What follows belongs to an exercise in optimizing a design on an open flow for a short achievable clock period and few clock cycles; a production flow would make more cautious choices. At most, simulation tests tie the RTL to the original design; equivalence was not proved. The series may have gaps, and a smaller design here may also do less where the tests do not look. Only the layout flow was run in run 2; the RTL was not checked for function there. Power figures rest on the tool's default switching activity, not on a simulated workload.

File: design.v
module catv_riscv #(
  parameter logic [31:0] BOOT_ADDR = 32'h0000_2000
) (
  input logic         clk_i,
  input logic         rst_ni,
  output logic [31:0] insn_addr_o,
  output logic        insn_valid_o,
  input logic         insn_ready_i,
  input logic [31:0]  insn_data_i,
  input logic         insn_rvalid_i,
  output logic [31:0] data_addr_o,
  output logic        data_wen_o,
  output logic [31:0] data_wdata_o,
  input logic         data_rvalid_i,
  input logic [31:0]  data_rdata_i,
  output logic [3:0]  data_strb_o,
  output logic        data_valid_o,
  input logic         data_ready_i,
  input logic [19:0]  hartid_i
);
  localparam int CAP = 4;  
  localparam int NBTB = 8;  
  logic [31:0] fpcx_q;        
  logic [31:0] fpc;
  logic        fvalid_q;
  logic        kill_pend_q;    
  logic [31:0] pend_tgt_q;
  logic [2:0]  oq_cnt_q;
  logic [3:0]  oq_iq_cnt_q;  
  logic [31:0] oq_pc_q   [0:CAP-1];
  logic [CAP-1:0] oq_kill_q;
  logic [CAP-1:0] oq_pred_q;  
  logic [2:0]  oq_bidx_q [0:CAP-1];
  logic [NBTB-1:0] btb_v_q;
  logic [29:0] btb_tag_q [0:NBTB-1];
  logic [29:0] btb_tgt_q [0:NBTB-1];
  logic [2:0]  btb_ptr_q;
  logic [2:0]  iq_cnt_q;
  logic [31:0] iq_insn_q [0:CAP-1];
  logic [31:0] iq_pc_q   [0:CAP-1];
  logic [CAP-1:0] iq_pred_q;
  logic [2:0]  iq_bidx_q [0:CAP-1];
  logic        e_valid_q;
  logic        e_redir_done_q;
  logic [31:0] e_a_q, e_b_q, e_sdata_q, e_link_q, e_btgt_q;
  logic [4:0]  e_rd_q;
  logic        e_we_q, e_load_q, e_store_q, e_br_q, e_jal_q, e_jalr_q, e_pred_q, e_link_sel_q;
  logic [2:0]  e_f3_q;
  logic [31:0] e_pc_q;
  logic        e_bhit_q;
  logic [2:0]  e_bidx_q;
  logic        e_sub_q;
  logic        e_fn_add_q, e_fn_sll_q, e_fn_slt_q, e_fn_sltu_q, e_fn_xor_q,
               e_fn_srl_q, e_fn_or_q, e_fn_and_q, e_sra_q;
  logic        m_valid_q;
  logic [31:0] m_res_q, m_sdata_q;
  logic [4:0]  m_rd_q;
  logic        m_we_q, m_load_q, m_req_q, m_wen_q;
  logic [3:0]  m_strb_q;
  logic [2:0]  m_f3_q;
  logic        w_valid_q;
  logic [31:0] w_res_q;
  logic [4:0]  w_rd_q;
  logic        w_we_q, w_load_q;
  logic [2:0]  w_f3_q;
  logic        wb_we_q;
  logic [4:0]  wb_rd_q;
  logic [31:0] wb_val_q;
  logic [31:0] regs [1:31];
  logic w_stall, m_block, adv;
  assign w_stall = w_valid_q & w_load_q & ~data_rvalid_i;
  assign m_block = m_req_q & ~data_ready_i;
  assign adv     = ~w_stall & ~m_block;  
  logic [31:0] ir, dpc;
  logic        d_valid;
  assign ir      = iq_insn_q[0];
  assign dpc     = iq_pc_q[0];
  assign d_valid = iq_cnt_q != 3'd0;
  logic [6:0] opc;
  logic [2:0] f3;
  logic [4:0] rs1, rs2, rd;
  assign opc = ir[6:0];
  assign f3  = ir[14:12];
  assign rs1 = ir[19:15];
  assign rs2 = ir[24:20];
  assign rd  = ir[11:7];
  logic is_lui, is_auipc, is_jal, is_jalr, is_br, is_load, is_store, is_opimm, is_op;
  assign is_lui   = opc == 7'b0110111;
  assign is_auipc = opc == 7'b0010111;
  assign is_jal   = opc == 7'b1101111;
  assign is_jalr  = opc == 7'b1100111 && f3 == 3'b000;
  assign is_br    = opc == 7'b1100011 && f3 != 3'b010 && f3 != 3'b011;
  assign is_load  = opc == 7'b0000011 && f3 != 3'b011 && f3 != 3'b110 && f3 != 3'b111;
  assign is_store = opc == 7'b0100011 && (f3 == 3'b000 || f3 == 3'b001 || f3 == 3'b010);
  assign is_opimm = opc == 7'b0010011 &&
                    (f3 != 3'b001 || ir[31:26] == 6'b000000) &&
                    (f3 != 3'b101 || ir[31:26] == 6'b000000 || ir[31:26] == 6'b010000);
  assign is_op    = opc == 7'b0110011 &&
                    (ir[31:25] == 7'b0000000 ||
                     (ir[31:25] == 7'b0100000 && (f3 == 3'b000 || f3 == 3'b101)));
  logic use_rs1, use_rs2, d_we;
  assign use_rs1 = (is_jalr | is_br | is_load | is_store | is_opimm | is_op) && rs1 != 5'd0;
  assign use_rs2 = (is_br | is_store | is_op) && rs2 != 5'd0;
  assign d_we    = (is_lui | is_auipc | is_jal | is_jalr | is_load | is_opimm | is_op) &&
                   rd != 5'd0;
  logic [31:0] i_imm, s_imm, b_imm, u_imm, j_imm;
  assign i_imm = {{20{ir[31]}}, ir[31:20]};
  assign s_imm = {{20{ir[31]}}, ir[31:25], ir[11:7]};
  assign b_imm = {{19{ir[31]}}, ir[31], ir[7], ir[30:25], ir[11:8], 1'b0};
  assign u_imm = {ir[31:12], 12'b0};
  assign j_imm = {{11{ir[31]}}, ir[31], ir[19:12], ir[20], ir[30:21], 1'b0};
  logic d_pred_static, d_pred;
  assign d_pred_static = is_jal | (is_br & ir[31]);
  assign d_pred        = iq_pred_q[0] | d_pred_static;
  logic [31:0] d_tgt, d_link;
  assign d_tgt  = dpc + (is_jal ? j_imm : b_imm);
  assign d_link = dpc + 32'd4;
  logic [31:0] sum, sll_r, srl_r, alu_res, e_res;
  logic [32:0] srl_x;
  logic        eq, lt, ltu, taken;
  assign sum   = e_a_q + (e_b_q ^ {32{e_sub_q}}) + {31'b0, e_sub_q};
  assign sll_r = e_a_q << e_b_q[4:0];
  assign srl_x = $signed({e_sra_q & e_a_q[31], e_a_q}) >>> e_b_q[4:0];
  assign srl_r = srl_x[31:0];
  assign eq    = e_a_q == e_b_q;
  assign lt    = $signed(e_a_q) < $signed(e_b_q);
  assign ltu   = e_a_q < e_b_q;
  assign alu_res = ({32{e_fn_add_q}}  & sum)
                 | ({32{e_fn_sll_q}}  & sll_r)
                 | ({32{e_fn_slt_q}}  & {31'b0, lt})
                 | ({32{e_fn_sltu_q}} & {31'b0, ltu})
                 | ({32{e_fn_xor_q}}  & (e_a_q ^ e_b_q))
                 | ({32{e_fn_srl_q}}  & srl_r)
                 | ({32{e_fn_or_q}}   & (e_a_q | e_b_q))
                 | ({32{e_fn_and_q}}  & (e_a_q & e_b_q));
  assign e_res = e_link_sel_q ? e_link_q : alu_res;
  always_comb begin
    unique case (e_f3_q)
      3'b000:  taken = eq;
      3'b001:  taken = ~eq;
      3'b100:  taken = lt;
      3'b101:  taken = ~lt;
      3'b110:  taken = ltu;
      default: taken = ~ltu;
    endcase
  end
  logic e_mispred, e_redir;
  logic [31:0] e_tgt;
  assign e_mispred = e_jalr_q | (e_br_q ? (taken != e_pred_q) : (e_pred_q & ~e_jal_q));
  assign e_redir   = e_valid_q & ~e_redir_done_q & e_mispred;
  assign e_tgt     = e_jalr_q ? {sum[31:1], 1'b0} : (e_pred_q ? e_link_q : e_btgt_q);
  logic [31:0] ld_val, w_val;
  always_comb begin
    unique case (w_f3_q[1:0])
      2'b00:   ld_val = {{24{~w_f3_q[2] & data_rdata_i[7]}},  data_rdata_i[7:0]};
      2'b01:   ld_val = {{16{~w_f3_q[2] & data_rdata_i[15]}}, data_rdata_i[15:0]};
      default: ld_val = data_rdata_i;
    endcase
  end
  assign w_val = w_load_q ? ld_val : w_res_q;
  logic e_hit1, m_hit1, w_hit1, wb_hit1, e_hit2, m_hit2, w_hit2, wb_hit2;
  assign e_hit1  = e_valid_q & e_we_q & (e_rd_q == rs1);
  assign m_hit1  = m_valid_q & m_we_q & (m_rd_q == rs1);
  assign w_hit1  = w_valid_q & w_we_q & (w_rd_q == rs1);
  assign wb_hit1 = wb_we_q & (wb_rd_q == rs1);
  assign e_hit2  = e_valid_q & e_we_q & (e_rd_q == rs2);
  assign m_hit2  = m_valid_q & m_we_q & (m_rd_q == rs2);
  assign w_hit2  = w_valid_q & w_we_q & (w_rd_q == rs2);
  assign wb_hit2 = wb_we_q & (wb_rd_q == rs2);
  logic [31:0] rf1, rf2, rv1, rv2;
  assign rf1 = (rs1 == 5'd0) ? 32'b0 : regs[rs1];
  assign rf2 = (rs2 == 5'd0) ? 32'b0 : regs[rs2];
  assign rv1 = (rs1 == 5'd0) ? 32'b0 : e_hit1 ? e_res : m_hit1 ? m_res_q :
               w_hit1 ? w_val : wb_hit1 ? wb_val_q : rf1;
  assign rv2 = (rs2 == 5'd0) ? 32'b0 : e_hit2 ? e_res : m_hit2 ? m_res_q :
               w_hit2 ? w_val : wb_hit2 ? wb_val_q : rf2;
  logic hazard;
  assign hazard = (use_rs1 & ((e_hit1 & e_load_q) | (m_hit1 & m_load_q))) |
                  (use_rs2 & ((e_hit2 & e_load_q) | (m_hit2 & m_load_q)));
  logic d_fire0, d_fire;
  assign d_fire0 = d_valid & ~hazard & adv;
  assign d_fire  = d_fire0 & ~e_redir;
  logic [31:0] d_a, d_b;
  always_comb begin
    d_a = rv1;
    if (is_lui)   d_a = 32'b0;
    if (is_auipc) d_a = dpc;
    d_b = rv2;
    if (is_opimm | is_load | is_jalr) d_b = i_imm;
    if (is_store)                     d_b = s_imm;
    if (is_lui | is_auipc)            d_b = u_imm;
  end
  logic fn_add, fn_sll, fn_slt, fn_sltu, fn_xor, fn_srl, fn_or, fn_and, d_sub, d_sra;
  logic alu_f3;
  assign alu_f3  = is_opimm | is_op;
  assign fn_add  = ~alu_f3 | f3 == 3'b000;
  assign fn_sll  = alu_f3 & f3 == 3'b001;
  assign fn_slt  = alu_f3 & f3 == 3'b010;
  assign fn_sltu = alu_f3 & f3 == 3'b011;
  assign fn_xor  = alu_f3 & f3 == 3'b100;
  assign fn_srl  = alu_f3 & f3 == 3'b101;
  assign fn_or   = alu_f3 & f3 == 3'b110;
  assign fn_and  = alu_f3 & f3 == 3'b111;
  assign d_sub   = is_op & f3 == 3'b000 & ir[30];
  assign d_sra   = ir[30];
  logic [31:0] ain, apc;
  logic        a_jal, a_br, a_static, a_redir;
  assign ain      = insn_data_i;
  assign apc      = oq_pc_q[0];
  assign a_jal    = ain[6:0] == 7'b1101111;
  assign a_br     = ain[6:0] == 7'b1100011 && ain[14:13] != 2'b01;
  assign a_static = a_jal | (a_br & ain[31]);
  assign a_redir  = resp_keep0 & ~oq_pred_q[0] & a_static & ~e_redir;
  logic [13:0] a_blo;
  logic [21:0] a_jlo;
  logic [18:0] a_bup;
  logic [10:0] a_jup;
  logic [31:0] a_tgt;
  assign a_blo = {1'b0, apc[12:0]} +
                 {1'b0, ain[31], ain[7], ain[30:25], ain[11:8], 1'b0};
  assign a_jlo = {1'b0, apc[20:0]} +
                 {1'b0, ain[31], ain[19:12], ain[20], ain[30:21], 1'b0};
  assign a_bup = (ain[31] ^ a_blo[13]) ? (ain[31] ? apc[31:13] - 19'd1 : apc[31:13] + 19'd1)
                                       : apc[31:13];
  assign a_jup = (ain[31] ^ a_jlo[21]) ? (ain[31] ? apc[31:21] - 11'd1 : apc[31:21] + 11'd1)
                                       : apc[31:21];
  assign a_tgt = a_jal ? {a_jup, a_jlo[20:0]} : {a_bup, a_blo[12:0]};
  logic        acc, redir;
  logic [31:0] tgt;
  assign acc   = fvalid_q & insn_ready_i;
  assign redir = e_redir | a_redir;
  assign tgt   = e_redir ? e_tgt : a_tgt;
  assign fpc          = fpcx_q ^ BOOT_ADDR;
  assign insn_addr_o  = fpc;
  assign insn_valid_o = fvalid_q;
  logic            btb_hit;
  logic [NBTB-1:0] btb_match;
  logic [29:0]     btb_pred_tgt;
  logic [2:0]      btb_hidx;
  always_comb begin
    btb_pred_tgt = '0;
    btb_hidx     = '0;
    for (int i = 0; i < NBTB; i++) begin
      btb_match[i] = btb_v_q[i] && btb_tag_q[i] == fpc[31:2];
      btb_pred_tgt = btb_pred_tgt | ({30{btb_match[i]}} & btb_tgt_q[i]);
      btb_hidx     = btb_hidx | ({3{btb_match[i]}} & 3'(i));
    end
    btb_hit = |btb_match;
  end
  logic e_taken_ctl, btb_ins_d, btb_del_d, btb_ins, btb_del;
  logic [2:0]  btb_uidx_q;
  logic [29:0] btb_upc_q, btb_utgt_q;
  assign e_taken_ctl = e_jal_q | (e_br_q & taken);
  assign btb_ins_d = e_valid_q & ~e_redir_done_q & e_taken_ctl & ~e_bhit_q;
  assign btb_del_d = e_valid_q & ~e_redir_done_q & e_bhit_q & ~e_taken_ctl;
  always_ff @(posedge clk_i, negedge rst_ni) begin : btb_upd
    if (!rst_ni) begin
      btb_ins <= 1'b0;
      btb_del <= 1'b0;
    end else begin
      btb_ins <= btb_ins_d;
      btb_del <= btb_del_d;
    end
  end : btb_upd
  always_ff @(posedge clk_i) begin : btb_upd_data
    btb_uidx_q <= e_bidx_q;
    btb_upc_q  <= e_pc_q[31:2];
    btb_utgt_q <= e_btgt_q[31:2];
  end : btb_upd_data
  always_ff @(posedge clk_i, negedge rst_ni) begin : btb_ctrl
    if (!rst_ni) begin
      btb_v_q   <= '0;
      btb_ptr_q <= '0;
    end else begin
      if (btb_ins) begin
        btb_v_q[btb_ptr_q] <= 1'b1;
        btb_ptr_q          <= btb_ptr_q + 3'd1;
      end else if (btb_del) begin
        btb_v_q[btb_uidx_q] <= 1'b0;
      end
    end
  end : btb_ctrl
  always_ff @(posedge clk_i) begin : btb_data
    if (btb_ins) begin
      btb_tag_q[btb_ptr_q] <= btb_upc_q;
      btb_tgt_q[btb_ptr_q] <= btb_utgt_q;
    end
  end : btb_data
  logic resp, resp_keep0;
  assign resp      = insn_rvalid_i;
  assign resp_keep0 = resp & ~oq_kill_q[0];
  logic [2:0] oq_cnt_d, iq_cnt_d;
  always_comb begin
    oq_cnt_d = oq_cnt_q + {2'b0, acc} - {2'b0, resp};
    if (e_redir)      iq_cnt_d = 3'd0;
    else               iq_cnt_d = iq_cnt_q + {2'b0, resp_keep0} - {2'b0, d_fire0};
  end
  always_ff @(posedge clk_i, negedge rst_ni) begin : fetch
    if (!rst_ni) begin
      fpcx_q      <= '0;
      fvalid_q    <= 1'b0;
      oq_iq_cnt_q <= 4'd0;
      kill_pend_q <= 1'b0;
      pend_tgt_q  <= '0;
      oq_cnt_q    <= 3'd0;
      oq_kill_q   <= '0;
      oq_pred_q   <= '0;
      iq_pred_q   <= '0;
      iq_cnt_q    <= 3'd0;
    end else begin
      fvalid_q <= (fvalid_q & ~insn_ready_i) | (oq_iq_cnt_q + {3'b0, acc} < CAP);
      if (e_redir)       oq_iq_cnt_q <= {1'b0, oq_cnt_d};
      else               oq_iq_cnt_q <= {1'b0, oq_cnt_d} + {1'b0, iq_cnt_q} +
                                        {3'b0, resp_keep0} - {3'b0, d_fire0};
      if (redir) begin
        if (fvalid_q & ~insn_ready_i) begin
          kill_pend_q <= 1'b1;
          pend_tgt_q  <= tgt;
        end else begin
          kill_pend_q <= 1'b0;
          fpcx_q      <= tgt ^ BOOT_ADDR;
        end
      end else if (acc) begin
        kill_pend_q <= 1'b0;
        fpcx_q      <= (kill_pend_q ? pend_tgt_q :
                        btb_hit ? {btb_pred_tgt, 2'b00} : fpc + 32'd4) ^ BOOT_ADDR;
      end
      oq_cnt_q <= oq_cnt_d;
      for (int i = 0; i < CAP; i++) begin
        logic [2:0] n;
        logic       k;
        n = resp ? oq_cnt_q - 3'd1 : oq_cnt_q;  
        if (resp) k = (i < CAP - 1) ? oq_kill_q[i+1] : 1'b0;
        else      k = oq_kill_q[i];
        if (acc && n == 3'(i)) k = redir | kill_pend_q;
        if (redir) k = 1'b1;
        oq_kill_q[i] <= k;
        if (resp) oq_pred_q[i] <= (i < CAP - 1) ? oq_pred_q[i+1] : 1'b0;
        if (acc && n == 3'(i)) oq_pred_q[i] <= btb_hit & ~kill_pend_q;
      end
      iq_cnt_q <= iq_cnt_d;
      for (int i = 0; i < CAP; i++) begin
        if (d_fire0) begin
          if (3'(i + 1) < iq_cnt_q) iq_pred_q[i] <= (i < CAP - 1) ? iq_pred_q[i+1] : oq_pred_q[0];
          else                      iq_pred_q[i] <= oq_pred_q[0];
        end else if (3'(i) >= iq_cnt_q) begin
          iq_pred_q[i] <= oq_pred_q[0];
        end
      end
    end
  end : fetch
  always_ff @(posedge clk_i) begin : fetch_data
    for (int i = 0; i < CAP; i++) begin
      logic [2:0] n;
      n = resp ? oq_cnt_q - 3'd1 : oq_cnt_q;
      if (resp) begin
        oq_pc_q[i]   <= (i < CAP - 1) ? oq_pc_q[i+1] : fpc;
        oq_bidx_q[i] <= (i < CAP - 1) ? oq_bidx_q[i+1] : btb_hidx;
      end
      if (acc && n == 3'(i)) begin
        oq_pc_q[i]   <= fpc;
        oq_bidx_q[i] <= btb_hidx;
      end
    end
    for (int i = 0; i < CAP; i++) begin
      if (d_fire0) begin
        if (3'(i + 1) < iq_cnt_q) begin
          iq_insn_q[i] <= (i < CAP - 1) ? iq_insn_q[i+1] : insn_data_i;
          iq_pc_q[i]   <= (i < CAP - 1) ? iq_pc_q[i+1]   : oq_pc_q[0];
          iq_bidx_q[i] <= (i < CAP - 1) ? iq_bidx_q[i+1] : oq_bidx_q[0];
        end else begin
          iq_bidx_q[i] <= oq_bidx_q[0];
          iq_insn_q[i] <= insn_data_i;
          iq_pc_q[i]   <= oq_pc_q[0];
        end
      end else if (3'(i) >= iq_cnt_q) begin
        iq_bidx_q[i] <= oq_bidx_q[0];
        iq_insn_q[i] <= insn_data_i;
        iq_pc_q[i]   <= oq_pc_q[0];
      end
    end
  end : fetch_data
  always_ff @(posedge clk_i, negedge rst_ni) begin : pipe_ctrl
    if (!rst_ni) begin
      e_valid_q      <= 1'b0;
      e_redir_done_q <= 1'b0;
      e_we_q         <= 1'b0;
      e_load_q       <= 1'b0;
      e_store_q      <= 1'b0;
      e_br_q         <= 1'b0;
      e_jalr_q       <= 1'b0;
      e_jal_q        <= 1'b0;
      e_pred_q       <= 1'b0;
      e_bhit_q       <= 1'b0;
      e_rd_q         <= 5'd0;
      m_valid_q      <= 1'b0;
      m_we_q         <= 1'b0;
      m_load_q       <= 1'b0;
      m_req_q        <= 1'b0;
      m_rd_q         <= 5'd0;
      w_valid_q      <= 1'b0;
      w_we_q         <= 1'b0;
      w_load_q       <= 1'b0;
      w_rd_q         <= 5'd0;
      wb_we_q        <= 1'b0;
      wb_rd_q        <= 5'd0;
    end else begin
      if (adv) begin
        e_valid_q      <= d_fire;
        e_redir_done_q <= 1'b0;
        e_we_q         <= d_fire0 & d_we;
        e_load_q       <= d_fire0 & is_load;
        e_store_q      <= d_fire0 & is_store;
        e_br_q         <= d_fire0 & is_br;
        e_jalr_q       <= d_fire0 & is_jalr;
        e_jal_q        <= d_fire0 & is_jal;
        e_pred_q       <= d_fire0 & d_pred;
        e_bhit_q       <= d_fire0 & iq_pred_q[0];
        e_rd_q         <= rd;
      end else if (e_redir) begin
        e_redir_done_q <= 1'b1;
      end
      if (adv) begin
        m_valid_q <= e_valid_q;
        m_we_q    <= e_valid_q & e_we_q;
        m_load_q  <= e_valid_q & e_load_q;
        m_req_q   <= e_valid_q & (e_load_q | e_store_q);
        m_rd_q    <= e_rd_q;
      end else if (data_ready_i) begin
        m_req_q   <= 1'b0;
      end
      if (!w_stall) begin
        w_valid_q <= m_valid_q & ~m_block;
        w_we_q    <= m_we_q & ~m_block;
        w_load_q  <= m_load_q & ~m_block;
        w_rd_q    <= m_rd_q;
      end
      wb_we_q <= w_valid_q & w_we_q & ~w_stall;
      wb_rd_q <= w_rd_q;
    end
  end : pipe_ctrl
  always_ff @(posedge clk_i) begin : pipe_data
    if (adv) begin
      e_a_q        <= d_a;
      e_b_q        <= d_b;
      e_sdata_q    <= rv2;
      e_link_q     <= d_link;
      e_btgt_q     <= d_tgt;
      e_pc_q       <= dpc;
      e_bidx_q     <= iq_bidx_q[0];
      e_f3_q       <= f3;
      e_sub_q      <= d_sub;
      e_sra_q      <= d_sra;
      e_link_sel_q <= is_jal | is_jalr;
      e_fn_add_q   <= fn_add;
      e_fn_sll_q   <= fn_sll;
      e_fn_slt_q   <= fn_slt;
      e_fn_sltu_q  <= fn_sltu;
      e_fn_xor_q   <= fn_xor;
      e_fn_srl_q   <= fn_srl;
      e_fn_or_q    <= fn_or;
      e_fn_and_q   <= fn_and;
      m_res_q   <= e_res;
      m_sdata_q <= e_sdata_q;
      m_wen_q   <= e_store_q;
      m_f3_q    <= e_f3_q;
      m_strb_q  <= e_f3_q[1] ? 4'b1111 : (e_f3_q[0] ? 4'b0011 : 4'b0001);
    end
    if (!w_stall) begin
      w_res_q <= m_res_q;
      w_f3_q  <= m_f3_q;
    end
    wb_val_q <= w_val;
  end : pipe_data
  assign data_addr_o  = m_res_q;
  assign data_wdata_o = m_sdata_q;
  assign data_wen_o   = m_wen_q;
  assign data_strb_o  = m_strb_q;
  assign data_valid_o = m_req_q;
  always_ff @(posedge clk_i, negedge rst_ni) begin : gpr
    if (!rst_ni) begin
      for (int i = 1; i < 32; i++) regs[i] <= 32'b0;
    end else begin
      if (wb_we_q) regs[wb_rd_q] <= wb_val_q;
    end
  end : gpr
endmodule  
File: flow/run.sh
#!/bin/bash
set -euo pipefail
MARGIN=${MARGIN:-8.5}
sed -e "s/SETUP_SLACK_MARGIN=[0-9.]*/SETUP_SLACK_MARGIN=${MARGIN}/" standard.sh > standard_margin.sh
grep -q "SETUP_SLACK_MARGIN=${MARGIN}" standard_margin.sh
bash standard_margin.sh > make.log 2>&1
File: standard.sh
#!/bin/bash
# synth_recipe.tcl (not shown) runs the flow's synth.tcl, then flattens the netlist and writes it again
# the make line also repeats each setting of config.mk as NAME=value (left out here)
make -C /OpenROAD-flow-scripts/flow DESIGN_CONFIG=/design/flow/config.mk WORK_HOME=/design/flow/orfs CLKGATE_MAP_FILE= SYNTH_SCRIPT=/design/flow/synth_recipe.tcl "${@:-finish}"
File: config.mk
export PLATFORM = sky130hd
export DESIGN_NAME = catv_riscv
export DESIGN_NICKNAME = catv_riscv
export VERILOG_FILES = /design/flow/design.v
export SDC_FILE = /design/flow/constraint.sdc
export NUM_CORES = 4
export LEC_CHECK = 0
export ABC_CLOCK_PERIOD_IN_PS = 2500
export CAP_MARGIN = 20
export CORE_MARGIN = 2
export CORE_UTILIZATION = 35
export SETUP_SLACK_MARGIN = 5
export SLEW_MARGIN = 20
File: constraint.sdc
create_clock -name core_clock -period 12.5 [get_ports {clk_i}]
set_input_delay 2.5000 -clock core_clock [delete_from_list [all_inputs] [get_ports {clk_i}]]
set_output_delay 2.5000 -clock core_clock [all_outputs]
set_load 0.01 [all_outputs]
### Worst path highlighted, run 1

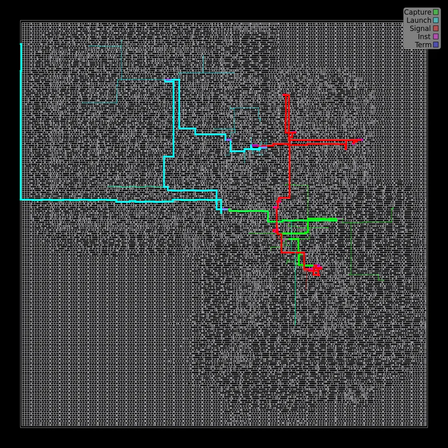
fin util: 43.7%
TNS Setup: 0 ns
Cell Count, Final, Fillers Out: 15,300
final setup margin: 7.66 ns

### I/O nets highlighted, run 1

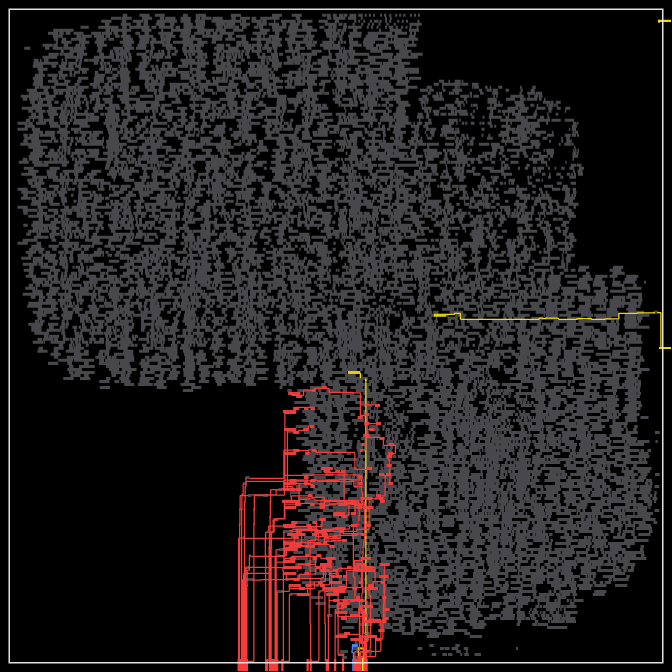
color	port	bits	direction	edge	end cells	buffers	wire
blue	`data_ready_i`	1	input	bottom	1	1	14.5 um
red	`insn_data_i`	32	input	bottom	182	33	6,380 um
yellow	`data_strb_o`	4	output	2 right, 2 bottom	3	4	527 um
I/O pin count: 193
I/O Buffers: 171

==> results.py, run 1 <==
metrics = {
    "outcome": {
        "status": "no timing/DRC/antenna violations",
    },
    "synth": {
        "syn_nets": 10200,
        "yosysWarningCount": 7,
        "synth.distinct_cells": 97,
        "async_reset_ff_share_pct": 46.6,
        "ys_seq_area_share_pct": 54.9,
        "syn-instance-count": 9878,
        "syn_avg_cell_area_um2": 12.2,
        "synth_edf_count": 1199,
    },
    "worst_setup_path": {
        "crit_path_start_kind": "flip-flop",
        "cp-startpoint": "e_b_q[30]",
        "path_max_fanout": 4,
        "crit_required_ns": 13.32,
    },
    "timing": {
        "tightest_slew_ns": 1.22,
        "skew_ns": 0.0854,
        "finalHoldViolations": 0,
        "timing.fmax_ghz": 0.206,
        "rsz0062_at_grt": "true",
    },
    "final_layout": {
        "register_area_mm2": 0.0663,
        "multiInputGateArea_mm2": 0.0565,
        "nNetsFinal": 10800,
        "final_cell_mix": "edfxtp_1 (1,199), mux2_2 (1,185), dfrtp_1 (1,100)",
        "drive_gt1_share_pct": 34.6,
        "syn_to_final_growth_pct": 24.4,
        "fillers": 30800,
    },
    "drt": {
        "first_pass_iters": 12,
        "drt_iter0_markers": 17400,
        "drc_errors": 0,
        "vias_per_cell": 6.55,
        "antenna_left": 0,
    },
    "cts": {
        "htree_levels": 5,
        "root_buffer": "clkbuf_16",
    },
    "min_path": {
        "min_path_type": "reg2reg",
    },
    "die": {
        "design.core.area_mm2": 0.343,
        "rows": 215,
        "chipWidth_um": 591,
    },
    "grt": {
        "grt-ovfl-total": 0,
        "grt_usage_pct": 30.8,
        "grt_pass1_vias": 94200,
        "grt_max_degree": 180,
    },
    "pwr": {
        "p_leak_nw": 61.6,
        "irDropWorstVdd_v": 0.000173,
        "p_int_mw": 21.2,
    },
    "placed_design": {
        "dp_cells": 14100,
    },
}
Testbench counts for the RTL of run 1, summed over its fixed seeds: cycles 116,906.
### Routed metal per tile, run 1

30 x 30 tiles, from black (low) to pale yellow (high), scaled to the fullest tile. Values are wire area over tile area, all layers added.
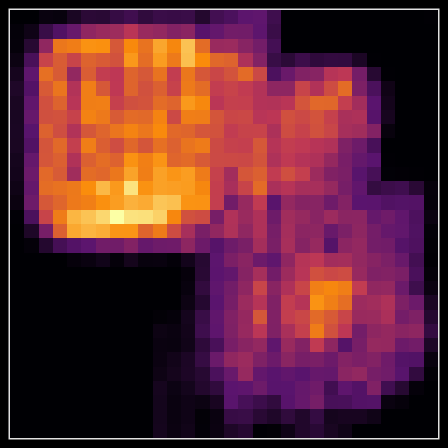
mean over tiles	0.30
fullest tile	1.0
nearly empty tiles	26%
tiles over half the peak	26%
Wirelength per Cell: 37.1 um
DRT Wirelength: 568 mm
via count: 100,000

-- run 1: power groups by stage --
stage / Combinational (mW) / Clock, mW / Sequential (mW)
after floorplan: 6.76 / 0 / 11.5
after global placement: 10.6 / 0 / 12.7
after detailed placement: 10.7 / 0 / 12.7
after CTS: 13.2 / 8.25 / 12.4
after global routing: 15.3 / 8.58 / 12.6
final: 15.0 / 8.24 / 12.5
-- run 1: synth_stat cells, types with 62 or more instances --
| library cell | instances | share of area [%] |
|---|---|---|
| nand2_1 | 533 | 1.7 |
| nand3_1 | 161 | 0.67 |
| nor4_1 | 70 | 0.36 |
| mux2_2 | 1331 | 12 |
| and3_1 | 90 | 0.47 |
| a22oi_1 | 822 | 5.1 |
| mux2i_1 | 91 | 0.76 |
| xor2_1 | 147 | 1.1 |
| nor2_1 | 444 | 1.4 |
| o21ai_0 | 306 | 1.3 |
| dfxtp_1 | 95 | 1.6 |
| ha_1 | 219 | 2.3 |
| clkbuf_1 | 606 | 1.9 |
| inv_1 | 200 | 0.62 |
| xnor2_1 | 311 | 2.3 |
| a211oi_1 | 81 | 0.50 |
| dfrtp_1 | 1131 | 23 |
| a21oi_1 | 319 | 1.3 |
| nor3_1 | 110 | 0.46 |
| mux4_2 | 63 | 1.2 |
| o211ai_1 | 75 | 0.47 |
| and2_1 | 71 | 0.37 |
| a222oi_1 | 62 | 0.51 |
| nand4_1 | 221 | 1.1 |
| edfxtp_1 | 1199 | 30 |
| buf_1 | 148 | 0.46 |
| a221oi_1 | 68 | 0.49 |
| a22o_1 | 86 | 0.62 |
-- run 1: worst max-delay path, stage by stage, from the launching register on --
cell and delay [ns]:
edfxtp_1 0.53, inv_2 0.15, ha_4 0.21, or4_4 0.60
or4_4 0.60, nor3_4 0.27, xnor2_1 0.16, a22o_1 0.18
a21oi_2 0.06, o311a_4 0.39, a311o_2 0.39, buf_12 0.14
buf_12 0.12, a2111oi_0 0.63, a31o_4 0.17, a211o_1 0.09
-- run 1: repair_timing --
action	in CTS	in global routing
gates cloned	46	21
pin swaps	237	211
resized for setup	1424	487
buffers inserted	426	170
setup endpoints to repair	1320	701
-- run 1: cell families after synthesis --
logic type,count (synthesis),synth area share (%)
AOI/OAI and AO/OA,2316,13.8
xor gates and xnor gates,458,3.33
adders and majority gates,229,2.44
buffers and inverters,1023,3.32
DFF,2425,54.9
muxes,1485,14.4
other,1,0.00311
and+or+nand+nor,1941,7.87
-- run 1: path summary, 6_finish.rpt --
| check | slack, ns | cells after the start | end |
|---|---|---|---|
| max reg2reg | 7.66 | 15 | fpcx_q[30] |
| min reg2reg | 0.34 | 0 | btb_upc_q[12] |
| max | 7.66 | 15 | fpcx_q[30] |
| max in group asynchronous | 8.70 | 3 | fpcx_q[6] |
| min in group asynchronous | 1.53 | 1 | regs[29][4] |
| min | 0.34 | 0 | btb_upc_q[12] |
-- run 1: flip-flops by register name, indices dropped and copies added, names as in the netlist, 128 cells and up --
register / count
iq_pc_q: 128
regs: 992
btb_tgt_q: 240
iq_insn_q: 128
btb_tag_q: 240
oq_pc_q: 128
-- run 1: through the flow --
step | hold slack [ns] | power [mW] | cell area (um2) | utilization (%) | setup slack, ns
5_1_grt | 0.345 | 36.4 | 150000 | 43.7 | 7.55
4_1_cts | 0.340 | 33.8 | 146000 | 42.6 | 7.69
2_1_floorplan | 0.323 | 18.3 | 122000 | - | 7.17
3_3_place_gp | 0.324 | 23.2 | 129000 | 37.6 | 5.40
3_5_place_dp | 0.327 | 23.4 | 129000 | 37.6 | 5.41
6_report | 0.340 | 35.7 | 150000 | 43.7 | 7.66
-- run 1: layer usage --
layer,track usage [%],vias up,wire length (um)
met2,44.7,8332,237000
met1,37.1,50200,200000
li1,-,39000,-
met3,10.5,2707,71900
met4,24.9,22,58200
met5,0.379,-,454
-- run 1: layout make-up --
| class | instances | share of cell area [%] |
|---|---|---|
| diodes | 52 | 0.0868 |
| clock buffers | 384 | 5.21 |
| clock inverters | 118 | 0.786 |
| inverters | 205 | 0.571 |
| multi-input cells | 6461 | 37.6 |
| flip-flops and latches | 2425 | 44.2 |
| well taps | 4557 | 3.80 |
| repair buffers | 1117 | 7.70 |
| repair inverters | 1 | 0.00501 |
### Cell area per tile, run 1

Bar = 200 um. 30 x 30 tiles, from black (low) to pale yellow (high), 0 to 100% covered.
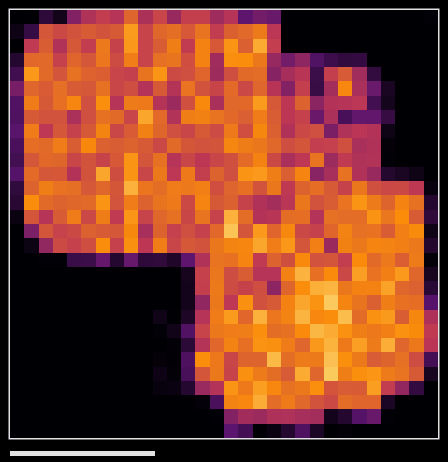

==> run 2, diff against run 1 <==
--- a/design.v
+++ b/design.v
@@ -118,3 +118,2 @@
   logic [31:0] sum, sll_r, srl_r, alu_res, e_res;
-  logic [32:0] srl_x;
   logic        eq, lt, ltu, taken;
@@ -122,4 +121,3 @@
   assign sll_r = e_a_q << e_b_q[4:0];
-  assign srl_x = $signed({e_sra_q & e_a_q[31], e_a_q}) >>> e_b_q[4:0];
-  assign srl_r = srl_x[31:0];
+  assign srl_r = $unsigned($signed({e_sra_q & e_a_q[31], e_a_q}) >>> e_b_q[4:0]);
   assign eq    = e_a_q == e_b_q;
### Cell area per tile, run 2

Bar = 200 um. 30 x 30 tiles, from black (low) to pale yellow (high), 0 to 100% covered.
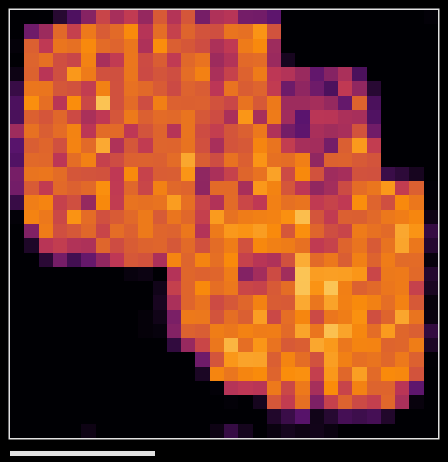
densest ninth of the die	middle
nearly empty tiles	28%
mean over tiles	41%
emptiest ninth of the die	bottom left
fullest tile	87%
tiles over 75% full	6.6%
core area: 0.343 mm2
Initial Util: 35.1%
fin util: 43.1%

### Worst path highlighted, run 2

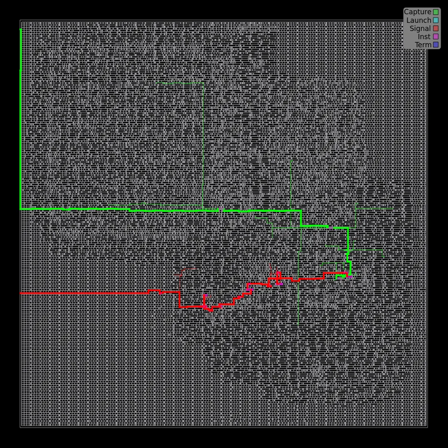
final setup margin: 7.67 ns
Cell Count, Final, Fillers Out: 15,100

### Routed metal per tile, run 2

30 x 30 tiles, from black (low) to pale yellow (high), scaled to the fullest tile. Values are wire area over tile area, all layers added.
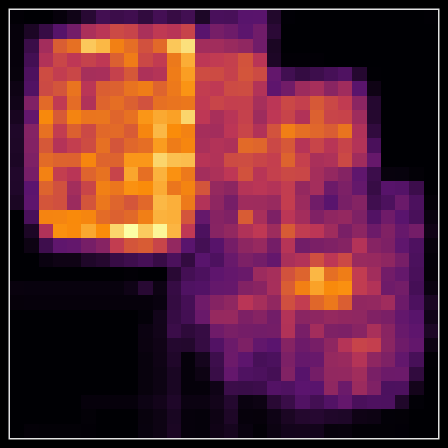
tiles over half the peak	25%
emptiest ninth of the die	bottom left
mean over tiles	0.29

==> results.py, run 2 <==
metrics = {
    "worst_setup_path": {
        "reg2reg_slack_ns": 8.10,
        "crit_required_ns": 13.30,
        "crit_family": "compound AO/OA/AOI/OAI gates",
        "crit_path_start_kind": "primary input",
        "cp_num_cells": 14,
        "cp_slowest_stage_delay_ns": 0.38,
        "cpMaxStageDelayCell": "o41a_1",
    },
    "drt": {
        "antenna_left": 0,
        "wirelength_mm": 551,
        "vias_per_cell": 6.52,
        "drc_errors": 0,
        "detailroute.via_count": 98600,
    },
    "final_layout": {
        "reg_top3": "regs: 992 flops, btb_tag_q: 240 flops, btb_tgt_q: 240 flops",
        "largest_reg_flops": 992,
        "nNetsFinal": 10600,
        "final_cell_mix": "mux2_2 (1,253), edfxtp_1 (1,199), dfrtp_1 (1,113)",
        "regMostFlops": "regs",
    },
    "synth": {
        "synth_common_cells": "mux2_2 (1,341), edfxtp_1 (1,199), dfrtp_1 (1,131)",
        "synth_edf_count": 1199,
        "syn-instance-count": 9856,
        "synth_top_area_share_pct": 29.9,
        "synthTopCellsByArea": "edfxtp_1 (30%), dfrtp_1 (24%), mux2_2 (13%)",
        "yosysMostFrequentCell": "mux2_2",
        "ys_seq_area_share_pct": 55.0,
        "synth.distinct_cells": 100,
        "async_reset_ff_share_pct": 46.6,
        "yosysWarningCount": 7,
        "synth_top_area_cell": "edfxtp_1",
    },
    "grt": {
        "grt-ovfl-total": 0,
        "grt_usage_pct": 30.2,
        "grt_max_degree": 192,
    },
    "min_path": {
        "min_path_type": "reg2reg",
        "min_path_cells": 0,
        "min_to": "btb_upc_q[24]",
    },
    "die": {
        "pin_count": 193,
        "rows": 215,
    },
    "timing": {
        "rsz0062_at_grt": "true",
        "finalHoldViolations": 0,
        "skew_ns": 0.0697,
        "fin_setup_tns_ns": 0,
    },
    "pwr": {
        "total_power_mw": 35.2,
        "irDropWorstVdd_v": 0.000191,
    },
    "outcome": {
        "status": "no timing/DRC/antenna violations",
    },
    "cts": {
        "htree_levels": 5,
    },
    "placed_design": {
        "numPortBuffers": 171,
    },
}
run 2: power groups by stage:
stage                     clock [mW]  sequential [mW]  combinational, mW
final                           8.19             12.4               14.6
after global routing            8.52             12.5               14.9
after CTS                       8.20             12.3               13.0
after detailed placement           0             12.6               10.6
after global placement             0             12.6               10.5
after floorplan                    0             11.5               6.62
run 2: through the flow:
step / hold WS (ns) / util (%) / setup slack [ns] / instances / area (um2)
after floorplan: 0.323 / - / 7.22 / 9856 / 122000
after global placement: 0.325 / 37.4 / 4.36 / 14100 / 128000
after detailed placement: 0.327 / 37.4 / 4.30 / 14100 / 128000
after CTS: 0.291 / 42.0 / 7.58 / 14900 / 144000
after global routing: 0.316 / 43.0 / 7.60 / 15100 / 148000
final: 0.296 / 43.1 / 7.67 / 15100 / 148000
run 2: worst max path at each step:
stage,startpoint,end
floorplan,insn_data_i[21],fpcx_q[25]
CTS,insn_data_i[21],fpcx_q[22]
global placement,data_rvalid_i,iq_pc_q[1][10]
detailed placement,data_rvalid_i,iq_insn_q[1][1]
finish,insn_data_i[24],fpcx_q[22]
global route,insn_data_i[21],fpcx_q[22]
run 2: layout make-up:
cell class / count / area (um2)
Antenna cell: 24 / 60.1
Timing Repair inverter: 3 / 48.8
Fill cell: 31100 / 195000
Clock buffer: 369 / 7570
Inverter: 209 / 882
Multi-Input combinational cell: 6437 / 55400
Clock inverter: 125 / 1360
Tap cell: 4557 / 5700
Sequential cell: 2425 / 66300
Timing Repair Buffer: 967 / 10300
run 2: cells by family after synthesis:
logic type | share of synthesized area (%)
and+or+nand+nor | 7.81
AOI/OAI and AO/OA | 13.4
xor gates and xnor gates | 3.34
adders and majority gates | 2.44
muxes | 14.6
buffers and inverters | 3.50
other | 0.00311
DFF | 55.0
run 2: worst register-to-register path: stages (launching register included):
cell and delay (ns):
edfxtp_1 0.43, buf_12 0.15, clkinvlp_4 0.11, buf_12 0.15
ha_4 0.16, nor2b_4 0.11, o21ai_1 0.18, a21oi_2 0.10
o41ai_4 0.41, buf_4 0.19, buf_6 0.08, nand4_1 0.12
xor2_1 0.20, o311a_4 0.37, o41ai_4 0.39, buf_12 0.17
buf_6 0.11, o31ai_4 0.08, buf_12 0.23, a2111oi_0 0.40
a221o_1 0.18
run 2: what timing repair did:
item | 4_1_cts | 5_1_grt
setup buffers | 340 | 135
gates resized for setup | 1382 | 418
pin swaps | 149 | 199
endpoints found under the setup margin | 1549 | 851
cloned | 43 | 14
run 2: routing by layer:
metal / vias to the layer above / wire, um / GRT usage [%]
met5: - / 375 / 0.493
met4: 24 / 52200 / 22.4
met3: 2640 / 74200 / 11.2
met2: 8226 / 231000 / 44.0
met1: 49200 / 194000 / 36.4
li1: 38500 / - / -
### I/O nets highlighted, run 2

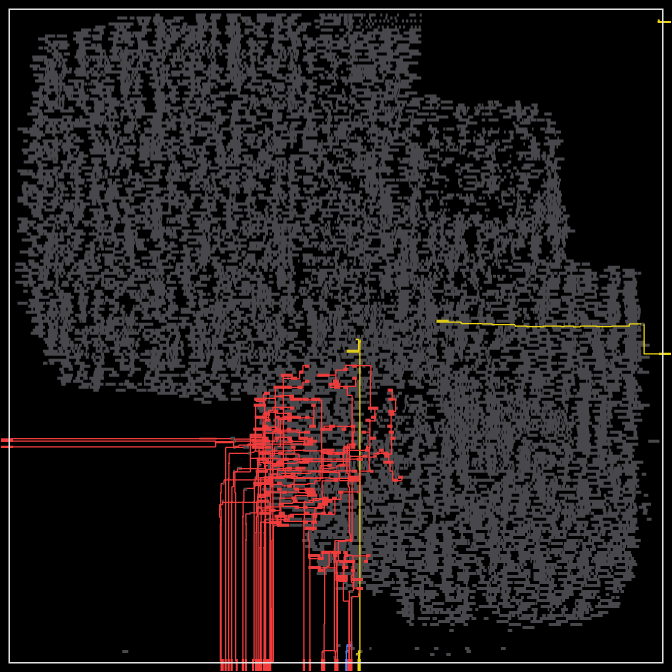

==> run 3: a larger rewrite; changed files in full <==
==> design.v <==
module catv_riscv #(
  parameter logic [31:0] BOOT_ADDR = 32'h0000_2000
) (
  input logic         clk_i,
  input logic         rst_ni,
  output logic [31:0] insn_addr_o,
  output logic        insn_valid_o,
  input logic         insn_ready_i,
  input logic [31:0]  insn_data_i,
  input logic         insn_rvalid_i,
  output logic [31:0] data_addr_o,
  output logic        data_wen_o,
  output logic [31:0] data_wdata_o,
  input logic         data_rvalid_i,
  input logic [31:0]  data_rdata_i,
  output logic [3:0]  data_strb_o,
  output logic        data_valid_o,
  input logic         data_ready_i,
  input logic [19:0]  hartid_i
);
  localparam int CAP = 4;  
  localparam int NBTB = 8;  
  logic [31:0] fpcx_q;        
  logic [31:0] fpo_q;         
  logic [31:0] fpc_n;
  logic        kill_pend_n;
  logic [31:0] fpc;
  logic        fvalid_q;
  logic        kill_pend_q;    
  logic [2:0]  oq_cnt_q;
  logic [3:0]  oq_iq_cnt_q;  
  logic [31:0] oq_pc_q   [0:CAP-1];
  logic [CAP-1:0] oq_kill_q;
  logic [CAP-1:0] oq_pred_q;  
  logic [2:0]  oq_bidx_q [0:CAP-1];
  logic [NBTB-1:0] btb_v_q;
  logic [29:0] btb_tag_q [0:NBTB-1];
  logic [29:0] btb_tgt_q [0:NBTB-1];
  logic [2:0]  btb_ptr_q;
  logic [2:0]  iq_cnt_q;
  logic [1:0]  iq_head_q, iq_tail_q;
  logic [31:0] iq_insn_q [0:CAP-1];
  logic [31:0] iq_pc_q   [0:CAP-1];
  logic [CAP-1:0] iq_pred_q;
  logic [2:0]  iq_bidx_q [0:CAP-1];
  logic        e_valid_q;
  logic        e_redir_done_q;
  logic [31:0] e_a_q, e_b_q, e_sdata_q, e_link_q;
  logic [4:0]  e_rd_q;
  logic        e_we_q, e_load_q, e_store_q, e_br_q, e_jal_q, e_jalr_q, e_pred_q, e_link_sel_q;
  logic [2:0]  e_f3_q;
  logic        e_ceq_q, e_clt_q, e_cltu_q, e_kx_q, e_npm_q;
  logic [31:0] e_pc_q;
  logic        e_bhit_q;
  logic [2:0]  e_bidx_q;
  logic        e_sub_q;
  logic        e_fn_add_q, e_fn_sll_q, e_fn_slt_q, e_fn_sltu_q, e_fn_xor_q,
               e_fn_srl_q, e_fn_or_q, e_fn_and_q, e_sra_q;
  logic        m_valid_q;
  logic [31:0] m_res_q, m_sdata_q;
  logic [31:0] m_addr_q;  
  logic [4:0]  m_rd_q;
  logic        m_we_q, m_load_q, m_req_q, m_wen_q;
  logic [3:0]  m_strb_q;
  logic [2:0]  m_f3_q;
  logic        w_valid_q;
  logic [31:0] w_res_q;
  logic [4:0]  w_rd_q;
  logic        w_we_q, w_load_q;
  logic [2:0]  w_f3_q;
  logic        wb_we_q;
  logic [4:0]  wb_rd_q;
  logic [31:0] wb_val_q;
  logic [31:0] regs [1:31];
  logic w_stall, m_block, adv;
  assign w_stall = w_valid_q & w_load_q & ~data_rvalid_i;
  assign m_block = m_req_q & ~data_ready_i;
  assign adv     = ~w_stall & ~m_block;  
  logic        resp, resp_keep0;
  assign resp       = insn_rvalid_i;
  assign resp_keep0 = resp & ~oq_kill_q[0];
  logic [31:0] ir, dpc;
  logic        d_valid, iq_empty, d_bpred;
  logic [2:0]  d_bidx;
  assign iq_empty = iq_cnt_q == 3'd0;
  assign ir       = iq_empty ? insn_data_i  : iq_insn_q[iq_head_q];
  assign dpc      = iq_empty ? oq_pc_q[0]   : iq_pc_q[iq_head_q];
  assign d_bpred  = iq_empty ? oq_pred_q[0] : iq_pred_q[iq_head_q];
  assign d_bidx   = iq_empty ? oq_bidx_q[0] : iq_bidx_q[iq_head_q];
  assign d_valid  = ~iq_empty | resp_keep0;
  logic [6:0] opc;
  logic [2:0] f3;
  logic [4:0] rs1, rs2, rd;
  assign opc = ir[6:0];
  assign f3  = ir[14:12];
  assign rs1 = ir[19:15];
  assign rs2 = ir[24:20];
  assign rd  = ir[11:7];
  logic is_lui, is_auipc, is_jal, is_jalr, is_br, is_load, is_store, is_opimm, is_op;
  assign is_lui   = opc == 7'b0110111;
  assign is_auipc = opc == 7'b0010111;
  assign is_jal   = opc == 7'b1101111;
  assign is_jalr  = opc == 7'b1100111 && f3 == 3'b000;
  assign is_br    = opc == 7'b1100011 && f3 != 3'b010 && f3 != 3'b011;
  assign is_load  = opc == 7'b0000011 && f3 != 3'b011 && f3 != 3'b110 && f3 != 3'b111;
  assign is_store = opc == 7'b0100011 && (f3 == 3'b000 || f3 == 3'b001 || f3 == 3'b010);
  assign is_opimm = opc == 7'b0010011 &&
                    (f3 != 3'b001 || ir[31:26] == 6'b000000) &&
                    (f3 != 3'b101 || ir[31:26] == 6'b000000 || ir[31:26] == 6'b010000);
  assign is_op    = opc == 7'b0110011 &&
                    (ir[31:25] == 7'b0000000 ||
                     (ir[31:25] == 7'b0100000 && (f3 == 3'b000 || f3 == 3'b101)));
  logic use_rs1, use_rs2, d_we;
  assign use_rs1 = (is_jalr | is_br | is_load | is_store | is_opimm | is_op) && rs1 != 5'd0;
  assign use_rs2 = (is_br | is_store | is_op) && rs2 != 5'd0;
  assign d_we    = (is_lui | is_auipc | is_jal | is_jalr | is_load | is_opimm | is_op) &&
                   rd != 5'd0;
  logic [31:0] i_imm, s_imm, b_imm, u_imm, j_imm;
  assign i_imm = {{20{ir[31]}}, ir[31:20]};
  assign s_imm = {{20{ir[31]}}, ir[31:25], ir[11:7]};
  assign b_imm = {{19{ir[31]}}, ir[31], ir[7], ir[30:25], ir[11:8], 1'b0};
  assign u_imm = {ir[31:12], 12'b0};
  assign j_imm = {{11{ir[31]}}, ir[31], ir[19:12], ir[20], ir[30:21], 1'b0};
  logic d_pred_static, d_pred;
  assign d_pred_static = is_jal | (is_br & ir[31]);
  assign d_pred        = d_bpred | d_pred_static;
  logic [31:0] d_imm, d_link, e_imm_q, e_btgt;
  assign d_imm  = is_jal ? j_imm : b_imm;
  assign d_link = dpc + 32'd4;
  logic [4:0]  e_pa_q, e_pb_q, e_ps_q;
  logic [31:0] ea, eb, esd, wb2_val_q;
  function automatic logic [31:0] fwd(input logic [4:0] p, input logic [31:0] r,
                                      input logic [31:0] m, input logic [31:0] w,
                                      input logic [31:0] wb, input logic [31:0] wb2);
    fwd = ({32{p[0]}} & r) | ({32{p[1]}} & m) | ({32{p[2]}} & w) |
          ({32{p[3]}} & wb) | ({32{p[4]}} & wb2);
  endfunction
  assign ea  = fwd(e_pa_q, e_a_q,     m_res_q, w_res_q, wb_val_q, wb2_val_q);
  assign eb  = fwd(e_pb_q, e_b_q,     m_res_q, w_res_q, wb_val_q, wb2_val_q);
  assign esd = fwd(e_ps_q, e_sdata_q, m_res_q, w_res_q, wb_val_q, wb2_val_q);
  logic [31:0] sum, sll_r, srl_r, alu_res, e_res;
  logic [32:0] srl_x;
  logic        eq, lt, ltu, taken;
  assign sum   = ea + (eb ^ {32{e_sub_q}}) + {31'b0, e_sub_q};
  assign sll_r = ea << eb[4:0];
  assign srl_x = $signed({e_sra_q & ea[31], ea}) >>> eb[4:0];
  assign srl_r = srl_x[31:0];
  assign eq    = ea == eb;
  assign lt    = $signed(ea) < $signed(eb);
  assign ltu   = ea < eb;
  assign alu_res = ({32{e_fn_add_q}}  & sum)
                 | ({32{e_fn_sll_q}}  & sll_r)
                 | ({32{e_fn_slt_q}}  & {31'b0, lt})
                 | ({32{e_fn_sltu_q}} & {31'b0, ltu})
                 | ({32{e_fn_xor_q}}  & (ea ^ eb))
                 | ({32{e_fn_srl_q}}  & srl_r)
                 | ({32{e_fn_or_q}}   & (ea | eb))
                 | ({32{e_fn_and_q}}  & (ea & eb));
  assign e_res = e_link_sel_q ? e_link_q : alu_res;
  always_comb begin
    unique case (e_f3_q)
      3'b000:  taken = eq;
      3'b001:  taken = ~eq;
      3'b100:  taken = lt;
      3'b101:  taken = ~lt;
      3'b110:  taken = ltu;
      default: taken = ~ltu;
    endcase
  end
  logic e_mispred, e_redir;
  logic [31:0] e_tgt;
  assign e_mispred = e_jalr_q | e_npm_q | (e_ceq_q & (eq ^ e_kx_q)) |
                     (e_clt_q & (lt ^ e_kx_q)) | (e_cltu_q & (ltu ^ e_kx_q));
  assign e_redir   = e_valid_q & ~e_redir_done_q & e_mispred;
  assign e_btgt    = e_pc_q + e_imm_q;
  assign e_tgt     = e_jalr_q ? {sum[31:1], 1'b0} : (e_pred_q ? e_link_q : e_btgt);
  logic [31:0] ld_val, w_val;
  always_comb begin
    unique case (w_f3_q[1:0])
      2'b00:   ld_val = {{24{~w_f3_q[2] & data_rdata_i[7]}},  data_rdata_i[7:0]};
      2'b01:   ld_val = {{16{~w_f3_q[2] & data_rdata_i[15]}}, data_rdata_i[15:0]};
      default: ld_val = data_rdata_i;
    endcase
  end
  assign w_val = w_load_q ? ld_val : w_res_q;
  logic m_hit1, w_hit1, wb_hit1, x_hit1, m_hit2, w_hit2, wb_hit2, x_hit2;
  assign m_hit1  = e_valid_q & e_we_q & (e_rd_q == rs1);
  assign w_hit1  = m_valid_q & m_we_q & (m_rd_q == rs1);
  assign wb_hit1 = w_valid_q & w_we_q & (w_rd_q == rs1);
  assign x_hit1  = wb_we_q & (wb_rd_q == rs1);
  assign m_hit2  = e_valid_q & e_we_q & (e_rd_q == rs2);
  assign w_hit2  = m_valid_q & m_we_q & (m_rd_q == rs2);
  assign wb_hit2 = w_valid_q & w_we_q & (w_rd_q == rs2);
  assign x_hit2  = wb_we_q & (wb_rd_q == rs2);
  logic [4:0] p1, p2;
  assign p1 = ~use_rs1 ? 5'b00001 : m_hit1 ? 5'b00010 : w_hit1 ? 5'b00100 :
              wb_hit1 ? 5'b01000 : x_hit1 ? 5'b10000 : 5'b00001;
  assign p2 = ~use_rs2 ? 5'b00001 : m_hit2 ? 5'b00010 : w_hit2 ? 5'b00100 :
              wb_hit2 ? 5'b01000 : x_hit2 ? 5'b10000 : 5'b00001;
  logic [31:0] rf1, rf2;
  always_comb begin
    rf1 = 32'b0;
    rf2 = 32'b0;
    for (int i = 1; i < 32; i++) begin
      rf1 = rf1 | ({32{rs1 == 5'(i)}} & regs[i]);
      rf2 = rf2 | ({32{rs2 == 5'(i)}} & regs[i]);
    end
  end
  logic hazard;
  assign hazard = ((m_hit1 | m_hit2) & e_load_q) | ((w_hit1 | w_hit2) & m_load_q);
  logic d_fire0, d_fire;
  assign d_fire0 = d_valid & ~hazard & adv;
  assign d_fire  = d_fire0 & ~e_redir;
  logic [31:0] d_a, d_b;
  logic [4:0]  d_pa, d_pb, d_ps;
  always_comb begin
    d_a  = rf1;
    d_pa = p1;
    if (is_lui)   d_a = 32'b0;
    if (is_auipc) d_a = dpc;
    d_b  = rf2;
    d_pb = p2;
    d_ps = p2;
    if (is_opimm | is_load | is_jalr) d_b = i_imm;
    if (is_store)                     d_b = s_imm;
    if (is_lui | is_auipc)            d_b = u_imm;
    if (!(is_op | is_br))             d_pb = 5'b00001;
    if (!is_store)                    d_ps = 5'b00001;
  end
  logic fn_add, fn_sll, fn_slt, fn_sltu, fn_xor, fn_srl, fn_or, fn_and, d_sub, d_sra;
  logic alu_f3;
  assign alu_f3  = is_opimm | is_op;
  assign fn_add  = ~alu_f3 | f3 == 3'b000;
  assign fn_sll  = alu_f3 & f3 == 3'b001;
  assign fn_slt  = alu_f3 & f3 == 3'b010;
  assign fn_sltu = alu_f3 & f3 == 3'b011;
  assign fn_xor  = alu_f3 & f3 == 3'b100;
  assign fn_srl  = alu_f3 & f3 == 3'b101;
  assign fn_or   = alu_f3 & f3 == 3'b110;
  assign fn_and  = alu_f3 & f3 == 3'b111;
  assign d_sub   = is_op & f3 == 3'b000 & ir[30];
  assign d_sra   = ir[30];
  logic [31:0] ain, apc;
  logic        a_jal, a_br, a_static, a_redir;
  assign ain      = insn_data_i;
  assign apc      = oq_pc_q[0];
  assign a_jal    = ain[6:0] == 7'b1101111;
  assign a_br     = ain[6:0] == 7'b1100011 && ain[14:13] != 2'b01;
  assign a_static = a_jal | (a_br & ain[31]);
  assign a_redir  = resp_keep0 & ~oq_pred_q[0] & a_static & ~e_redir;
  logic [13:0] a_blo;
  logic [21:0] a_jlo;
  logic [18:0] a_bup;
  logic [10:0] a_jup;
  logic [31:0] a_tgt;
  function automatic logic [21:0] add21(input logic [20:0] x, input logic [20:0] y);
    logic [20:0] g, p, gg, pp, g2, p2;
    g  = x & y;
    p  = x ^ y;
    gg = g;
    pp = p;
    for (int d = 1; d < 21; d = d * 2) begin
      g2 = gg;
      p2 = pp;
      for (int i = d; i < 21; i++) begin
        g2[i] = gg[i] | (pp[i] & gg[i-d]);
        p2[i] = pp[i] & pp[i-d];
      end
      gg = g2;
      pp = p2;
    end
    add21 = {gg[20], p ^ {gg[19:0], 1'b0}};
  endfunction
  logic [21:0] a_bsum;
  assign a_bsum = add21({8'b0, apc[12:0]},
                        {8'b0, ain[31], ain[7], ain[30:25], ain[11:8], 1'b0});
  assign a_blo  = a_bsum[13:0];
  assign a_jlo  = add21(apc[20:0], {ain[31], ain[19:12], ain[20], ain[30:21], 1'b0});
  assign a_bup = (ain[31] ^ a_blo[13]) ? (ain[31] ? apc[31:13] - 19'd1 : apc[31:13] + 19'd1)
                                       : apc[31:13];
  assign a_jup = (ain[31] ^ a_jlo[21]) ? (ain[31] ? apc[31:21] - 11'd1 : apc[31:21] + 11'd1)
                                       : apc[31:21];
  assign a_tgt = a_jal ? {a_jup, a_jlo[20:0]} : {a_bup, a_blo[12:0]};
  logic        acc, redir;
  logic [31:0] tgt;
  assign acc   = fvalid_q & insn_ready_i;
  assign redir = e_redir | a_redir;
  assign tgt   = e_redir ? e_tgt : a_tgt;
  assign fpc          = fpcx_q ^ BOOT_ADDR;
  assign insn_addr_o  = fpo_q;
  logic        f_hold;
  logic [31:0] fpc_a;
  assign f_hold = fvalid_q & ~insn_ready_i;  
  always_comb begin
    fpc_a = fpc;
    if (a_redir)                 fpc_a = a_tgt;
    else if (acc & ~kill_pend_q) fpc_a = btb_hit ? {btb_pred_tgt, 2'b00} : fpc + 32'd4;
    fpc_n = e_redir ? e_tgt : fpc_a;
    kill_pend_n = redir ? f_hold : (acc ? 1'b0 : kill_pend_q);
  end
  always_ff @(posedge clk_i) begin : fetch_port
    if (!f_hold) fpo_q <= fpc_n;  
  end : fetch_port
  assign insn_valid_o = fvalid_q;
  logic            btb_hit;
  logic [NBTB-1:0] btb_match;
  logic [29:0]     btb_pred_tgt;
  logic [2:0]      btb_hidx;
  always_comb begin
    btb_pred_tgt = '0;
    btb_hidx     = '0;
    for (int i = 0; i < NBTB; i++) begin
      btb_match[i] = btb_v_q[i] && btb_tag_q[i] == fpc[31:2];
      btb_pred_tgt = btb_pred_tgt | ({30{btb_match[i]}} & btb_tgt_q[i]);
      btb_hidx     = btb_hidx | ({3{btb_match[i]}} & 3'(i));
    end
    btb_hit = |btb_match;
  end
  logic e_taken_ctl, btb_ins_d, btb_del_d, btb_ins, btb_del;
  logic [2:0]  btb_uidx_q;
  logic [29:0] btb_upc_q, btb_utgt_q;
  assign e_taken_ctl = e_jal_q | (e_br_q & taken);
  assign btb_ins_d = e_valid_q & ~e_redir_done_q & e_taken_ctl & ~e_bhit_q;
  assign btb_del_d = e_valid_q & ~e_redir_done_q & e_bhit_q & ~e_taken_ctl;
  always_ff @(posedge clk_i, negedge rst_ni) begin : btb_upd
    if (!rst_ni) begin
      btb_ins <= 1'b0;
      btb_del <= 1'b0;
    end else begin
      btb_ins <= btb_ins_d;
      btb_del <= btb_del_d;
    end
  end : btb_upd
  always_ff @(posedge clk_i) begin : btb_upd_data
    btb_uidx_q <= e_bidx_q;
    btb_upc_q  <= e_pc_q[31:2];
    btb_utgt_q <= e_btgt[31:2];
  end : btb_upd_data
  always_ff @(posedge clk_i, negedge rst_ni) begin : btb_ctrl
    if (!rst_ni) begin
      btb_v_q   <= '0;
      btb_ptr_q <= '0;
    end else begin
      if (btb_ins) begin
        btb_v_q[btb_ptr_q] <= 1'b1;
        btb_ptr_q          <= btb_ptr_q + 3'd1;
      end else if (btb_del) begin
        btb_v_q[btb_uidx_q] <= 1'b0;
      end
    end
  end : btb_ctrl
  always_ff @(posedge clk_i) begin : btb_data
    if (btb_ins) begin
      btb_tag_q[btb_ptr_q] <= btb_upc_q;
      btb_tgt_q[btb_ptr_q] <= btb_utgt_q;
    end
  end : btb_data
  logic [2:0] oq_cnt_d, iq_cnt_d;
  always_comb begin
    oq_cnt_d = oq_cnt_q + {2'b0, acc} - {2'b0, resp};
    if (e_redir)      iq_cnt_d = 3'd0;
    else if (d_fire0) iq_cnt_d = iq_cnt_q + {2'b0, resp_keep0} - 3'd1;
    else              iq_cnt_d = iq_cnt_q + {2'b0, resp_keep0};
  end
  always_ff @(posedge clk_i, negedge rst_ni) begin : fetch
    if (!rst_ni) begin
      fpcx_q      <= '0;
      fvalid_q    <= 1'b0;
      oq_iq_cnt_q <= 4'd0;
      kill_pend_q <= 1'b0;
      oq_cnt_q    <= 3'd0;
      oq_kill_q   <= '0;
      oq_pred_q   <= '0;
      iq_pred_q   <= '0;
      iq_cnt_q    <= 3'd0;
      iq_head_q   <= 2'd0;
      iq_tail_q   <= 2'd0;
    end else begin
      fvalid_q <= (fvalid_q & ~insn_ready_i) | (oq_iq_cnt_q + {3'b0, acc} < CAP);
      if (e_redir)       oq_iq_cnt_q <= {1'b0, oq_cnt_d};
      else if (d_fire0)  oq_iq_cnt_q <= {1'b0, oq_cnt_d} + {1'b0, iq_cnt_q} +
                                        {3'b0, resp_keep0} - 4'd1;
      else               oq_iq_cnt_q <= {1'b0, oq_cnt_d} + {1'b0, iq_cnt_q} +
                                        {3'b0, resp_keep0};
      fpcx_q      <= fpc_n ^ BOOT_ADDR;
      kill_pend_q <= kill_pend_n;
      oq_cnt_q <= oq_cnt_d;
      for (int i = 0; i < CAP; i++) begin
        logic [2:0] n;
        logic       k;
        n = resp ? oq_cnt_q - 3'd1 : oq_cnt_q;  
        if (resp) k = (i < CAP - 1) ? oq_kill_q[i+1] : 1'b0;
        else      k = oq_kill_q[i];
        if (acc && n == 3'(i)) k = redir | kill_pend_q;
        if (redir) k = 1'b1;
        oq_kill_q[i] <= k;
        if (resp) oq_pred_q[i] <= (i < CAP - 1) ? oq_pred_q[i+1] : 1'b0;
        if (acc && n == 3'(i)) oq_pred_q[i] <= btb_hit & ~kill_pend_q;
      end
      iq_cnt_q <= iq_cnt_d;
      if (e_redir) begin
        iq_head_q <= iq_tail_q;
      end else begin
        if (resp_keep0 & ~(iq_empty & d_fire0)) iq_tail_q <= iq_tail_q + 2'd1;
        if (~iq_empty & d_fire0)                iq_head_q <= iq_head_q + 2'd1;
      end
      if (resp) iq_pred_q[iq_tail_q] <= oq_pred_q[0];
    end
  end : fetch
  always_ff @(posedge clk_i) begin : fetch_data
    for (int i = 0; i < CAP; i++) begin
      logic [2:0] n;
      n = resp ? oq_cnt_q - 3'd1 : oq_cnt_q;
      if (resp) begin
        oq_pc_q[i]   <= (i < CAP - 1) ? oq_pc_q[i+1] : fpo_q;
        oq_bidx_q[i] <= (i < CAP - 1) ? oq_bidx_q[i+1] : btb_hidx;
      end
      if (acc && n == 3'(i)) begin
        oq_pc_q[i]   <= fpo_q;
        oq_bidx_q[i] <= btb_hidx;
      end
    end
    if (resp) begin
      iq_insn_q[iq_tail_q] <= insn_data_i;
      iq_pc_q[iq_tail_q]   <= oq_pc_q[0];
      iq_bidx_q[iq_tail_q] <= oq_bidx_q[0];
    end
  end : fetch_data
  always_ff @(posedge clk_i, negedge rst_ni) begin : pipe_ctrl
    if (!rst_ni) begin
      e_valid_q      <= 1'b0;
      e_redir_done_q <= 1'b0;
      e_we_q         <= 1'b0;
      e_load_q       <= 1'b0;
      e_store_q      <= 1'b0;
      e_br_q         <= 1'b0;
      e_jalr_q       <= 1'b0;
      e_jal_q        <= 1'b0;
      e_pred_q       <= 1'b0;
      e_ceq_q        <= 1'b0;
      e_clt_q        <= 1'b0;
      e_cltu_q       <= 1'b0;
      e_kx_q         <= 1'b0;
      e_npm_q        <= 1'b0;
      e_bhit_q       <= 1'b0;
      e_rd_q         <= 5'd0;
      m_valid_q      <= 1'b0;
      m_we_q         <= 1'b0;
      m_load_q       <= 1'b0;
      m_req_q        <= 1'b0;
      m_rd_q         <= 5'd0;
      w_valid_q      <= 1'b0;
      w_we_q         <= 1'b0;
      w_load_q       <= 1'b0;
      w_rd_q         <= 5'd0;
      wb_we_q        <= 1'b0;
      wb_rd_q        <= 5'd0;
    end else begin
      if (adv) begin
        e_valid_q      <= d_fire;
        e_redir_done_q <= 1'b0;
        e_we_q         <= d_fire0 & d_we;
        e_load_q       <= d_fire0 & is_load;
        e_store_q      <= d_fire0 & is_store;
        e_br_q         <= d_fire0 & is_br;
        e_jalr_q       <= d_fire0 & is_jalr;
        e_jal_q        <= d_fire0 & is_jal;
        e_pred_q       <= d_fire0 & d_pred;
        e_ceq_q        <= d_fire0 & is_br & (f3[2:1] == 2'b00);
        e_clt_q        <= d_fire0 & is_br & (f3[2:1] == 2'b10);
        e_cltu_q       <= d_fire0 & is_br & (f3[2:1] == 2'b11);
        e_kx_q         <= f3[0] ^ d_pred;
        e_npm_q        <= d_fire0 & d_pred & ~is_br & ~is_jal;
        e_bhit_q       <= d_fire0 & d_bpred;
        e_rd_q         <= rd;
      end else if (e_redir) begin
        e_redir_done_q <= 1'b1;
      end
      if (adv) begin
        m_valid_q <= e_valid_q;
        m_we_q    <= e_valid_q & e_we_q;
        m_load_q  <= e_valid_q & e_load_q;
        m_req_q   <= e_valid_q & (e_load_q | e_store_q);
        m_rd_q    <= e_rd_q;
      end else if (data_ready_i) begin
        m_req_q   <= 1'b0;
      end
      if (!w_stall) begin
        w_valid_q <= m_valid_q & ~m_block;
        w_we_q    <= m_we_q & ~m_block;
        w_load_q  <= m_load_q & ~m_block;
        w_rd_q    <= m_rd_q;
      end
      wb_we_q <= w_valid_q & w_we_q & ~w_stall;
      wb_rd_q <= w_rd_q;
    end
  end : pipe_ctrl
  always_ff @(posedge clk_i) begin : pipe_data
    if (adv) begin
      e_a_q        <= d_a;
      e_b_q        <= d_b;
      e_sdata_q    <= rf2;
      e_pa_q       <= d_pa;
      e_pb_q       <= d_pb;
      e_ps_q       <= d_ps;
      e_link_q     <= d_link;
      e_imm_q      <= d_imm;
      e_pc_q       <= dpc;
      e_bidx_q     <= d_bidx;
      e_f3_q       <= f3;
      e_sub_q      <= d_sub;
      e_sra_q      <= d_sra;
      e_link_sel_q <= is_jal | is_jalr;
      e_fn_add_q   <= fn_add;
      e_fn_sll_q   <= fn_sll;
      e_fn_slt_q   <= fn_slt;
      e_fn_sltu_q  <= fn_sltu;
      e_fn_xor_q   <= fn_xor;
      e_fn_srl_q   <= fn_srl;
      e_fn_or_q    <= fn_or;
      e_fn_and_q   <= fn_and;
      m_res_q   <= e_res;
      if (e_valid_q & (e_load_q | e_store_q)) m_addr_q <= sum;
      m_sdata_q <= esd;
      m_wen_q   <= e_store_q;
      m_f3_q    <= e_f3_q;
      m_strb_q  <= e_f3_q[1] ? 4'b1111 : (e_f3_q[0] ? 4'b0011 : 4'b0001);
    end
    if (!w_stall) begin
      w_res_q <= m_res_q;
      w_f3_q  <= m_f3_q;
    end
    wb_val_q  <= w_val;
    wb2_val_q <= wb_val_q;
    if (!adv) begin
      e_a_q     <= ea;
      e_b_q     <= eb;
      e_sdata_q <= esd;
      e_pa_q    <= 5'b00001;
      e_pb_q    <= 5'b00001;
      e_ps_q    <= 5'b00001;
    end
  end : pipe_data
  assign data_addr_o  = m_addr_q;
  assign data_wdata_o = m_sdata_q;
  assign data_wen_o   = m_wen_q;
  assign data_strb_o  = m_strb_q;
  assign data_valid_o = m_req_q;
  always_ff @(posedge clk_i, negedge rst_ni) begin : gpr
    if (!rst_ni) begin
      for (int i = 1; i < 32; i++) regs[i] <= 32'b0;
    end else begin
      if (wb_we_q) regs[wb_rd_q] <= wb_val_q;
    end
  end : gpr
endmodule  
==> config.mk <==
export PLATFORM = sky130hd
export DESIGN_NAME = catv_riscv
export DESIGN_NICKNAME = catv_riscv
export VERILOG_FILES = /design/flow/design.v
export SDC_FILE = /design/flow/constraint.sdc
export NUM_CORES = 4
export LEC_CHECK = 0
export ABC_CLOCK_PERIOD_IN_PS = 2500
export CAP_MARGIN = 35
export CELL_PAD_IN_SITES_DETAIL_PLACEMENT = 1
export CORE_MARGIN = 2
export CORE_UTILIZATION = 35
export PLACE_DENSITY = 0.5
export SETUP_SLACK_MARGIN = 5
export SLEW_MARGIN = 35
### I/O nets highlighted, run 3

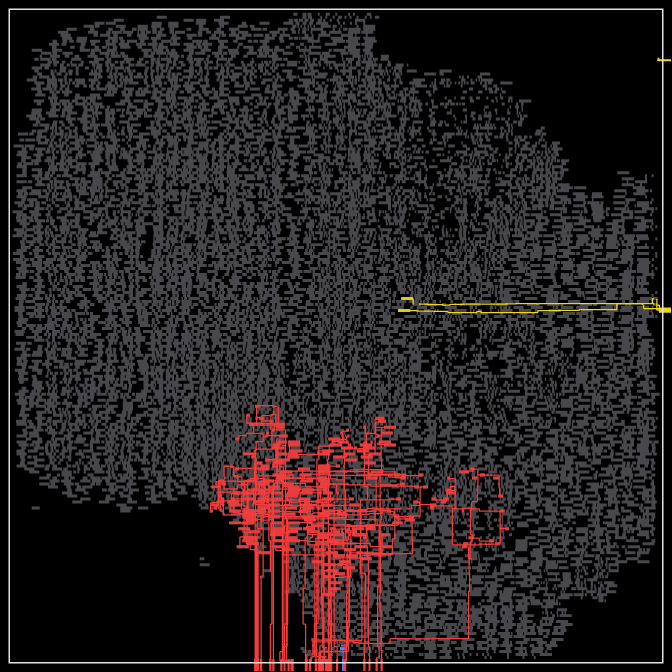
color	port	bits	direction	edge	end cells	buffers	wire
red	`insn_data_i`	32	input	bottom	251	59	10,700 um
blue	`data_ready_i`	1	input	bottom	1	1	17.0 um
yellow	`data_strb_o`	4	output	right	3	4	498 um

### Routed metal per tile, run 3

30 x 30 tiles, from black (low) to pale yellow (high), scaled to the fullest tile. Values are wire area over tile area, all layers added.
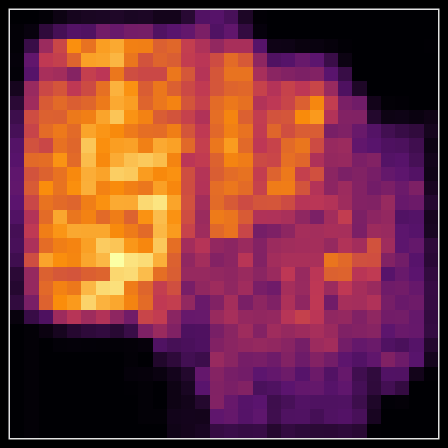
via count: 106,000
All-Layer GR Usage: 36.6%

==> results.py, run 3 <==
metrics = {
    "outcome": {
        "status": "no timing/DRC/antenna violations",
    },
    "worst_setup_path": {
        "crit_end": "fpo_q[31]",
        "cp_slowest_stage_delay_ns": 0.50,
        "crit_required_ns": 13.18,
        "cp_num_cells": 14,
        "reg2reg_slack_ns": 7.67,
    },
    "grt": {
        "grt_max_degree": 171,
    },
    "drt": {
        "wirelength_mm": 668,
        "drc_errors": 0,
        "vias_per_cell": 6.68,
        "antenna_left": 0,
    },
    "final_layout": {
        "largest_reg_flops": 992,
        "final_cell_mix": "edfxtp_1 (1,155), mux2_2 (1,111), dfrtp_1 (1,089)",
        "multiInputGateArea_mm2": 0.0575,
        "reg_top3": "regs: 992 flops, btb_tag_q: 240 flops, btb_tgt_q: 240 flops",
    },
    "die": {
        "pin_count": 193,
        "rows": 216,
    },
    "synth": {
        "synth_top_area_cell": "edfxtp_1",
        "async_reset_ff_share_pct": 44.3,
        "yosysMostFrequentCell": "edfxtp_1",
        "synth_common_cells": "edfxtp_1 (1,155), mux2_2 (1,147), dfrtp_1 (1,108)",
        "syn-instance-count": 9865,
        "synth_edf_count": 1155,
        "synth.distinct_cells": 109,
    },
    "placed_design": {
        "dp_cells": 14200,
    },
    "min_path": {
        "min_path_type": "reg2reg",
    },
    "timing": {
        "skew_ns": 0.0830,
    },
}
Testbench counts for the RTL of run 3, summed over its fixed seeds: cycles 112,634.
### Cell area per tile, run 3

Bar = 200 um. 30 x 30 tiles, from black (low) to pale yellow (high), 0 to 100% covered.
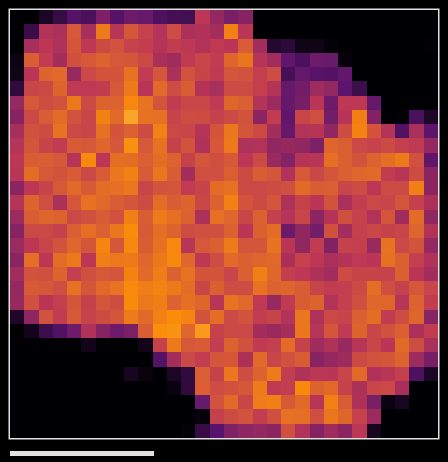
mean over tiles	44%
nearly empty tiles	17%
emptiest ninth of the die	bottom left
tiles over 75% full	0.70%
fin util: 46.1%
core area: 0.346 mm2
Initial Util: 35.1%

==> run 3: power groups by stage <==
| stage | sequential, mW | combinational (mW) | clock, mW |
|---|---|---|---|
| floorplan | 11.3 | 6.39 | 0 |
| global placement | 12.3 | 11.5 | 0 |
| detailed placement | 12.3 | 11.7 | 0 |
| CTS | 12.2 | 14.6 | 8.73 |
| global route | 12.4 | 16.5 | 9.04 |
| finish | 12.3 | 16.3 | 8.72 |
==> run 3: kinds of logic after synthesis <==
family	count (synthesis)	share of synthesized area, %
AO/OA/AOI/OAI	2339	14.3
AND/OR/NAND/NOR	2015	8.13
other	1	0.00309
multiplexers	1384	13.3
XOR/XNOR	447	3.23
buffers and inverters	945	3.22
adder cells (fa/ha/maj)	233	2.46
flip-flops	2501	55.4
==> run 3: worst min-delay path by stage <==
stage,start,to
floorplan,e_bidx_q[0],btb_uidx_q[0]
global placement,e_bidx_q[0],btb_uidx_q[0]
detailed placement,e_bidx_q[0],btb_uidx_q[0]
CTS,e_bidx_q[0],btb_uidx_q[0]
global route,e_bidx_q[1],btb_uidx_q[1]
finish,e_bidx_q[0],btb_uidx_q[0]
==> run 3: through the flow <==
step	util, %	area (um2)	worst slack (ns)
after floorplan	-	124000	7.38
final	46.1	159000	7.60
after global routing	46.1	159000	7.56
after CTS	44.6	154000	7.62
after detailed placement	37.8	131000	4.96
after global placement	37.7	130000	4.66
==> run 3: worst reg2reg max path, stage by stage, from the launching register on <==
cell and delay [ns]:
dfxtp_4 0.43, buf_16 0.21, a222oi_1 0.41, nand2_2 0.19, ha_4 0.28, or4_4 0.56, nor4_4 0.29, buf_6 0.17
xor2_2 0.08, a211oi_2 0.28, a31oi_2 0.17, or3_4 0.45, buf_12 0.15, buf_8 0.13, a22oi_2 0.37, o211ai_1 0.16
buf_4 0.18
==> run 3: final cells by class <==
type	count	area share [%]
diodes	55	0.0864
clock buffers	404	5.14
clock inverters	109	0.768
inverters	212	0.552
multi-input cells	6427	36.1
flip-flops and latches	2501	42.2
well taps	4578	3.59
repair buffers	1564	11.5
repair inverters	1	0.0102
==> run 3: what timing repair did <==
item                                     CTS  global route
buffers inserted                         681           273
pin swaps                                481           380
endpoints found under the setup margin   863           525
gates cloned                              66            12
gates resized for setup                 2023           508
==> run 3: per-layer routing <==
layer	wire length, um	global-route usage, %	up-vias
li1	-	-	40500
met1	233000	42.6	54200
met2	284000	54.2	8142
met3	76700	11.7	3072
met4	73000	32.2	28
met5	356	0.0812	-
### Worst path highlighted, run 3

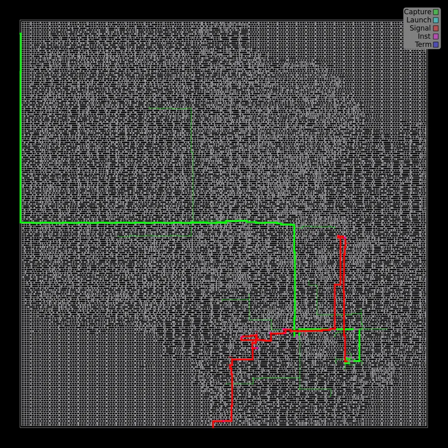

==> run 4, diff against run 3 <==
--- a/design.v
+++ b/design.v
@@ -158,3 +158,3 @@
                  | ({32{e_fn_and_q}}  & (ea & eb));
-  assign e_res = e_link_sel_q ? e_link_q : alu_res;
+  assign e_res = alu_res | ({32{e_link_sel_q}} & e_link_q);  
   always_comb begin
@@ -232,3 +232,3 @@
   assign alu_f3  = is_opimm | is_op;
-  assign fn_add  = ~alu_f3 | f3 == 3'b000;
+  assign fn_add  = (~alu_f3 & ~is_jal & ~is_jalr) | (alu_f3 & f3 == 3'b000);
   assign fn_sll  = alu_f3 & f3 == 3'b001;
@@ -522,3 +522,3 @@
       m_res_q   <= e_res;
-      if (e_valid_q & (e_load_q | e_store_q)) m_addr_q <= sum;
+      m_addr_q  <= sum;
       m_sdata_q <= esd;
### Worst path highlighted, run 4

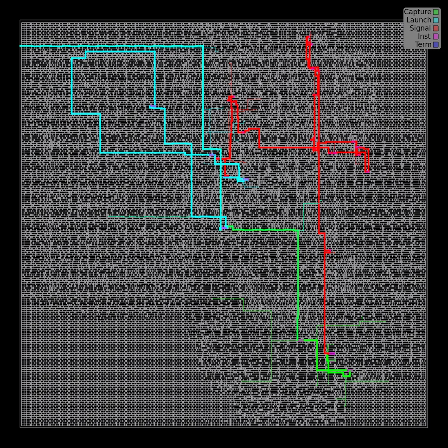
minimum clock period: 4.90 ns
Cell Count, Final, Fillers Out: 15,800
final setup margin: 7.60 ns
fin util: 45.6%

### Routed metal per tile, run 4

30 x 30 tiles, from black (low) to pale yellow (high), scaled to the fullest tile. Values are wire area over tile area, all layers added.
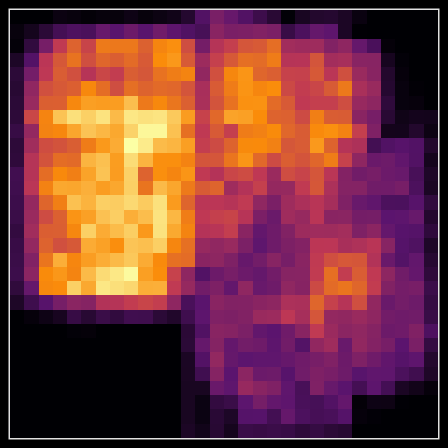
via count: 106,000
All-Layer GR Usage: 36.5%
DRT Wirelength: 669 mm

### I/O nets highlighted, run 4

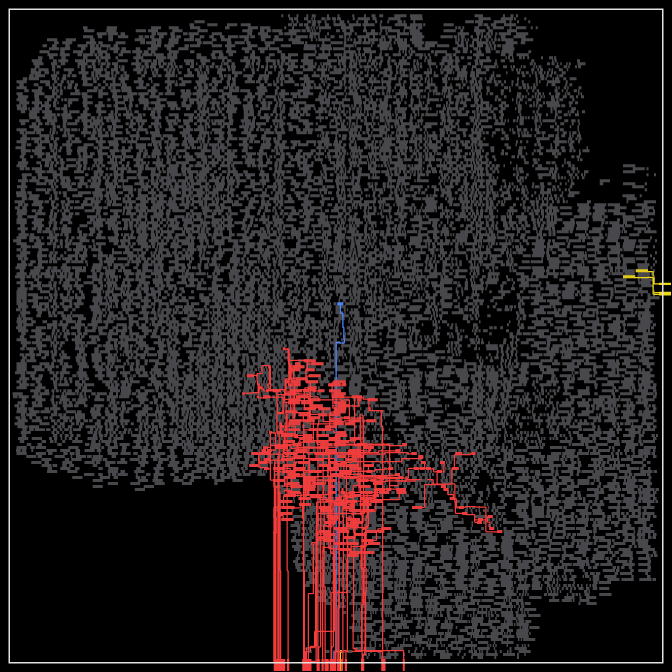
color	port	bits	direction	edge	end cells	buffers	wire
yellow	`data_strb_o`	4	output	3 right, 1 bottom	3	3	77.6 um
red	`insn_data_i`	32	input	bottom	248	43	10,400 um
blue	`data_ready_i`	1	input	bottom	1	1	339 um

==> results.py, run 4 <==
metrics = {
    "outcome": {
        "status": "no timing/DRC/antenna violations",
    },
    "final_layout": {
        "largest_reg_flops": 992,
        "reg_top3": "regs: 992 flops, btb_tag_q: 240 flops, btb_tgt_q: 240 flops",
        "final_cell_mix": "edfxtp_1 (1,155), dfrtp_1 (1,082), mux2_2 (1,020)",
    },
    "drt": {
        "first_pass_iters": 13,
        "drc_errors": 0,
        "antenna_left": 0,
        "vias_per_cell": 6.71,
    },
    "min_path": {
        "min_from": "e_pc_q[5]",
        "min_path_type": "reg2reg",
    },
    "die": {
        "design.core.area_mm2": 0.343,
        "pin_count": 193,
        "rows": 215,
        "initial_core_util_pct": 35.2,
    },
    "timing": {
        "rsz0062_at_grt": "true",
        "slew_viol_final": 0,
    },
    "pwr": {
        "clock_power_share_pct": 23.1,
    },
    "synth": {
        "synth_common_cells": "edfxtp_1 (1,155), dfrtp_1 (1,108), mux2_2 (1,067)",
        "synth_edf_count": 1155,
        "ys_seq_elements": 2501,
        "synth_top_area_cell": "edfxtp_1",
        "synth.distinct_cells": 108,
    },
    "grt": {
        "grt-ovfl-total": 0,
        "grt_pass1_vias": 104000,
    },
    "placed_design": {
        "numPortBuffers": 171,
    },
    "worst_setup_path": {
        "crit_required_ns": 13.15,
    },
}
Testbench counts for the RTL of run 4, summed over its fixed seeds: cycles 112,634.
==> run 4: repair_timing <==
| action | 4_1_cts | 5_1_grt |
|---|---|---|
| gates resized for setup | 1738 | 432 |
| gates cloned | 67 | 19 |
| pin swaps | 402 | 344 |
| buffers inserted | 636 | 205 |
| endpoints found under the setup margin | 1102 | 773 |
==> run 4: worst paths after layout <==
path | to | slack [ns] | cells after the start
max | fpo_q[28] | 7.60 | 23
min | btb_upc_q[3] | 0.39 | 0
max reg2reg | fpo_q[28] | 7.60 | 23
min reg2reg | btb_upc_q[3] | 0.39 | 0
max in group asynchronous | iq_head_q[1] | 8.76 | 5
min in group asynchronous | regs[8][21] | 1.44 | 1
==> run 4: final cells by class <==
type | instances | area [um2]
flip-flops and latches | 2501 | 67300
multi-input cells | 6592 | 56600
fillers | 35000 | 187000
repair buffers | 1407 | 16600
repair inverters | 1 | 8.76
diodes | 67 | 168
clock buffers | 392 | 8160
well taps | 4557 | 5700
inverters | 167 | 746
clock inverters | 129 | 1290
==> run 4: through the flow <==
| stage | utilization, % | hold slack (ns) | worst slack, ns | power (mW) | area, um2 |
|---|---|---|---|---|---|
| final | 45.6 | 0.390 | 7.60 | 37.7 | 157000 |
| after global routing | 45.6 | 0.384 | 7.62 | 38.2 | 156000 |
| after CTS | 44.3 | 0.385 | 7.70 | 35.7 | 152000 |
| after detailed placement | 37.9 | 0.379 | 5.05 | 24.2 | 130000 |
| after global placement | 37.8 | 0.382 | 5.16 | 23.9 | 130000 |
| after floorplan | - | 0.323 | 7.35 | 17.8 | 123000 |
==> run 4: layer usage <==
layer,GRT usage (%),vias to the layer above,part of all wire (%)
met5,0.974,-,0.13
met4,29.5,36,10
met3,13.1,3033,13
met2,53.5,8460,42
met1,43.0,54300,35
li1,-,40400,-
==> run 4: cell families (layout without fill, tap and decap cells) <==
group	after synthesis	in the layout	share of synthesized area (%)
buffers and inverters	918	2096	3.11
AOI/OAI and AO/OA	2288	2288	14.0
muxes	1297	1297	12.6
and+or+nand+nor	2312	2323	8.94
DFF	2501	2501	55.6
other	1	68	0.00310
xor gates and xnor gates	450	450	3.26
adders and majority gates	233	233	2.47
==> run 4: power by group through the flow <==
stage                     registers, mW  clock network, mW  logic (mW)
after CTS                          12.2               8.70        14.8
after floorplan                    11.3                  0        6.49
after global placement             12.4                  0        11.5
after global routing               12.4               9.03        16.8
final                              12.3               8.69        16.7
after detailed placement           12.4                  0        11.8
==> run 4: critical path: stages (launching register included) <==
cell      delay (ns)
dfxtp_4         0.43
buf_12          0.16
buf_6           0.10
buf_6           0.10
nand2_1         0.05
nand4_1         0.16
buf_6           0.19
inv_8           0.04
buf_12          0.12
xnor2_2         0.20
ha_4            0.26
a211oi_4        0.30
o21bai_4        0.14
and4_4          0.17
o211ai_1        0.17
buf_4           0.18
buf_6           0.12
a21bo_4         0.16
nand2_4         0.06
a2111o_1        0.44
nand2_2         0.11
nor3_1          0.08
buf_4           0.22
or4_4           0.57
### Cell area per tile, run 4

Bar = 200 um. 30 x 30 tiles, from black (low) to pale yellow (high), 0 to 100% covered.
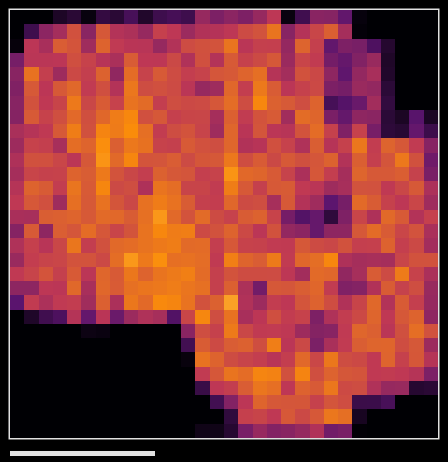

==> run 5, diff against run 4 <==
--- a/design.v
+++ b/design.v
@@ -140,6 +140,28 @@
   assign esd = fwd(e_ps_q, e_sdata_q, m_res_q, w_res_q, wb_val_q, wb2_val_q);
+  function automatic logic [32:0] add32(input logic [31:0] x, input logic [31:0] y,
+                                        input logic cin);
+    logic [31:0] g, p, gg, pp, g2, p2;
+    g    = x & y;
+    p    = x ^ y;
+    gg   = g;
+    gg[0] = g[0] | (p[0] & cin);
+    pp   = p;
+    for (int d = 1; d < 32; d = d * 2) begin
+      g2 = gg;
+      p2 = pp;
+      for (int i = d; i < 32; i++) begin
+        g2[i] = gg[i] | (pp[i] & gg[i-d]);
+        p2[i] = pp[i] & pp[i-d];
+      end
+      gg = g2;
+      pp = p2;
+    end
+    add32 = {gg[31], p ^ {gg[30:0], cin}};
+  endfunction
   logic [31:0] sum, sll_r, srl_r, alu_res, e_res;
   logic [32:0] srl_x;
+  logic [32:0] diff;
   logic        eq, lt, ltu, taken;
-  assign sum   = ea + (eb ^ {32{e_sub_q}}) + {31'b0, e_sub_q};
+  assign sum   = add32(ea, eb ^ {32{e_sub_q}}, e_sub_q);
+  assign diff  = add32(ea, ~eb, 1'b1);  
   assign sll_r = ea << eb[4:0];
@@ -148,4 +170,4 @@
   assign eq    = ea == eb;
-  assign lt    = $signed(ea) < $signed(eb);
-  assign ltu   = ea < eb;
+  assign ltu   = ~diff[32];
+  assign lt    = (ea[31] ^ eb[31]) ? ea[31] : diff[31];
   assign alu_res = ({32{e_fn_add_q}}  & sum)
@@ -158,3 +180,3 @@
                  | ({32{e_fn_and_q}}  & (ea & eb));
-  assign e_res = alu_res | ({32{e_link_sel_q}} & e_link_q);  
+  assign e_res = e_link_sel_q ? e_link_q : alu_res;
   always_comb begin
@@ -232,3 +254,3 @@
   assign alu_f3  = is_opimm | is_op;
-  assign fn_add  = (~alu_f3 & ~is_jal & ~is_jalr) | (alu_f3 & f3 == 3'b000);
+  assign fn_add  = ~alu_f3 | f3 == 3'b000;
   assign fn_sll  = alu_f3 & f3 == 3'b001;
@@ -522,3 +544,3 @@
       m_res_q   <= e_res;
-      m_addr_q  <= sum;
+      if (e_valid_q & (e_load_q | e_store_q)) m_addr_q <= sum;
       m_sdata_q <= esd;
### Cell area per tile, run 5

Bar = 200 um. 30 x 30 tiles, from black (low) to pale yellow (high), 0 to 100% covered.
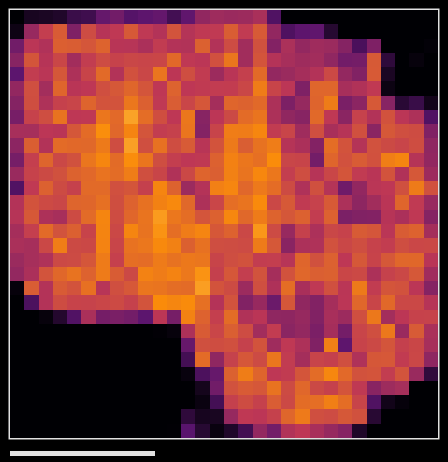
tiles over 75% full	1.1%
emptiest ninth of the die	bottom left
fullest tile	80%
mean over tiles	43%
nearly empty tiles	17%

### I/O nets highlighted, run 5

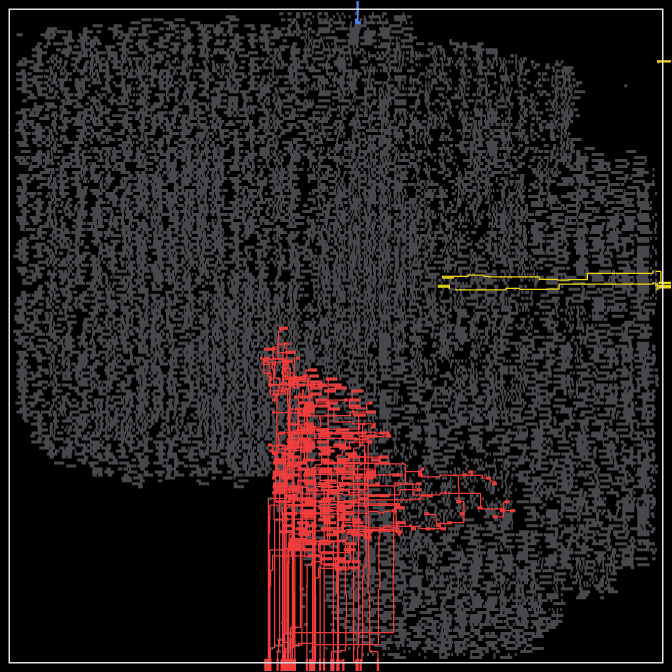
color	port	bits	direction	edge	end cells	buffers	wire
yellow	`data_strb_o`	4	output	right	3	5	424 um
blue	`data_ready_i`	1	input	top	1	1	15.4 um
red	`insn_data_i`	32	input	bottom	253	56	11,600 um

### Worst path highlighted, run 5

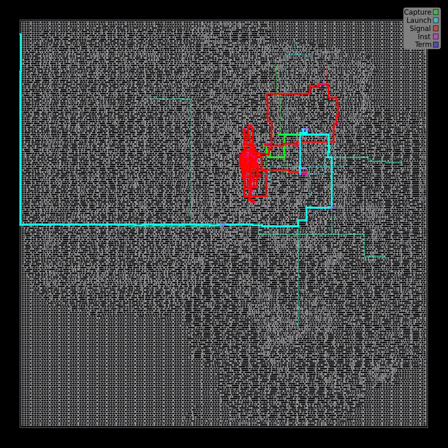
fin util: 45.8%
final setup margin: 6.59 ns
minimum clock period: 5.91 ns
Cell Count, Final, Fillers Out: 15,800

==> results.py, run 5 <==
metrics = {
    "worst_setup_path": {
        "crit_required_ns": 13.16,
        "cpMaxStageDelayCell": "edfxtp_1",
        "crit_family": "buffers and inverters",
        "cp_slowest_stage_delay_ns": 0.52,
        "cpMostUsedCell": "buf_6",
        "critPathBufInv": 36,
    },
    "die": {
        "rows": 216,
        "pin_count": 193,
        "initial_core_util_pct": 35.1,
        "design.core.area_mm2": 0.345,
    },
    "run": {
        "maxCapViolations": 0,
    },
    "timing": {
        "rsz0062_at_grt": "true",
        "finalSetupViolations": 0,
        "finalHoldViolations": 0,
        "timing.fmax_ghz": 0.169,
        "slew_viol_final": 0,
    },
    "min_path": {
        "min_path_type": "reg2reg",
    },
    "drt": {
        "wirelength_mm": 682,
        "detailroute.via_count": 107000,
        "antenna_left": 0,
        "vias_per_cell": 6.77,
        "first_pass_iters": 13,
        "drc_errors": 0,
    },
    "grt": {
        "antenna_found_initial": 87,
        "grt_usage_pct": 37.2,
        "grt_pass1_vias": 104000,
        "grt_pass1_wl_mm": 901,
        "grt-ovfl-total": 0,
    },
    "pwr": {
        "total_power_mw": 38.1,
    },
    "synth": {
        "synth.distinct_cells": 117,
        "synth_edf_count": 1155,
        "yosysWarningCount": 4,
        "synth_top_area_cell": "edfxtp_1",
        "synth_common_cells": "edfxtp_1 (1,155), mux2_2 (1,141), dfrtp_1 (1,108)",
        "ys_seq_elements": 2501,
        "syn_nets": 10200,
    },
    "cts": {
        "htree_levels": 5,
    },
    "placed_design": {
        "place_area_mm2": 0.131,
        "numPortBuffers": 171,
        "dp_slack_ns": 5.10,
    },
    "final_layout": {
        "largest_reg_flops": 992,
        "final_cell_mix": "edfxtp_1 (1,155), mux2_2 (1,115), dfrtp_1 (1,089)",
        "reg_top3": "regs: 992 flops, btb_tag_q: 240 flops, btb_tgt_q: 240 flops",
        "final_area_mm2": 0.158,
        "nNetsFinal": 11200,
    },
    "outcome": {
        "status": "no timing/DRC/antenna violations",
    },
}
Testbench counts for the RTL of run 5, summed over its fixed seeds: cycles 112,634.
run 5: changes by cell type after synthesis, moves of 14 or more:
cell and delta:
xnor2_1 -89, nand2b_1 +14, nand3_1 -50, a222oi_1 -17, a22oi_1 -34, nor2_1 +17, a221o_1 -16, xor2_1 +98
a22o_1 +35, a221oi_1 +51, nand2_1 -236, nand4_1 -14, mux2_2 +74
run 5: repair_timing:
| action | in CTS | in global routing |
|---|---|---|
| pin swaps | 427 | 325 |
| setup endpoints to repair | 1171 | 641 |
| gates cloned | 85 | 12 |
| resized for setup | 1783 | 412 |
| setup buffers | 671 | 233 |
run 5: path summary, 6_finish.rpt:
| check | startpoint | to | slack (ns) | cells after the start |
|---|---|---|---|---|
| setup / recovery | m_res_q[4] | m_res_q[9] | 6.59 | 40 |
| hold / removal | e_bidx_q[0] | btb_uidx_q[0] | 0.34 | 0 |
| setup reg to reg | m_res_q[4] | m_res_q[9] | 6.59 | 40 |
| hold reg to reg | e_bidx_q[0] | btb_uidx_q[0] | 0.34 | 0 |
| max in group asynchronous | rst_ni | iq_head_q[1] | 8.68 | 5 |
| min in group asynchronous | rst_ni | regs[25][21] | 1.47 | 1 |
run 5: worst reg2reg max path: cells and delay by family (launching register included):
kind                   cells  cell delay [ns]
DFF                        1             0.52
AOI/OAI and AO/OA          2             0.61
and+or+nand+nor            2             0.29
buffers and inverters     36             4.14
run 5: logic make-up (layout without fill, tap and decap cells):
family	after synthesis	in the layout	share of synthesized area [%]
DFF	2501	2501	55.4
AOI/OAI and AO/OA	2309	2309	14.2
and+or+nand+nor	2019	2034	7.96
muxes	1390	1390	13.5
buffers and inverters	913	2194	3.13
xor gates and xnor gates	459	459	3.32
adders and majority gates	234	234	2.48
other	1	61	0.00310
run 5: area by class of cell:
| class | count | area [um2] |
|---|---|---|
| antenna | 60 | 150 |
| clock buffer | 410 | 8280 |
| clock inverter | 117 | 1310 |
| fill | 34800 | 187000 |
| inverter | 175 | 739 |
| multi-input combinational | 6427 | 57000 |
| sequential | 2501 | 67300 |
| tap | 4578 | 5730 |
| timing repair buffer | 1489 | 17800 |
| timing repair inverter | 3 | 25.0 |
run 5: power breakdown:
group          switching (mW)  internal [mW]  total, mW
clock                    3.78           5.05       8.82
sequential               1.90           10.5       12.4
combinational            11.0           5.88       16.9
run 5: per-layer routing:
metal / GRT usage [%] / vias to the layer above / wire, um / part of all wire [%]
li1: - / 40200 / - / -
met4: 31.7 / 50 / 71500 / 10
met5: 1.52 / - / 1120 / 0.16
met3: 14.5 / 3334 / 85400 / 13
met1: 43.0 / 54400 / 238000 / 35
met2: 54.0 / 8843 / 286000 / 42
run 5: through the flow:
stage               util [%]  std cells  hold WS, ns
floorplan                  -       9826        0.323
global placement        37.7      14200        0.337
detailed placement      37.9      14200        0.333
CTS                     44.5      15500        0.343
global route            45.8      15700        0.355
finish                  45.8      15800        0.336
### Routed metal per tile, run 5

30 x 30 tiles, from black (low) to pale yellow (high), scaled to the fullest tile. Values are wire area over tile area, all layers added.
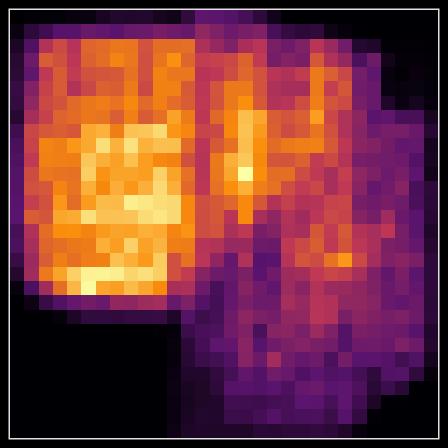

==> run 6, diff against run 5 <==
--- a/design.v
+++ b/design.v
@@ -51,3 +51,3 @@
   logic [2:0]  e_f3_q;
-  logic        e_ceq_q, e_clt_q, e_cltu_q, e_kx_q, e_npm_q;
+  logic        e_ceq_q, e_clt_q, e_cltu_q, e_kx_q, e_npm_q, e_jnp_q;
   logic [31:0] e_pc_q;
@@ -124,3 +124,7 @@
   logic d_pred_static, d_pred;
-  assign d_pred_static = is_jal | (is_br & ir[31]);
+  logic d_bshort, d_jshort;
+  assign d_bshort = &{ir[31], ir[7], ir[30:28]} | ~|{ir[31], ir[7], ir[30:28]};
+  assign d_jshort = &{ir[31], ir[19:12], ir[20], ir[30:28]} |
+                    ~|{ir[31], ir[19:12], ir[20], ir[30:28]};
+  assign d_pred_static = (is_jal & d_jshort) | (is_br & ir[31] & d_bshort);
   assign d_pred        = d_bpred | d_pred_static;
@@ -140,28 +144,6 @@
   assign esd = fwd(e_ps_q, e_sdata_q, m_res_q, w_res_q, wb_val_q, wb2_val_q);
-  function automatic logic [32:0] add32(input logic [31:0] x, input logic [31:0] y,
-                                        input logic cin);
-    logic [31:0] g, p, gg, pp, g2, p2;
-    g    = x & y;
-    p    = x ^ y;
-    gg   = g;
-    gg[0] = g[0] | (p[0] & cin);
-    pp   = p;
-    for (int d = 1; d < 32; d = d * 2) begin
-      g2 = gg;
-      p2 = pp;
-      for (int i = d; i < 32; i++) begin
-        g2[i] = gg[i] | (pp[i] & gg[i-d]);
-        p2[i] = pp[i] & pp[i-d];
-      end
-      gg = g2;
-      pp = p2;
-    end
-    add32 = {gg[31], p ^ {gg[30:0], cin}};
-  endfunction
   logic [31:0] sum, sll_r, srl_r, alu_res, e_res;
   logic [32:0] srl_x;
-  logic [32:0] diff;
   logic        eq, lt, ltu, taken;
-  assign sum   = add32(ea, eb ^ {32{e_sub_q}}, e_sub_q);
-  assign diff  = add32(ea, ~eb, 1'b1);  
+  assign sum   = ea + (eb ^ {32{e_sub_q}}) + {31'b0, e_sub_q};
   assign sll_r = ea << eb[4:0];
@@ -170,4 +152,4 @@
   assign eq    = ea == eb;
-  assign ltu   = ~diff[32];
-  assign lt    = (ea[31] ^ eb[31]) ? ea[31] : diff[31];
+  assign lt    = $signed(ea) < $signed(eb);
+  assign ltu   = ea < eb;
   assign alu_res = ({32{e_fn_add_q}}  & sum)
@@ -180,3 +162,3 @@
                  | ({32{e_fn_and_q}}  & (ea & eb));
-  assign e_res = e_link_sel_q ? e_link_q : alu_res;
+  assign e_res = alu_res | ({32{e_link_sel_q}} & e_link_q);  
   always_comb begin
@@ -193,3 +175,3 @@
   logic [31:0] e_tgt;
-  assign e_mispred = e_jalr_q | e_npm_q | (e_ceq_q & (eq ^ e_kx_q)) |
+  assign e_mispred = e_jalr_q | e_npm_q | e_jnp_q | (e_ceq_q & (eq ^ e_kx_q)) |
                      (e_clt_q & (lt ^ e_kx_q)) | (e_cltu_q & (ltu ^ e_kx_q));
@@ -254,3 +236,3 @@
   assign alu_f3  = is_opimm | is_op;
-  assign fn_add  = ~alu_f3 | f3 == 3'b000;
+  assign fn_add  = (~alu_f3 & ~is_jal & ~is_jalr) | (alu_f3 & f3 == 3'b000);
   assign fn_sll  = alu_f3 & f3 == 3'b001;
@@ -270,37 +252,18 @@
   assign a_br     = ain[6:0] == 7'b1100011 && ain[14:13] != 2'b01;
-  assign a_static = a_jal | (a_br & ain[31]);
+  logic a_bshort, a_jshort;
+  assign a_bshort = &{ain[31], ain[7], ain[30:28]} | ~|{ain[31], ain[7], ain[30:28]};
+  assign a_jshort = &{ain[31], ain[19:12], ain[20], ain[30:28]} |
+                    ~|{ain[31], ain[19:12], ain[20], ain[30:28]};
+  assign a_static = (a_jal & a_jshort) | (a_br & ain[31] & a_bshort);
   assign a_redir  = resp_keep0 & ~oq_pred_q[0] & a_static & ~e_redir;
-  logic [13:0] a_blo;
-  logic [21:0] a_jlo;
-  logic [18:0] a_bup;
-  logic [10:0] a_jup;
+  logic [8:0]  a_jlo, a_blo;
+  logic [23:0] a_upm, a_upp, a_jup, a_bup;
   logic [31:0] a_tgt;
-  function automatic logic [21:0] add21(input logic [20:0] x, input logic [20:0] y);
-    logic [20:0] g, p, gg, pp, g2, p2;
-    g  = x & y;
-    p  = x ^ y;
-    gg = g;
-    pp = p;
-    for (int d = 1; d < 21; d = d * 2) begin
-      g2 = gg;
-      p2 = pp;
-      for (int i = d; i < 21; i++) begin
-        g2[i] = gg[i] | (pp[i] & gg[i-d]);
-        p2[i] = pp[i] & pp[i-d];
-      end
-      gg = g2;
-      pp = p2;
-    end
-    add21 = {gg[20], p ^ {gg[19:0], 1'b0}};
-  endfunction
-  logic [21:0] a_bsum;
-  assign a_bsum = add21({8'b0, apc[12:0]},
-                        {8'b0, ain[31], ain[7], ain[30:25], ain[11:8], 1'b0});
-  assign a_blo  = a_bsum[13:0];
-  assign a_jlo  = add21(apc[20:0], {ain[31], ain[19:12], ain[20], ain[30:21], 1'b0});
-  assign a_bup = (ain[31] ^ a_blo[13]) ? (ain[31] ? apc[31:13] - 19'd1 : apc[31:13] + 19'd1)
-                                       : apc[31:13];
-  assign a_jup = (ain[31] ^ a_jlo[21]) ? (ain[31] ? apc[31:21] - 11'd1 : apc[31:21] + 11'd1)
-                                       : apc[31:21];
-  assign a_tgt = a_jal ? {a_jup, a_jlo[20:0]} : {a_bup, a_blo[12:0]};
+  assign a_jlo = {1'b0, apc[7:0]} + {1'b0, ain[27:21], 1'b0};
+  assign a_blo = {1'b0, apc[7:0]} + {1'b0, ain[27:25], ain[11:8], 1'b0};
+  assign a_upm = apc[31:8] - 24'd1;
+  assign a_upp = apc[31:8] + 24'd1;
+  assign a_jup = (ain[31] ^ a_jlo[8]) ? (ain[31] ? a_upm : a_upp) : apc[31:8];
+  assign a_bup = (ain[31] ^ a_blo[8]) ? (ain[31] ? a_upm : a_upp) : apc[31:8];
+  assign a_tgt = a_jal ? {a_jup, a_jlo[7:0]} : {a_bup, a_blo[7:0]};
   logic        acc, redir;
@@ -466,2 +429,3 @@
       e_npm_q        <= 1'b0;
+      e_jnp_q        <= 1'b0;
       e_bhit_q       <= 1'b0;
@@ -495,2 +459,3 @@
         e_npm_q        <= d_fire0 & d_pred & ~is_br & ~is_jal;
+        e_jnp_q        <= d_fire0 & ~d_pred & is_jal;
         e_bhit_q       <= d_fire0 & d_bpred;
@@ -544,3 +509,3 @@
       m_res_q   <= e_res;
-      if (e_valid_q & (e_load_q | e_store_q)) m_addr_q <= sum;
+      m_addr_q  <= sum;
       m_sdata_q <= esd;
### Routed metal per tile, run 6

29 x 29 tiles, from black (low) to pale yellow (high), scaled to the fullest tile. Values are wire area over tile area, all layers added.
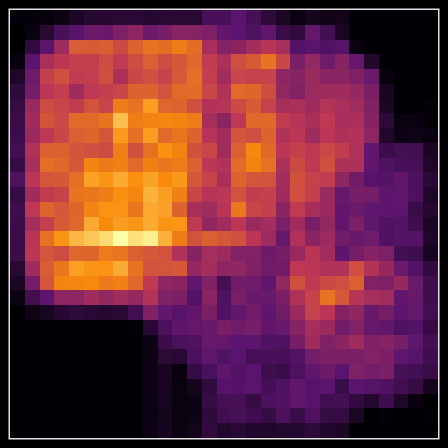
DRT Wirelength: 674 mm
Wirelength per Cell: 43.1 um
via count: 105,000
All-Layer GR Usage: 36.8%

### Cell area per tile, run 6

Bar = 200 um. 29 x 29 tiles, from black (low) to pale yellow (high), 0 to 100% covered.
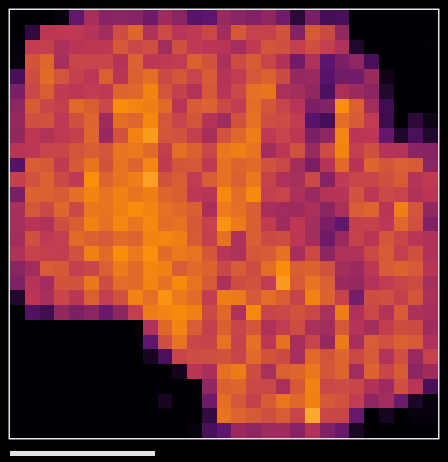
mean over tiles	44%
fullest tile	81%
emptiest ninth of the die	bottom left
tiles over 75% full	1.2%
nearly empty tiles	16%

### I/O nets highlighted, run 6

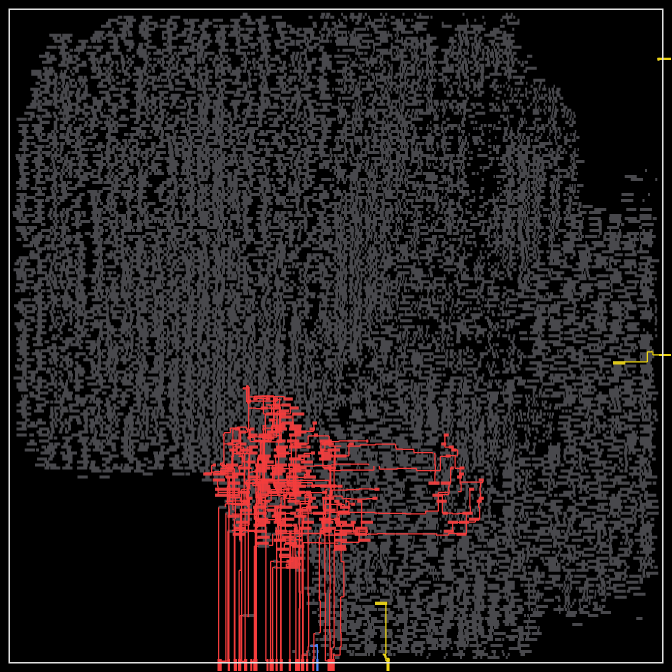
color	port	bits	direction	edge	end cells	buffers	wire
red	`insn_data_i`	32	input	bottom	242	66	9,530 um
blue	`data_ready_i`	1	input	bottom	1	1	21.8 um
yellow	`data_strb_o`	4	output	2 right, 2 bottom	3	3	116 um

==> results.py, run 6 <==
metrics = {
    "synth": {
        "synth_top_family_by_area": "compound AO/OA/AOI/OAI gates",
        "synth_top_area_cell": "edfxtp_1",
        "syn_nets": 9966,
        "yosys.area_share.xor_xnor_pct": 3.21,
        "synth-compound-area-share_pct": 14.4,
        "ys_seq_elements": 2502,
        "synth_edf_count": 1155,
        "synth_common_cells": "edfxtp_1 (1,155), mux2_2 (1,125), dfrtp_1 (1,109)",
        "yosys.area_share.simple_pct": 7.90,
    },
    "placed_design": {
        "dp_slack_ns": 5.43,
        "place_area_mm2": 0.130,
    },
    "final_layout": {
        "final_area_mm2": 0.159,
        "post-route-util_pct": 46.5,
        "largest_reg_flops": 992,
    },
    "outcome": {
        "status": "no timing/DRC/antenna violations",
    },
    "die": {
        "initial_core_util_pct": 35.1,
        "design.core.area_mm2": 0.342,
        "rows": 215,
    },
    "worst_setup_path": {
        "crit_required_ns": 13.33,
    },
    "grt": {
        "grt-ovfl-total": 0,
    },
    "pwr": {
        "p_switching_mw": 16.8,
        "p_sw_share_pct": 43.3,
        "combinationalPowerShare_pct": 46.2,
        "total_power_mw": 38.9,
        "power_frac_seq_pct": 31.3,
    },
    "timing": {
        "timing.final.crit_period_ns": 4.83,
        "hold_ws_ns": 0.351,
        "finalSetupViolations": 0,
        "slew_viol_final": 0,
        "final.setup.worst_slack_ns": 7.67,
    },
    "run": {
        "maxCapViolations": 0,
    },
    "cts": {
        "htree_levels": 5,
    },
    "drt": {
        "drc_errors": 0,
    },
}
Testbench counts for the RTL of run 6, summed over its fixed seeds: cycles 112,634.
[run 6: cell count changes after synthesis, sizes merged, moves of 50 or more]
cell,change
a222oi,-67
xnor2,+82
a221oi,+65
nand2,-140
a21oi,-69
xor2,-100
a22oi,+50
a22o,+60
[run 6: final cells by class]
| type | instances | area, um2 |
|---|---|---|
| antenna | 38 | 95.1 |
| clock inverter | 115 | 1290 |
| sequential | 2502 | 67300 |
| multi-input combinational | 6268 | 57300 |
| timing repair inverter | 1 | 8.76 |
| fill | 34400 | 183000 |
| inverter | 175 | 721 |
| tap | 4557 | 5700 |
| timing repair buffer | 1589 | 18800 |
| clock buffer | 404 | 8110 |
[run 6: worst max-delay path, stage by stage (launching register included)]
cell,delay (ns)
dfxtp_4,0.37
buf_12,0.14
buf_4,0.13
a22oi_1,0.23
nand4_1,0.25
buf_4,0.23
ha_1,0.34
nor4_4,0.24
and4_4,0.28
and4_4,0.36
xor2_4,0.11
a2111oi_4,0.39
o41ai_2,0.14
o21ai_2,0.19
buf_4,0.16
buf_8,0.13
nand3_4,0.18
buf_6,0.19
a211o_1,0.30
nand4_1,0.17
buf_6,0.16
[run 6: cells by family after synthesis]
family / after synthesis
AOI/OAI and AO/OA: 2303
xor gates and xnor gates: 441
adders and majority gates: 223
buffers and inverters: 895
DFF: 2502
muxes: 1346
other: 1
and+or+nand+nor: 1942
[run 6: worst paths after layout]
| path | slack, ns | endpoint | start |
|---|---|---|---|
| setup / recovery | 7.67 | fpo_q[27] | e_pb_q[2] |
| hold / removal | 0.35 | btb_upc_q[1] | e_pc_q[3] |
| setup reg to reg | 7.67 | fpo_q[27] | e_pb_q[2] |
| hold reg to reg | 0.35 | btb_upc_q[1] | e_pc_q[3] |
| max in group asynchronous | 8.86 | regs[22][25] | rst_ni |
| min in group asynchronous | 1.45 | btb_ptr_q[2] | rst_ni |
[run 6: power by group through the flow]
stage	Sequential [mW]	Clock, mW	Combinational, mW
final	12.2	8.74	18.0
after global routing	12.2	9.08	18.0
after CTS	12.1	8.74	15.9
after detailed placement	12.3	0	12.3
after global placement	12.2	0	12.1
after floorplan	11.3	0	6.70
[run 6: metal layers]
| metal | share of wire, % | global-route usage, % | up-vias |
|---|---|---|---|
| met3 | 12 | 12.6 | 2956 |
| met4 | 10 | 30.8 | 56 |
| met2 | 42 | 53.9 | 8245 |
| li1 | - | - | 39900 |
| met5 | 0.18 | 0.520 | - |
| met1 | 35 | 43.4 | 54100 |
[run 6: timing repair]
item | in CTS | in global routing
gates cloned | 81 | 20
setup endpoints to repair | 777 | 555
pin swaps | 402 | 385
resized for setup | 1941 | 486
buffers inserted | 715 | 260
endpoints found under the hold margin | 0 | 0

-- static timing again, ports no longer ideal --
The flow's constraints put no driver on any port. The routed layouts listed below were extracted and timed again, unchanged, in two steps. Step 1: set_driving_cell puts a clkbuf_16 on clk_i and a buf_2 on each other input, an assumption about the parent block. Step 2 adds t to the input delays and takes it off the output delays; t is the mean of the earliest and latest rising clock arrival at the registers after step 1. Input paths then give back, and output paths get back, about the clock's delay inside the block. Three values: ideal, step 1, step 2; two values: the first two.
| run | shift t [ns] | setup slack, ns | worst hold slack (ns) | worst setup path at the end |
|---|---|---|---|---|
| run 1 | 1.028 | 7.657 / 7.657 / 6.667 | 0.340 / 0.340 / 0.340 | input to register |
| run 2 | 1.018 | 7.666 / 7.655 / 6.637 | 0.296 / 0.296 / 0.296 | input to register |
| run 3 | 1.071 | 7.595 / 7.559 / 6.487 | 0.342 / 0.342 / 0.342 | input to register |
| run 4 | 1.079 | 7.597 / 7.587 / 6.508 | 0.390 / 0.390 / 0.390 | input to register |
| run 5 | 1.063 | 6.595 / 6.595 / 6.098 | 0.336 / 0.336 / 0.336 | input to register |
| run 6 | 1.031 | 7.672 / 7.672 / 6.830 | 0.351 / 0.351 / 0.351 | input to register |
After both steps every run listed still meets setup and hold. The setup slack of run 3, which loses most, moves by -0.036 ns with the drivers and by -1.108 ns with both steps.
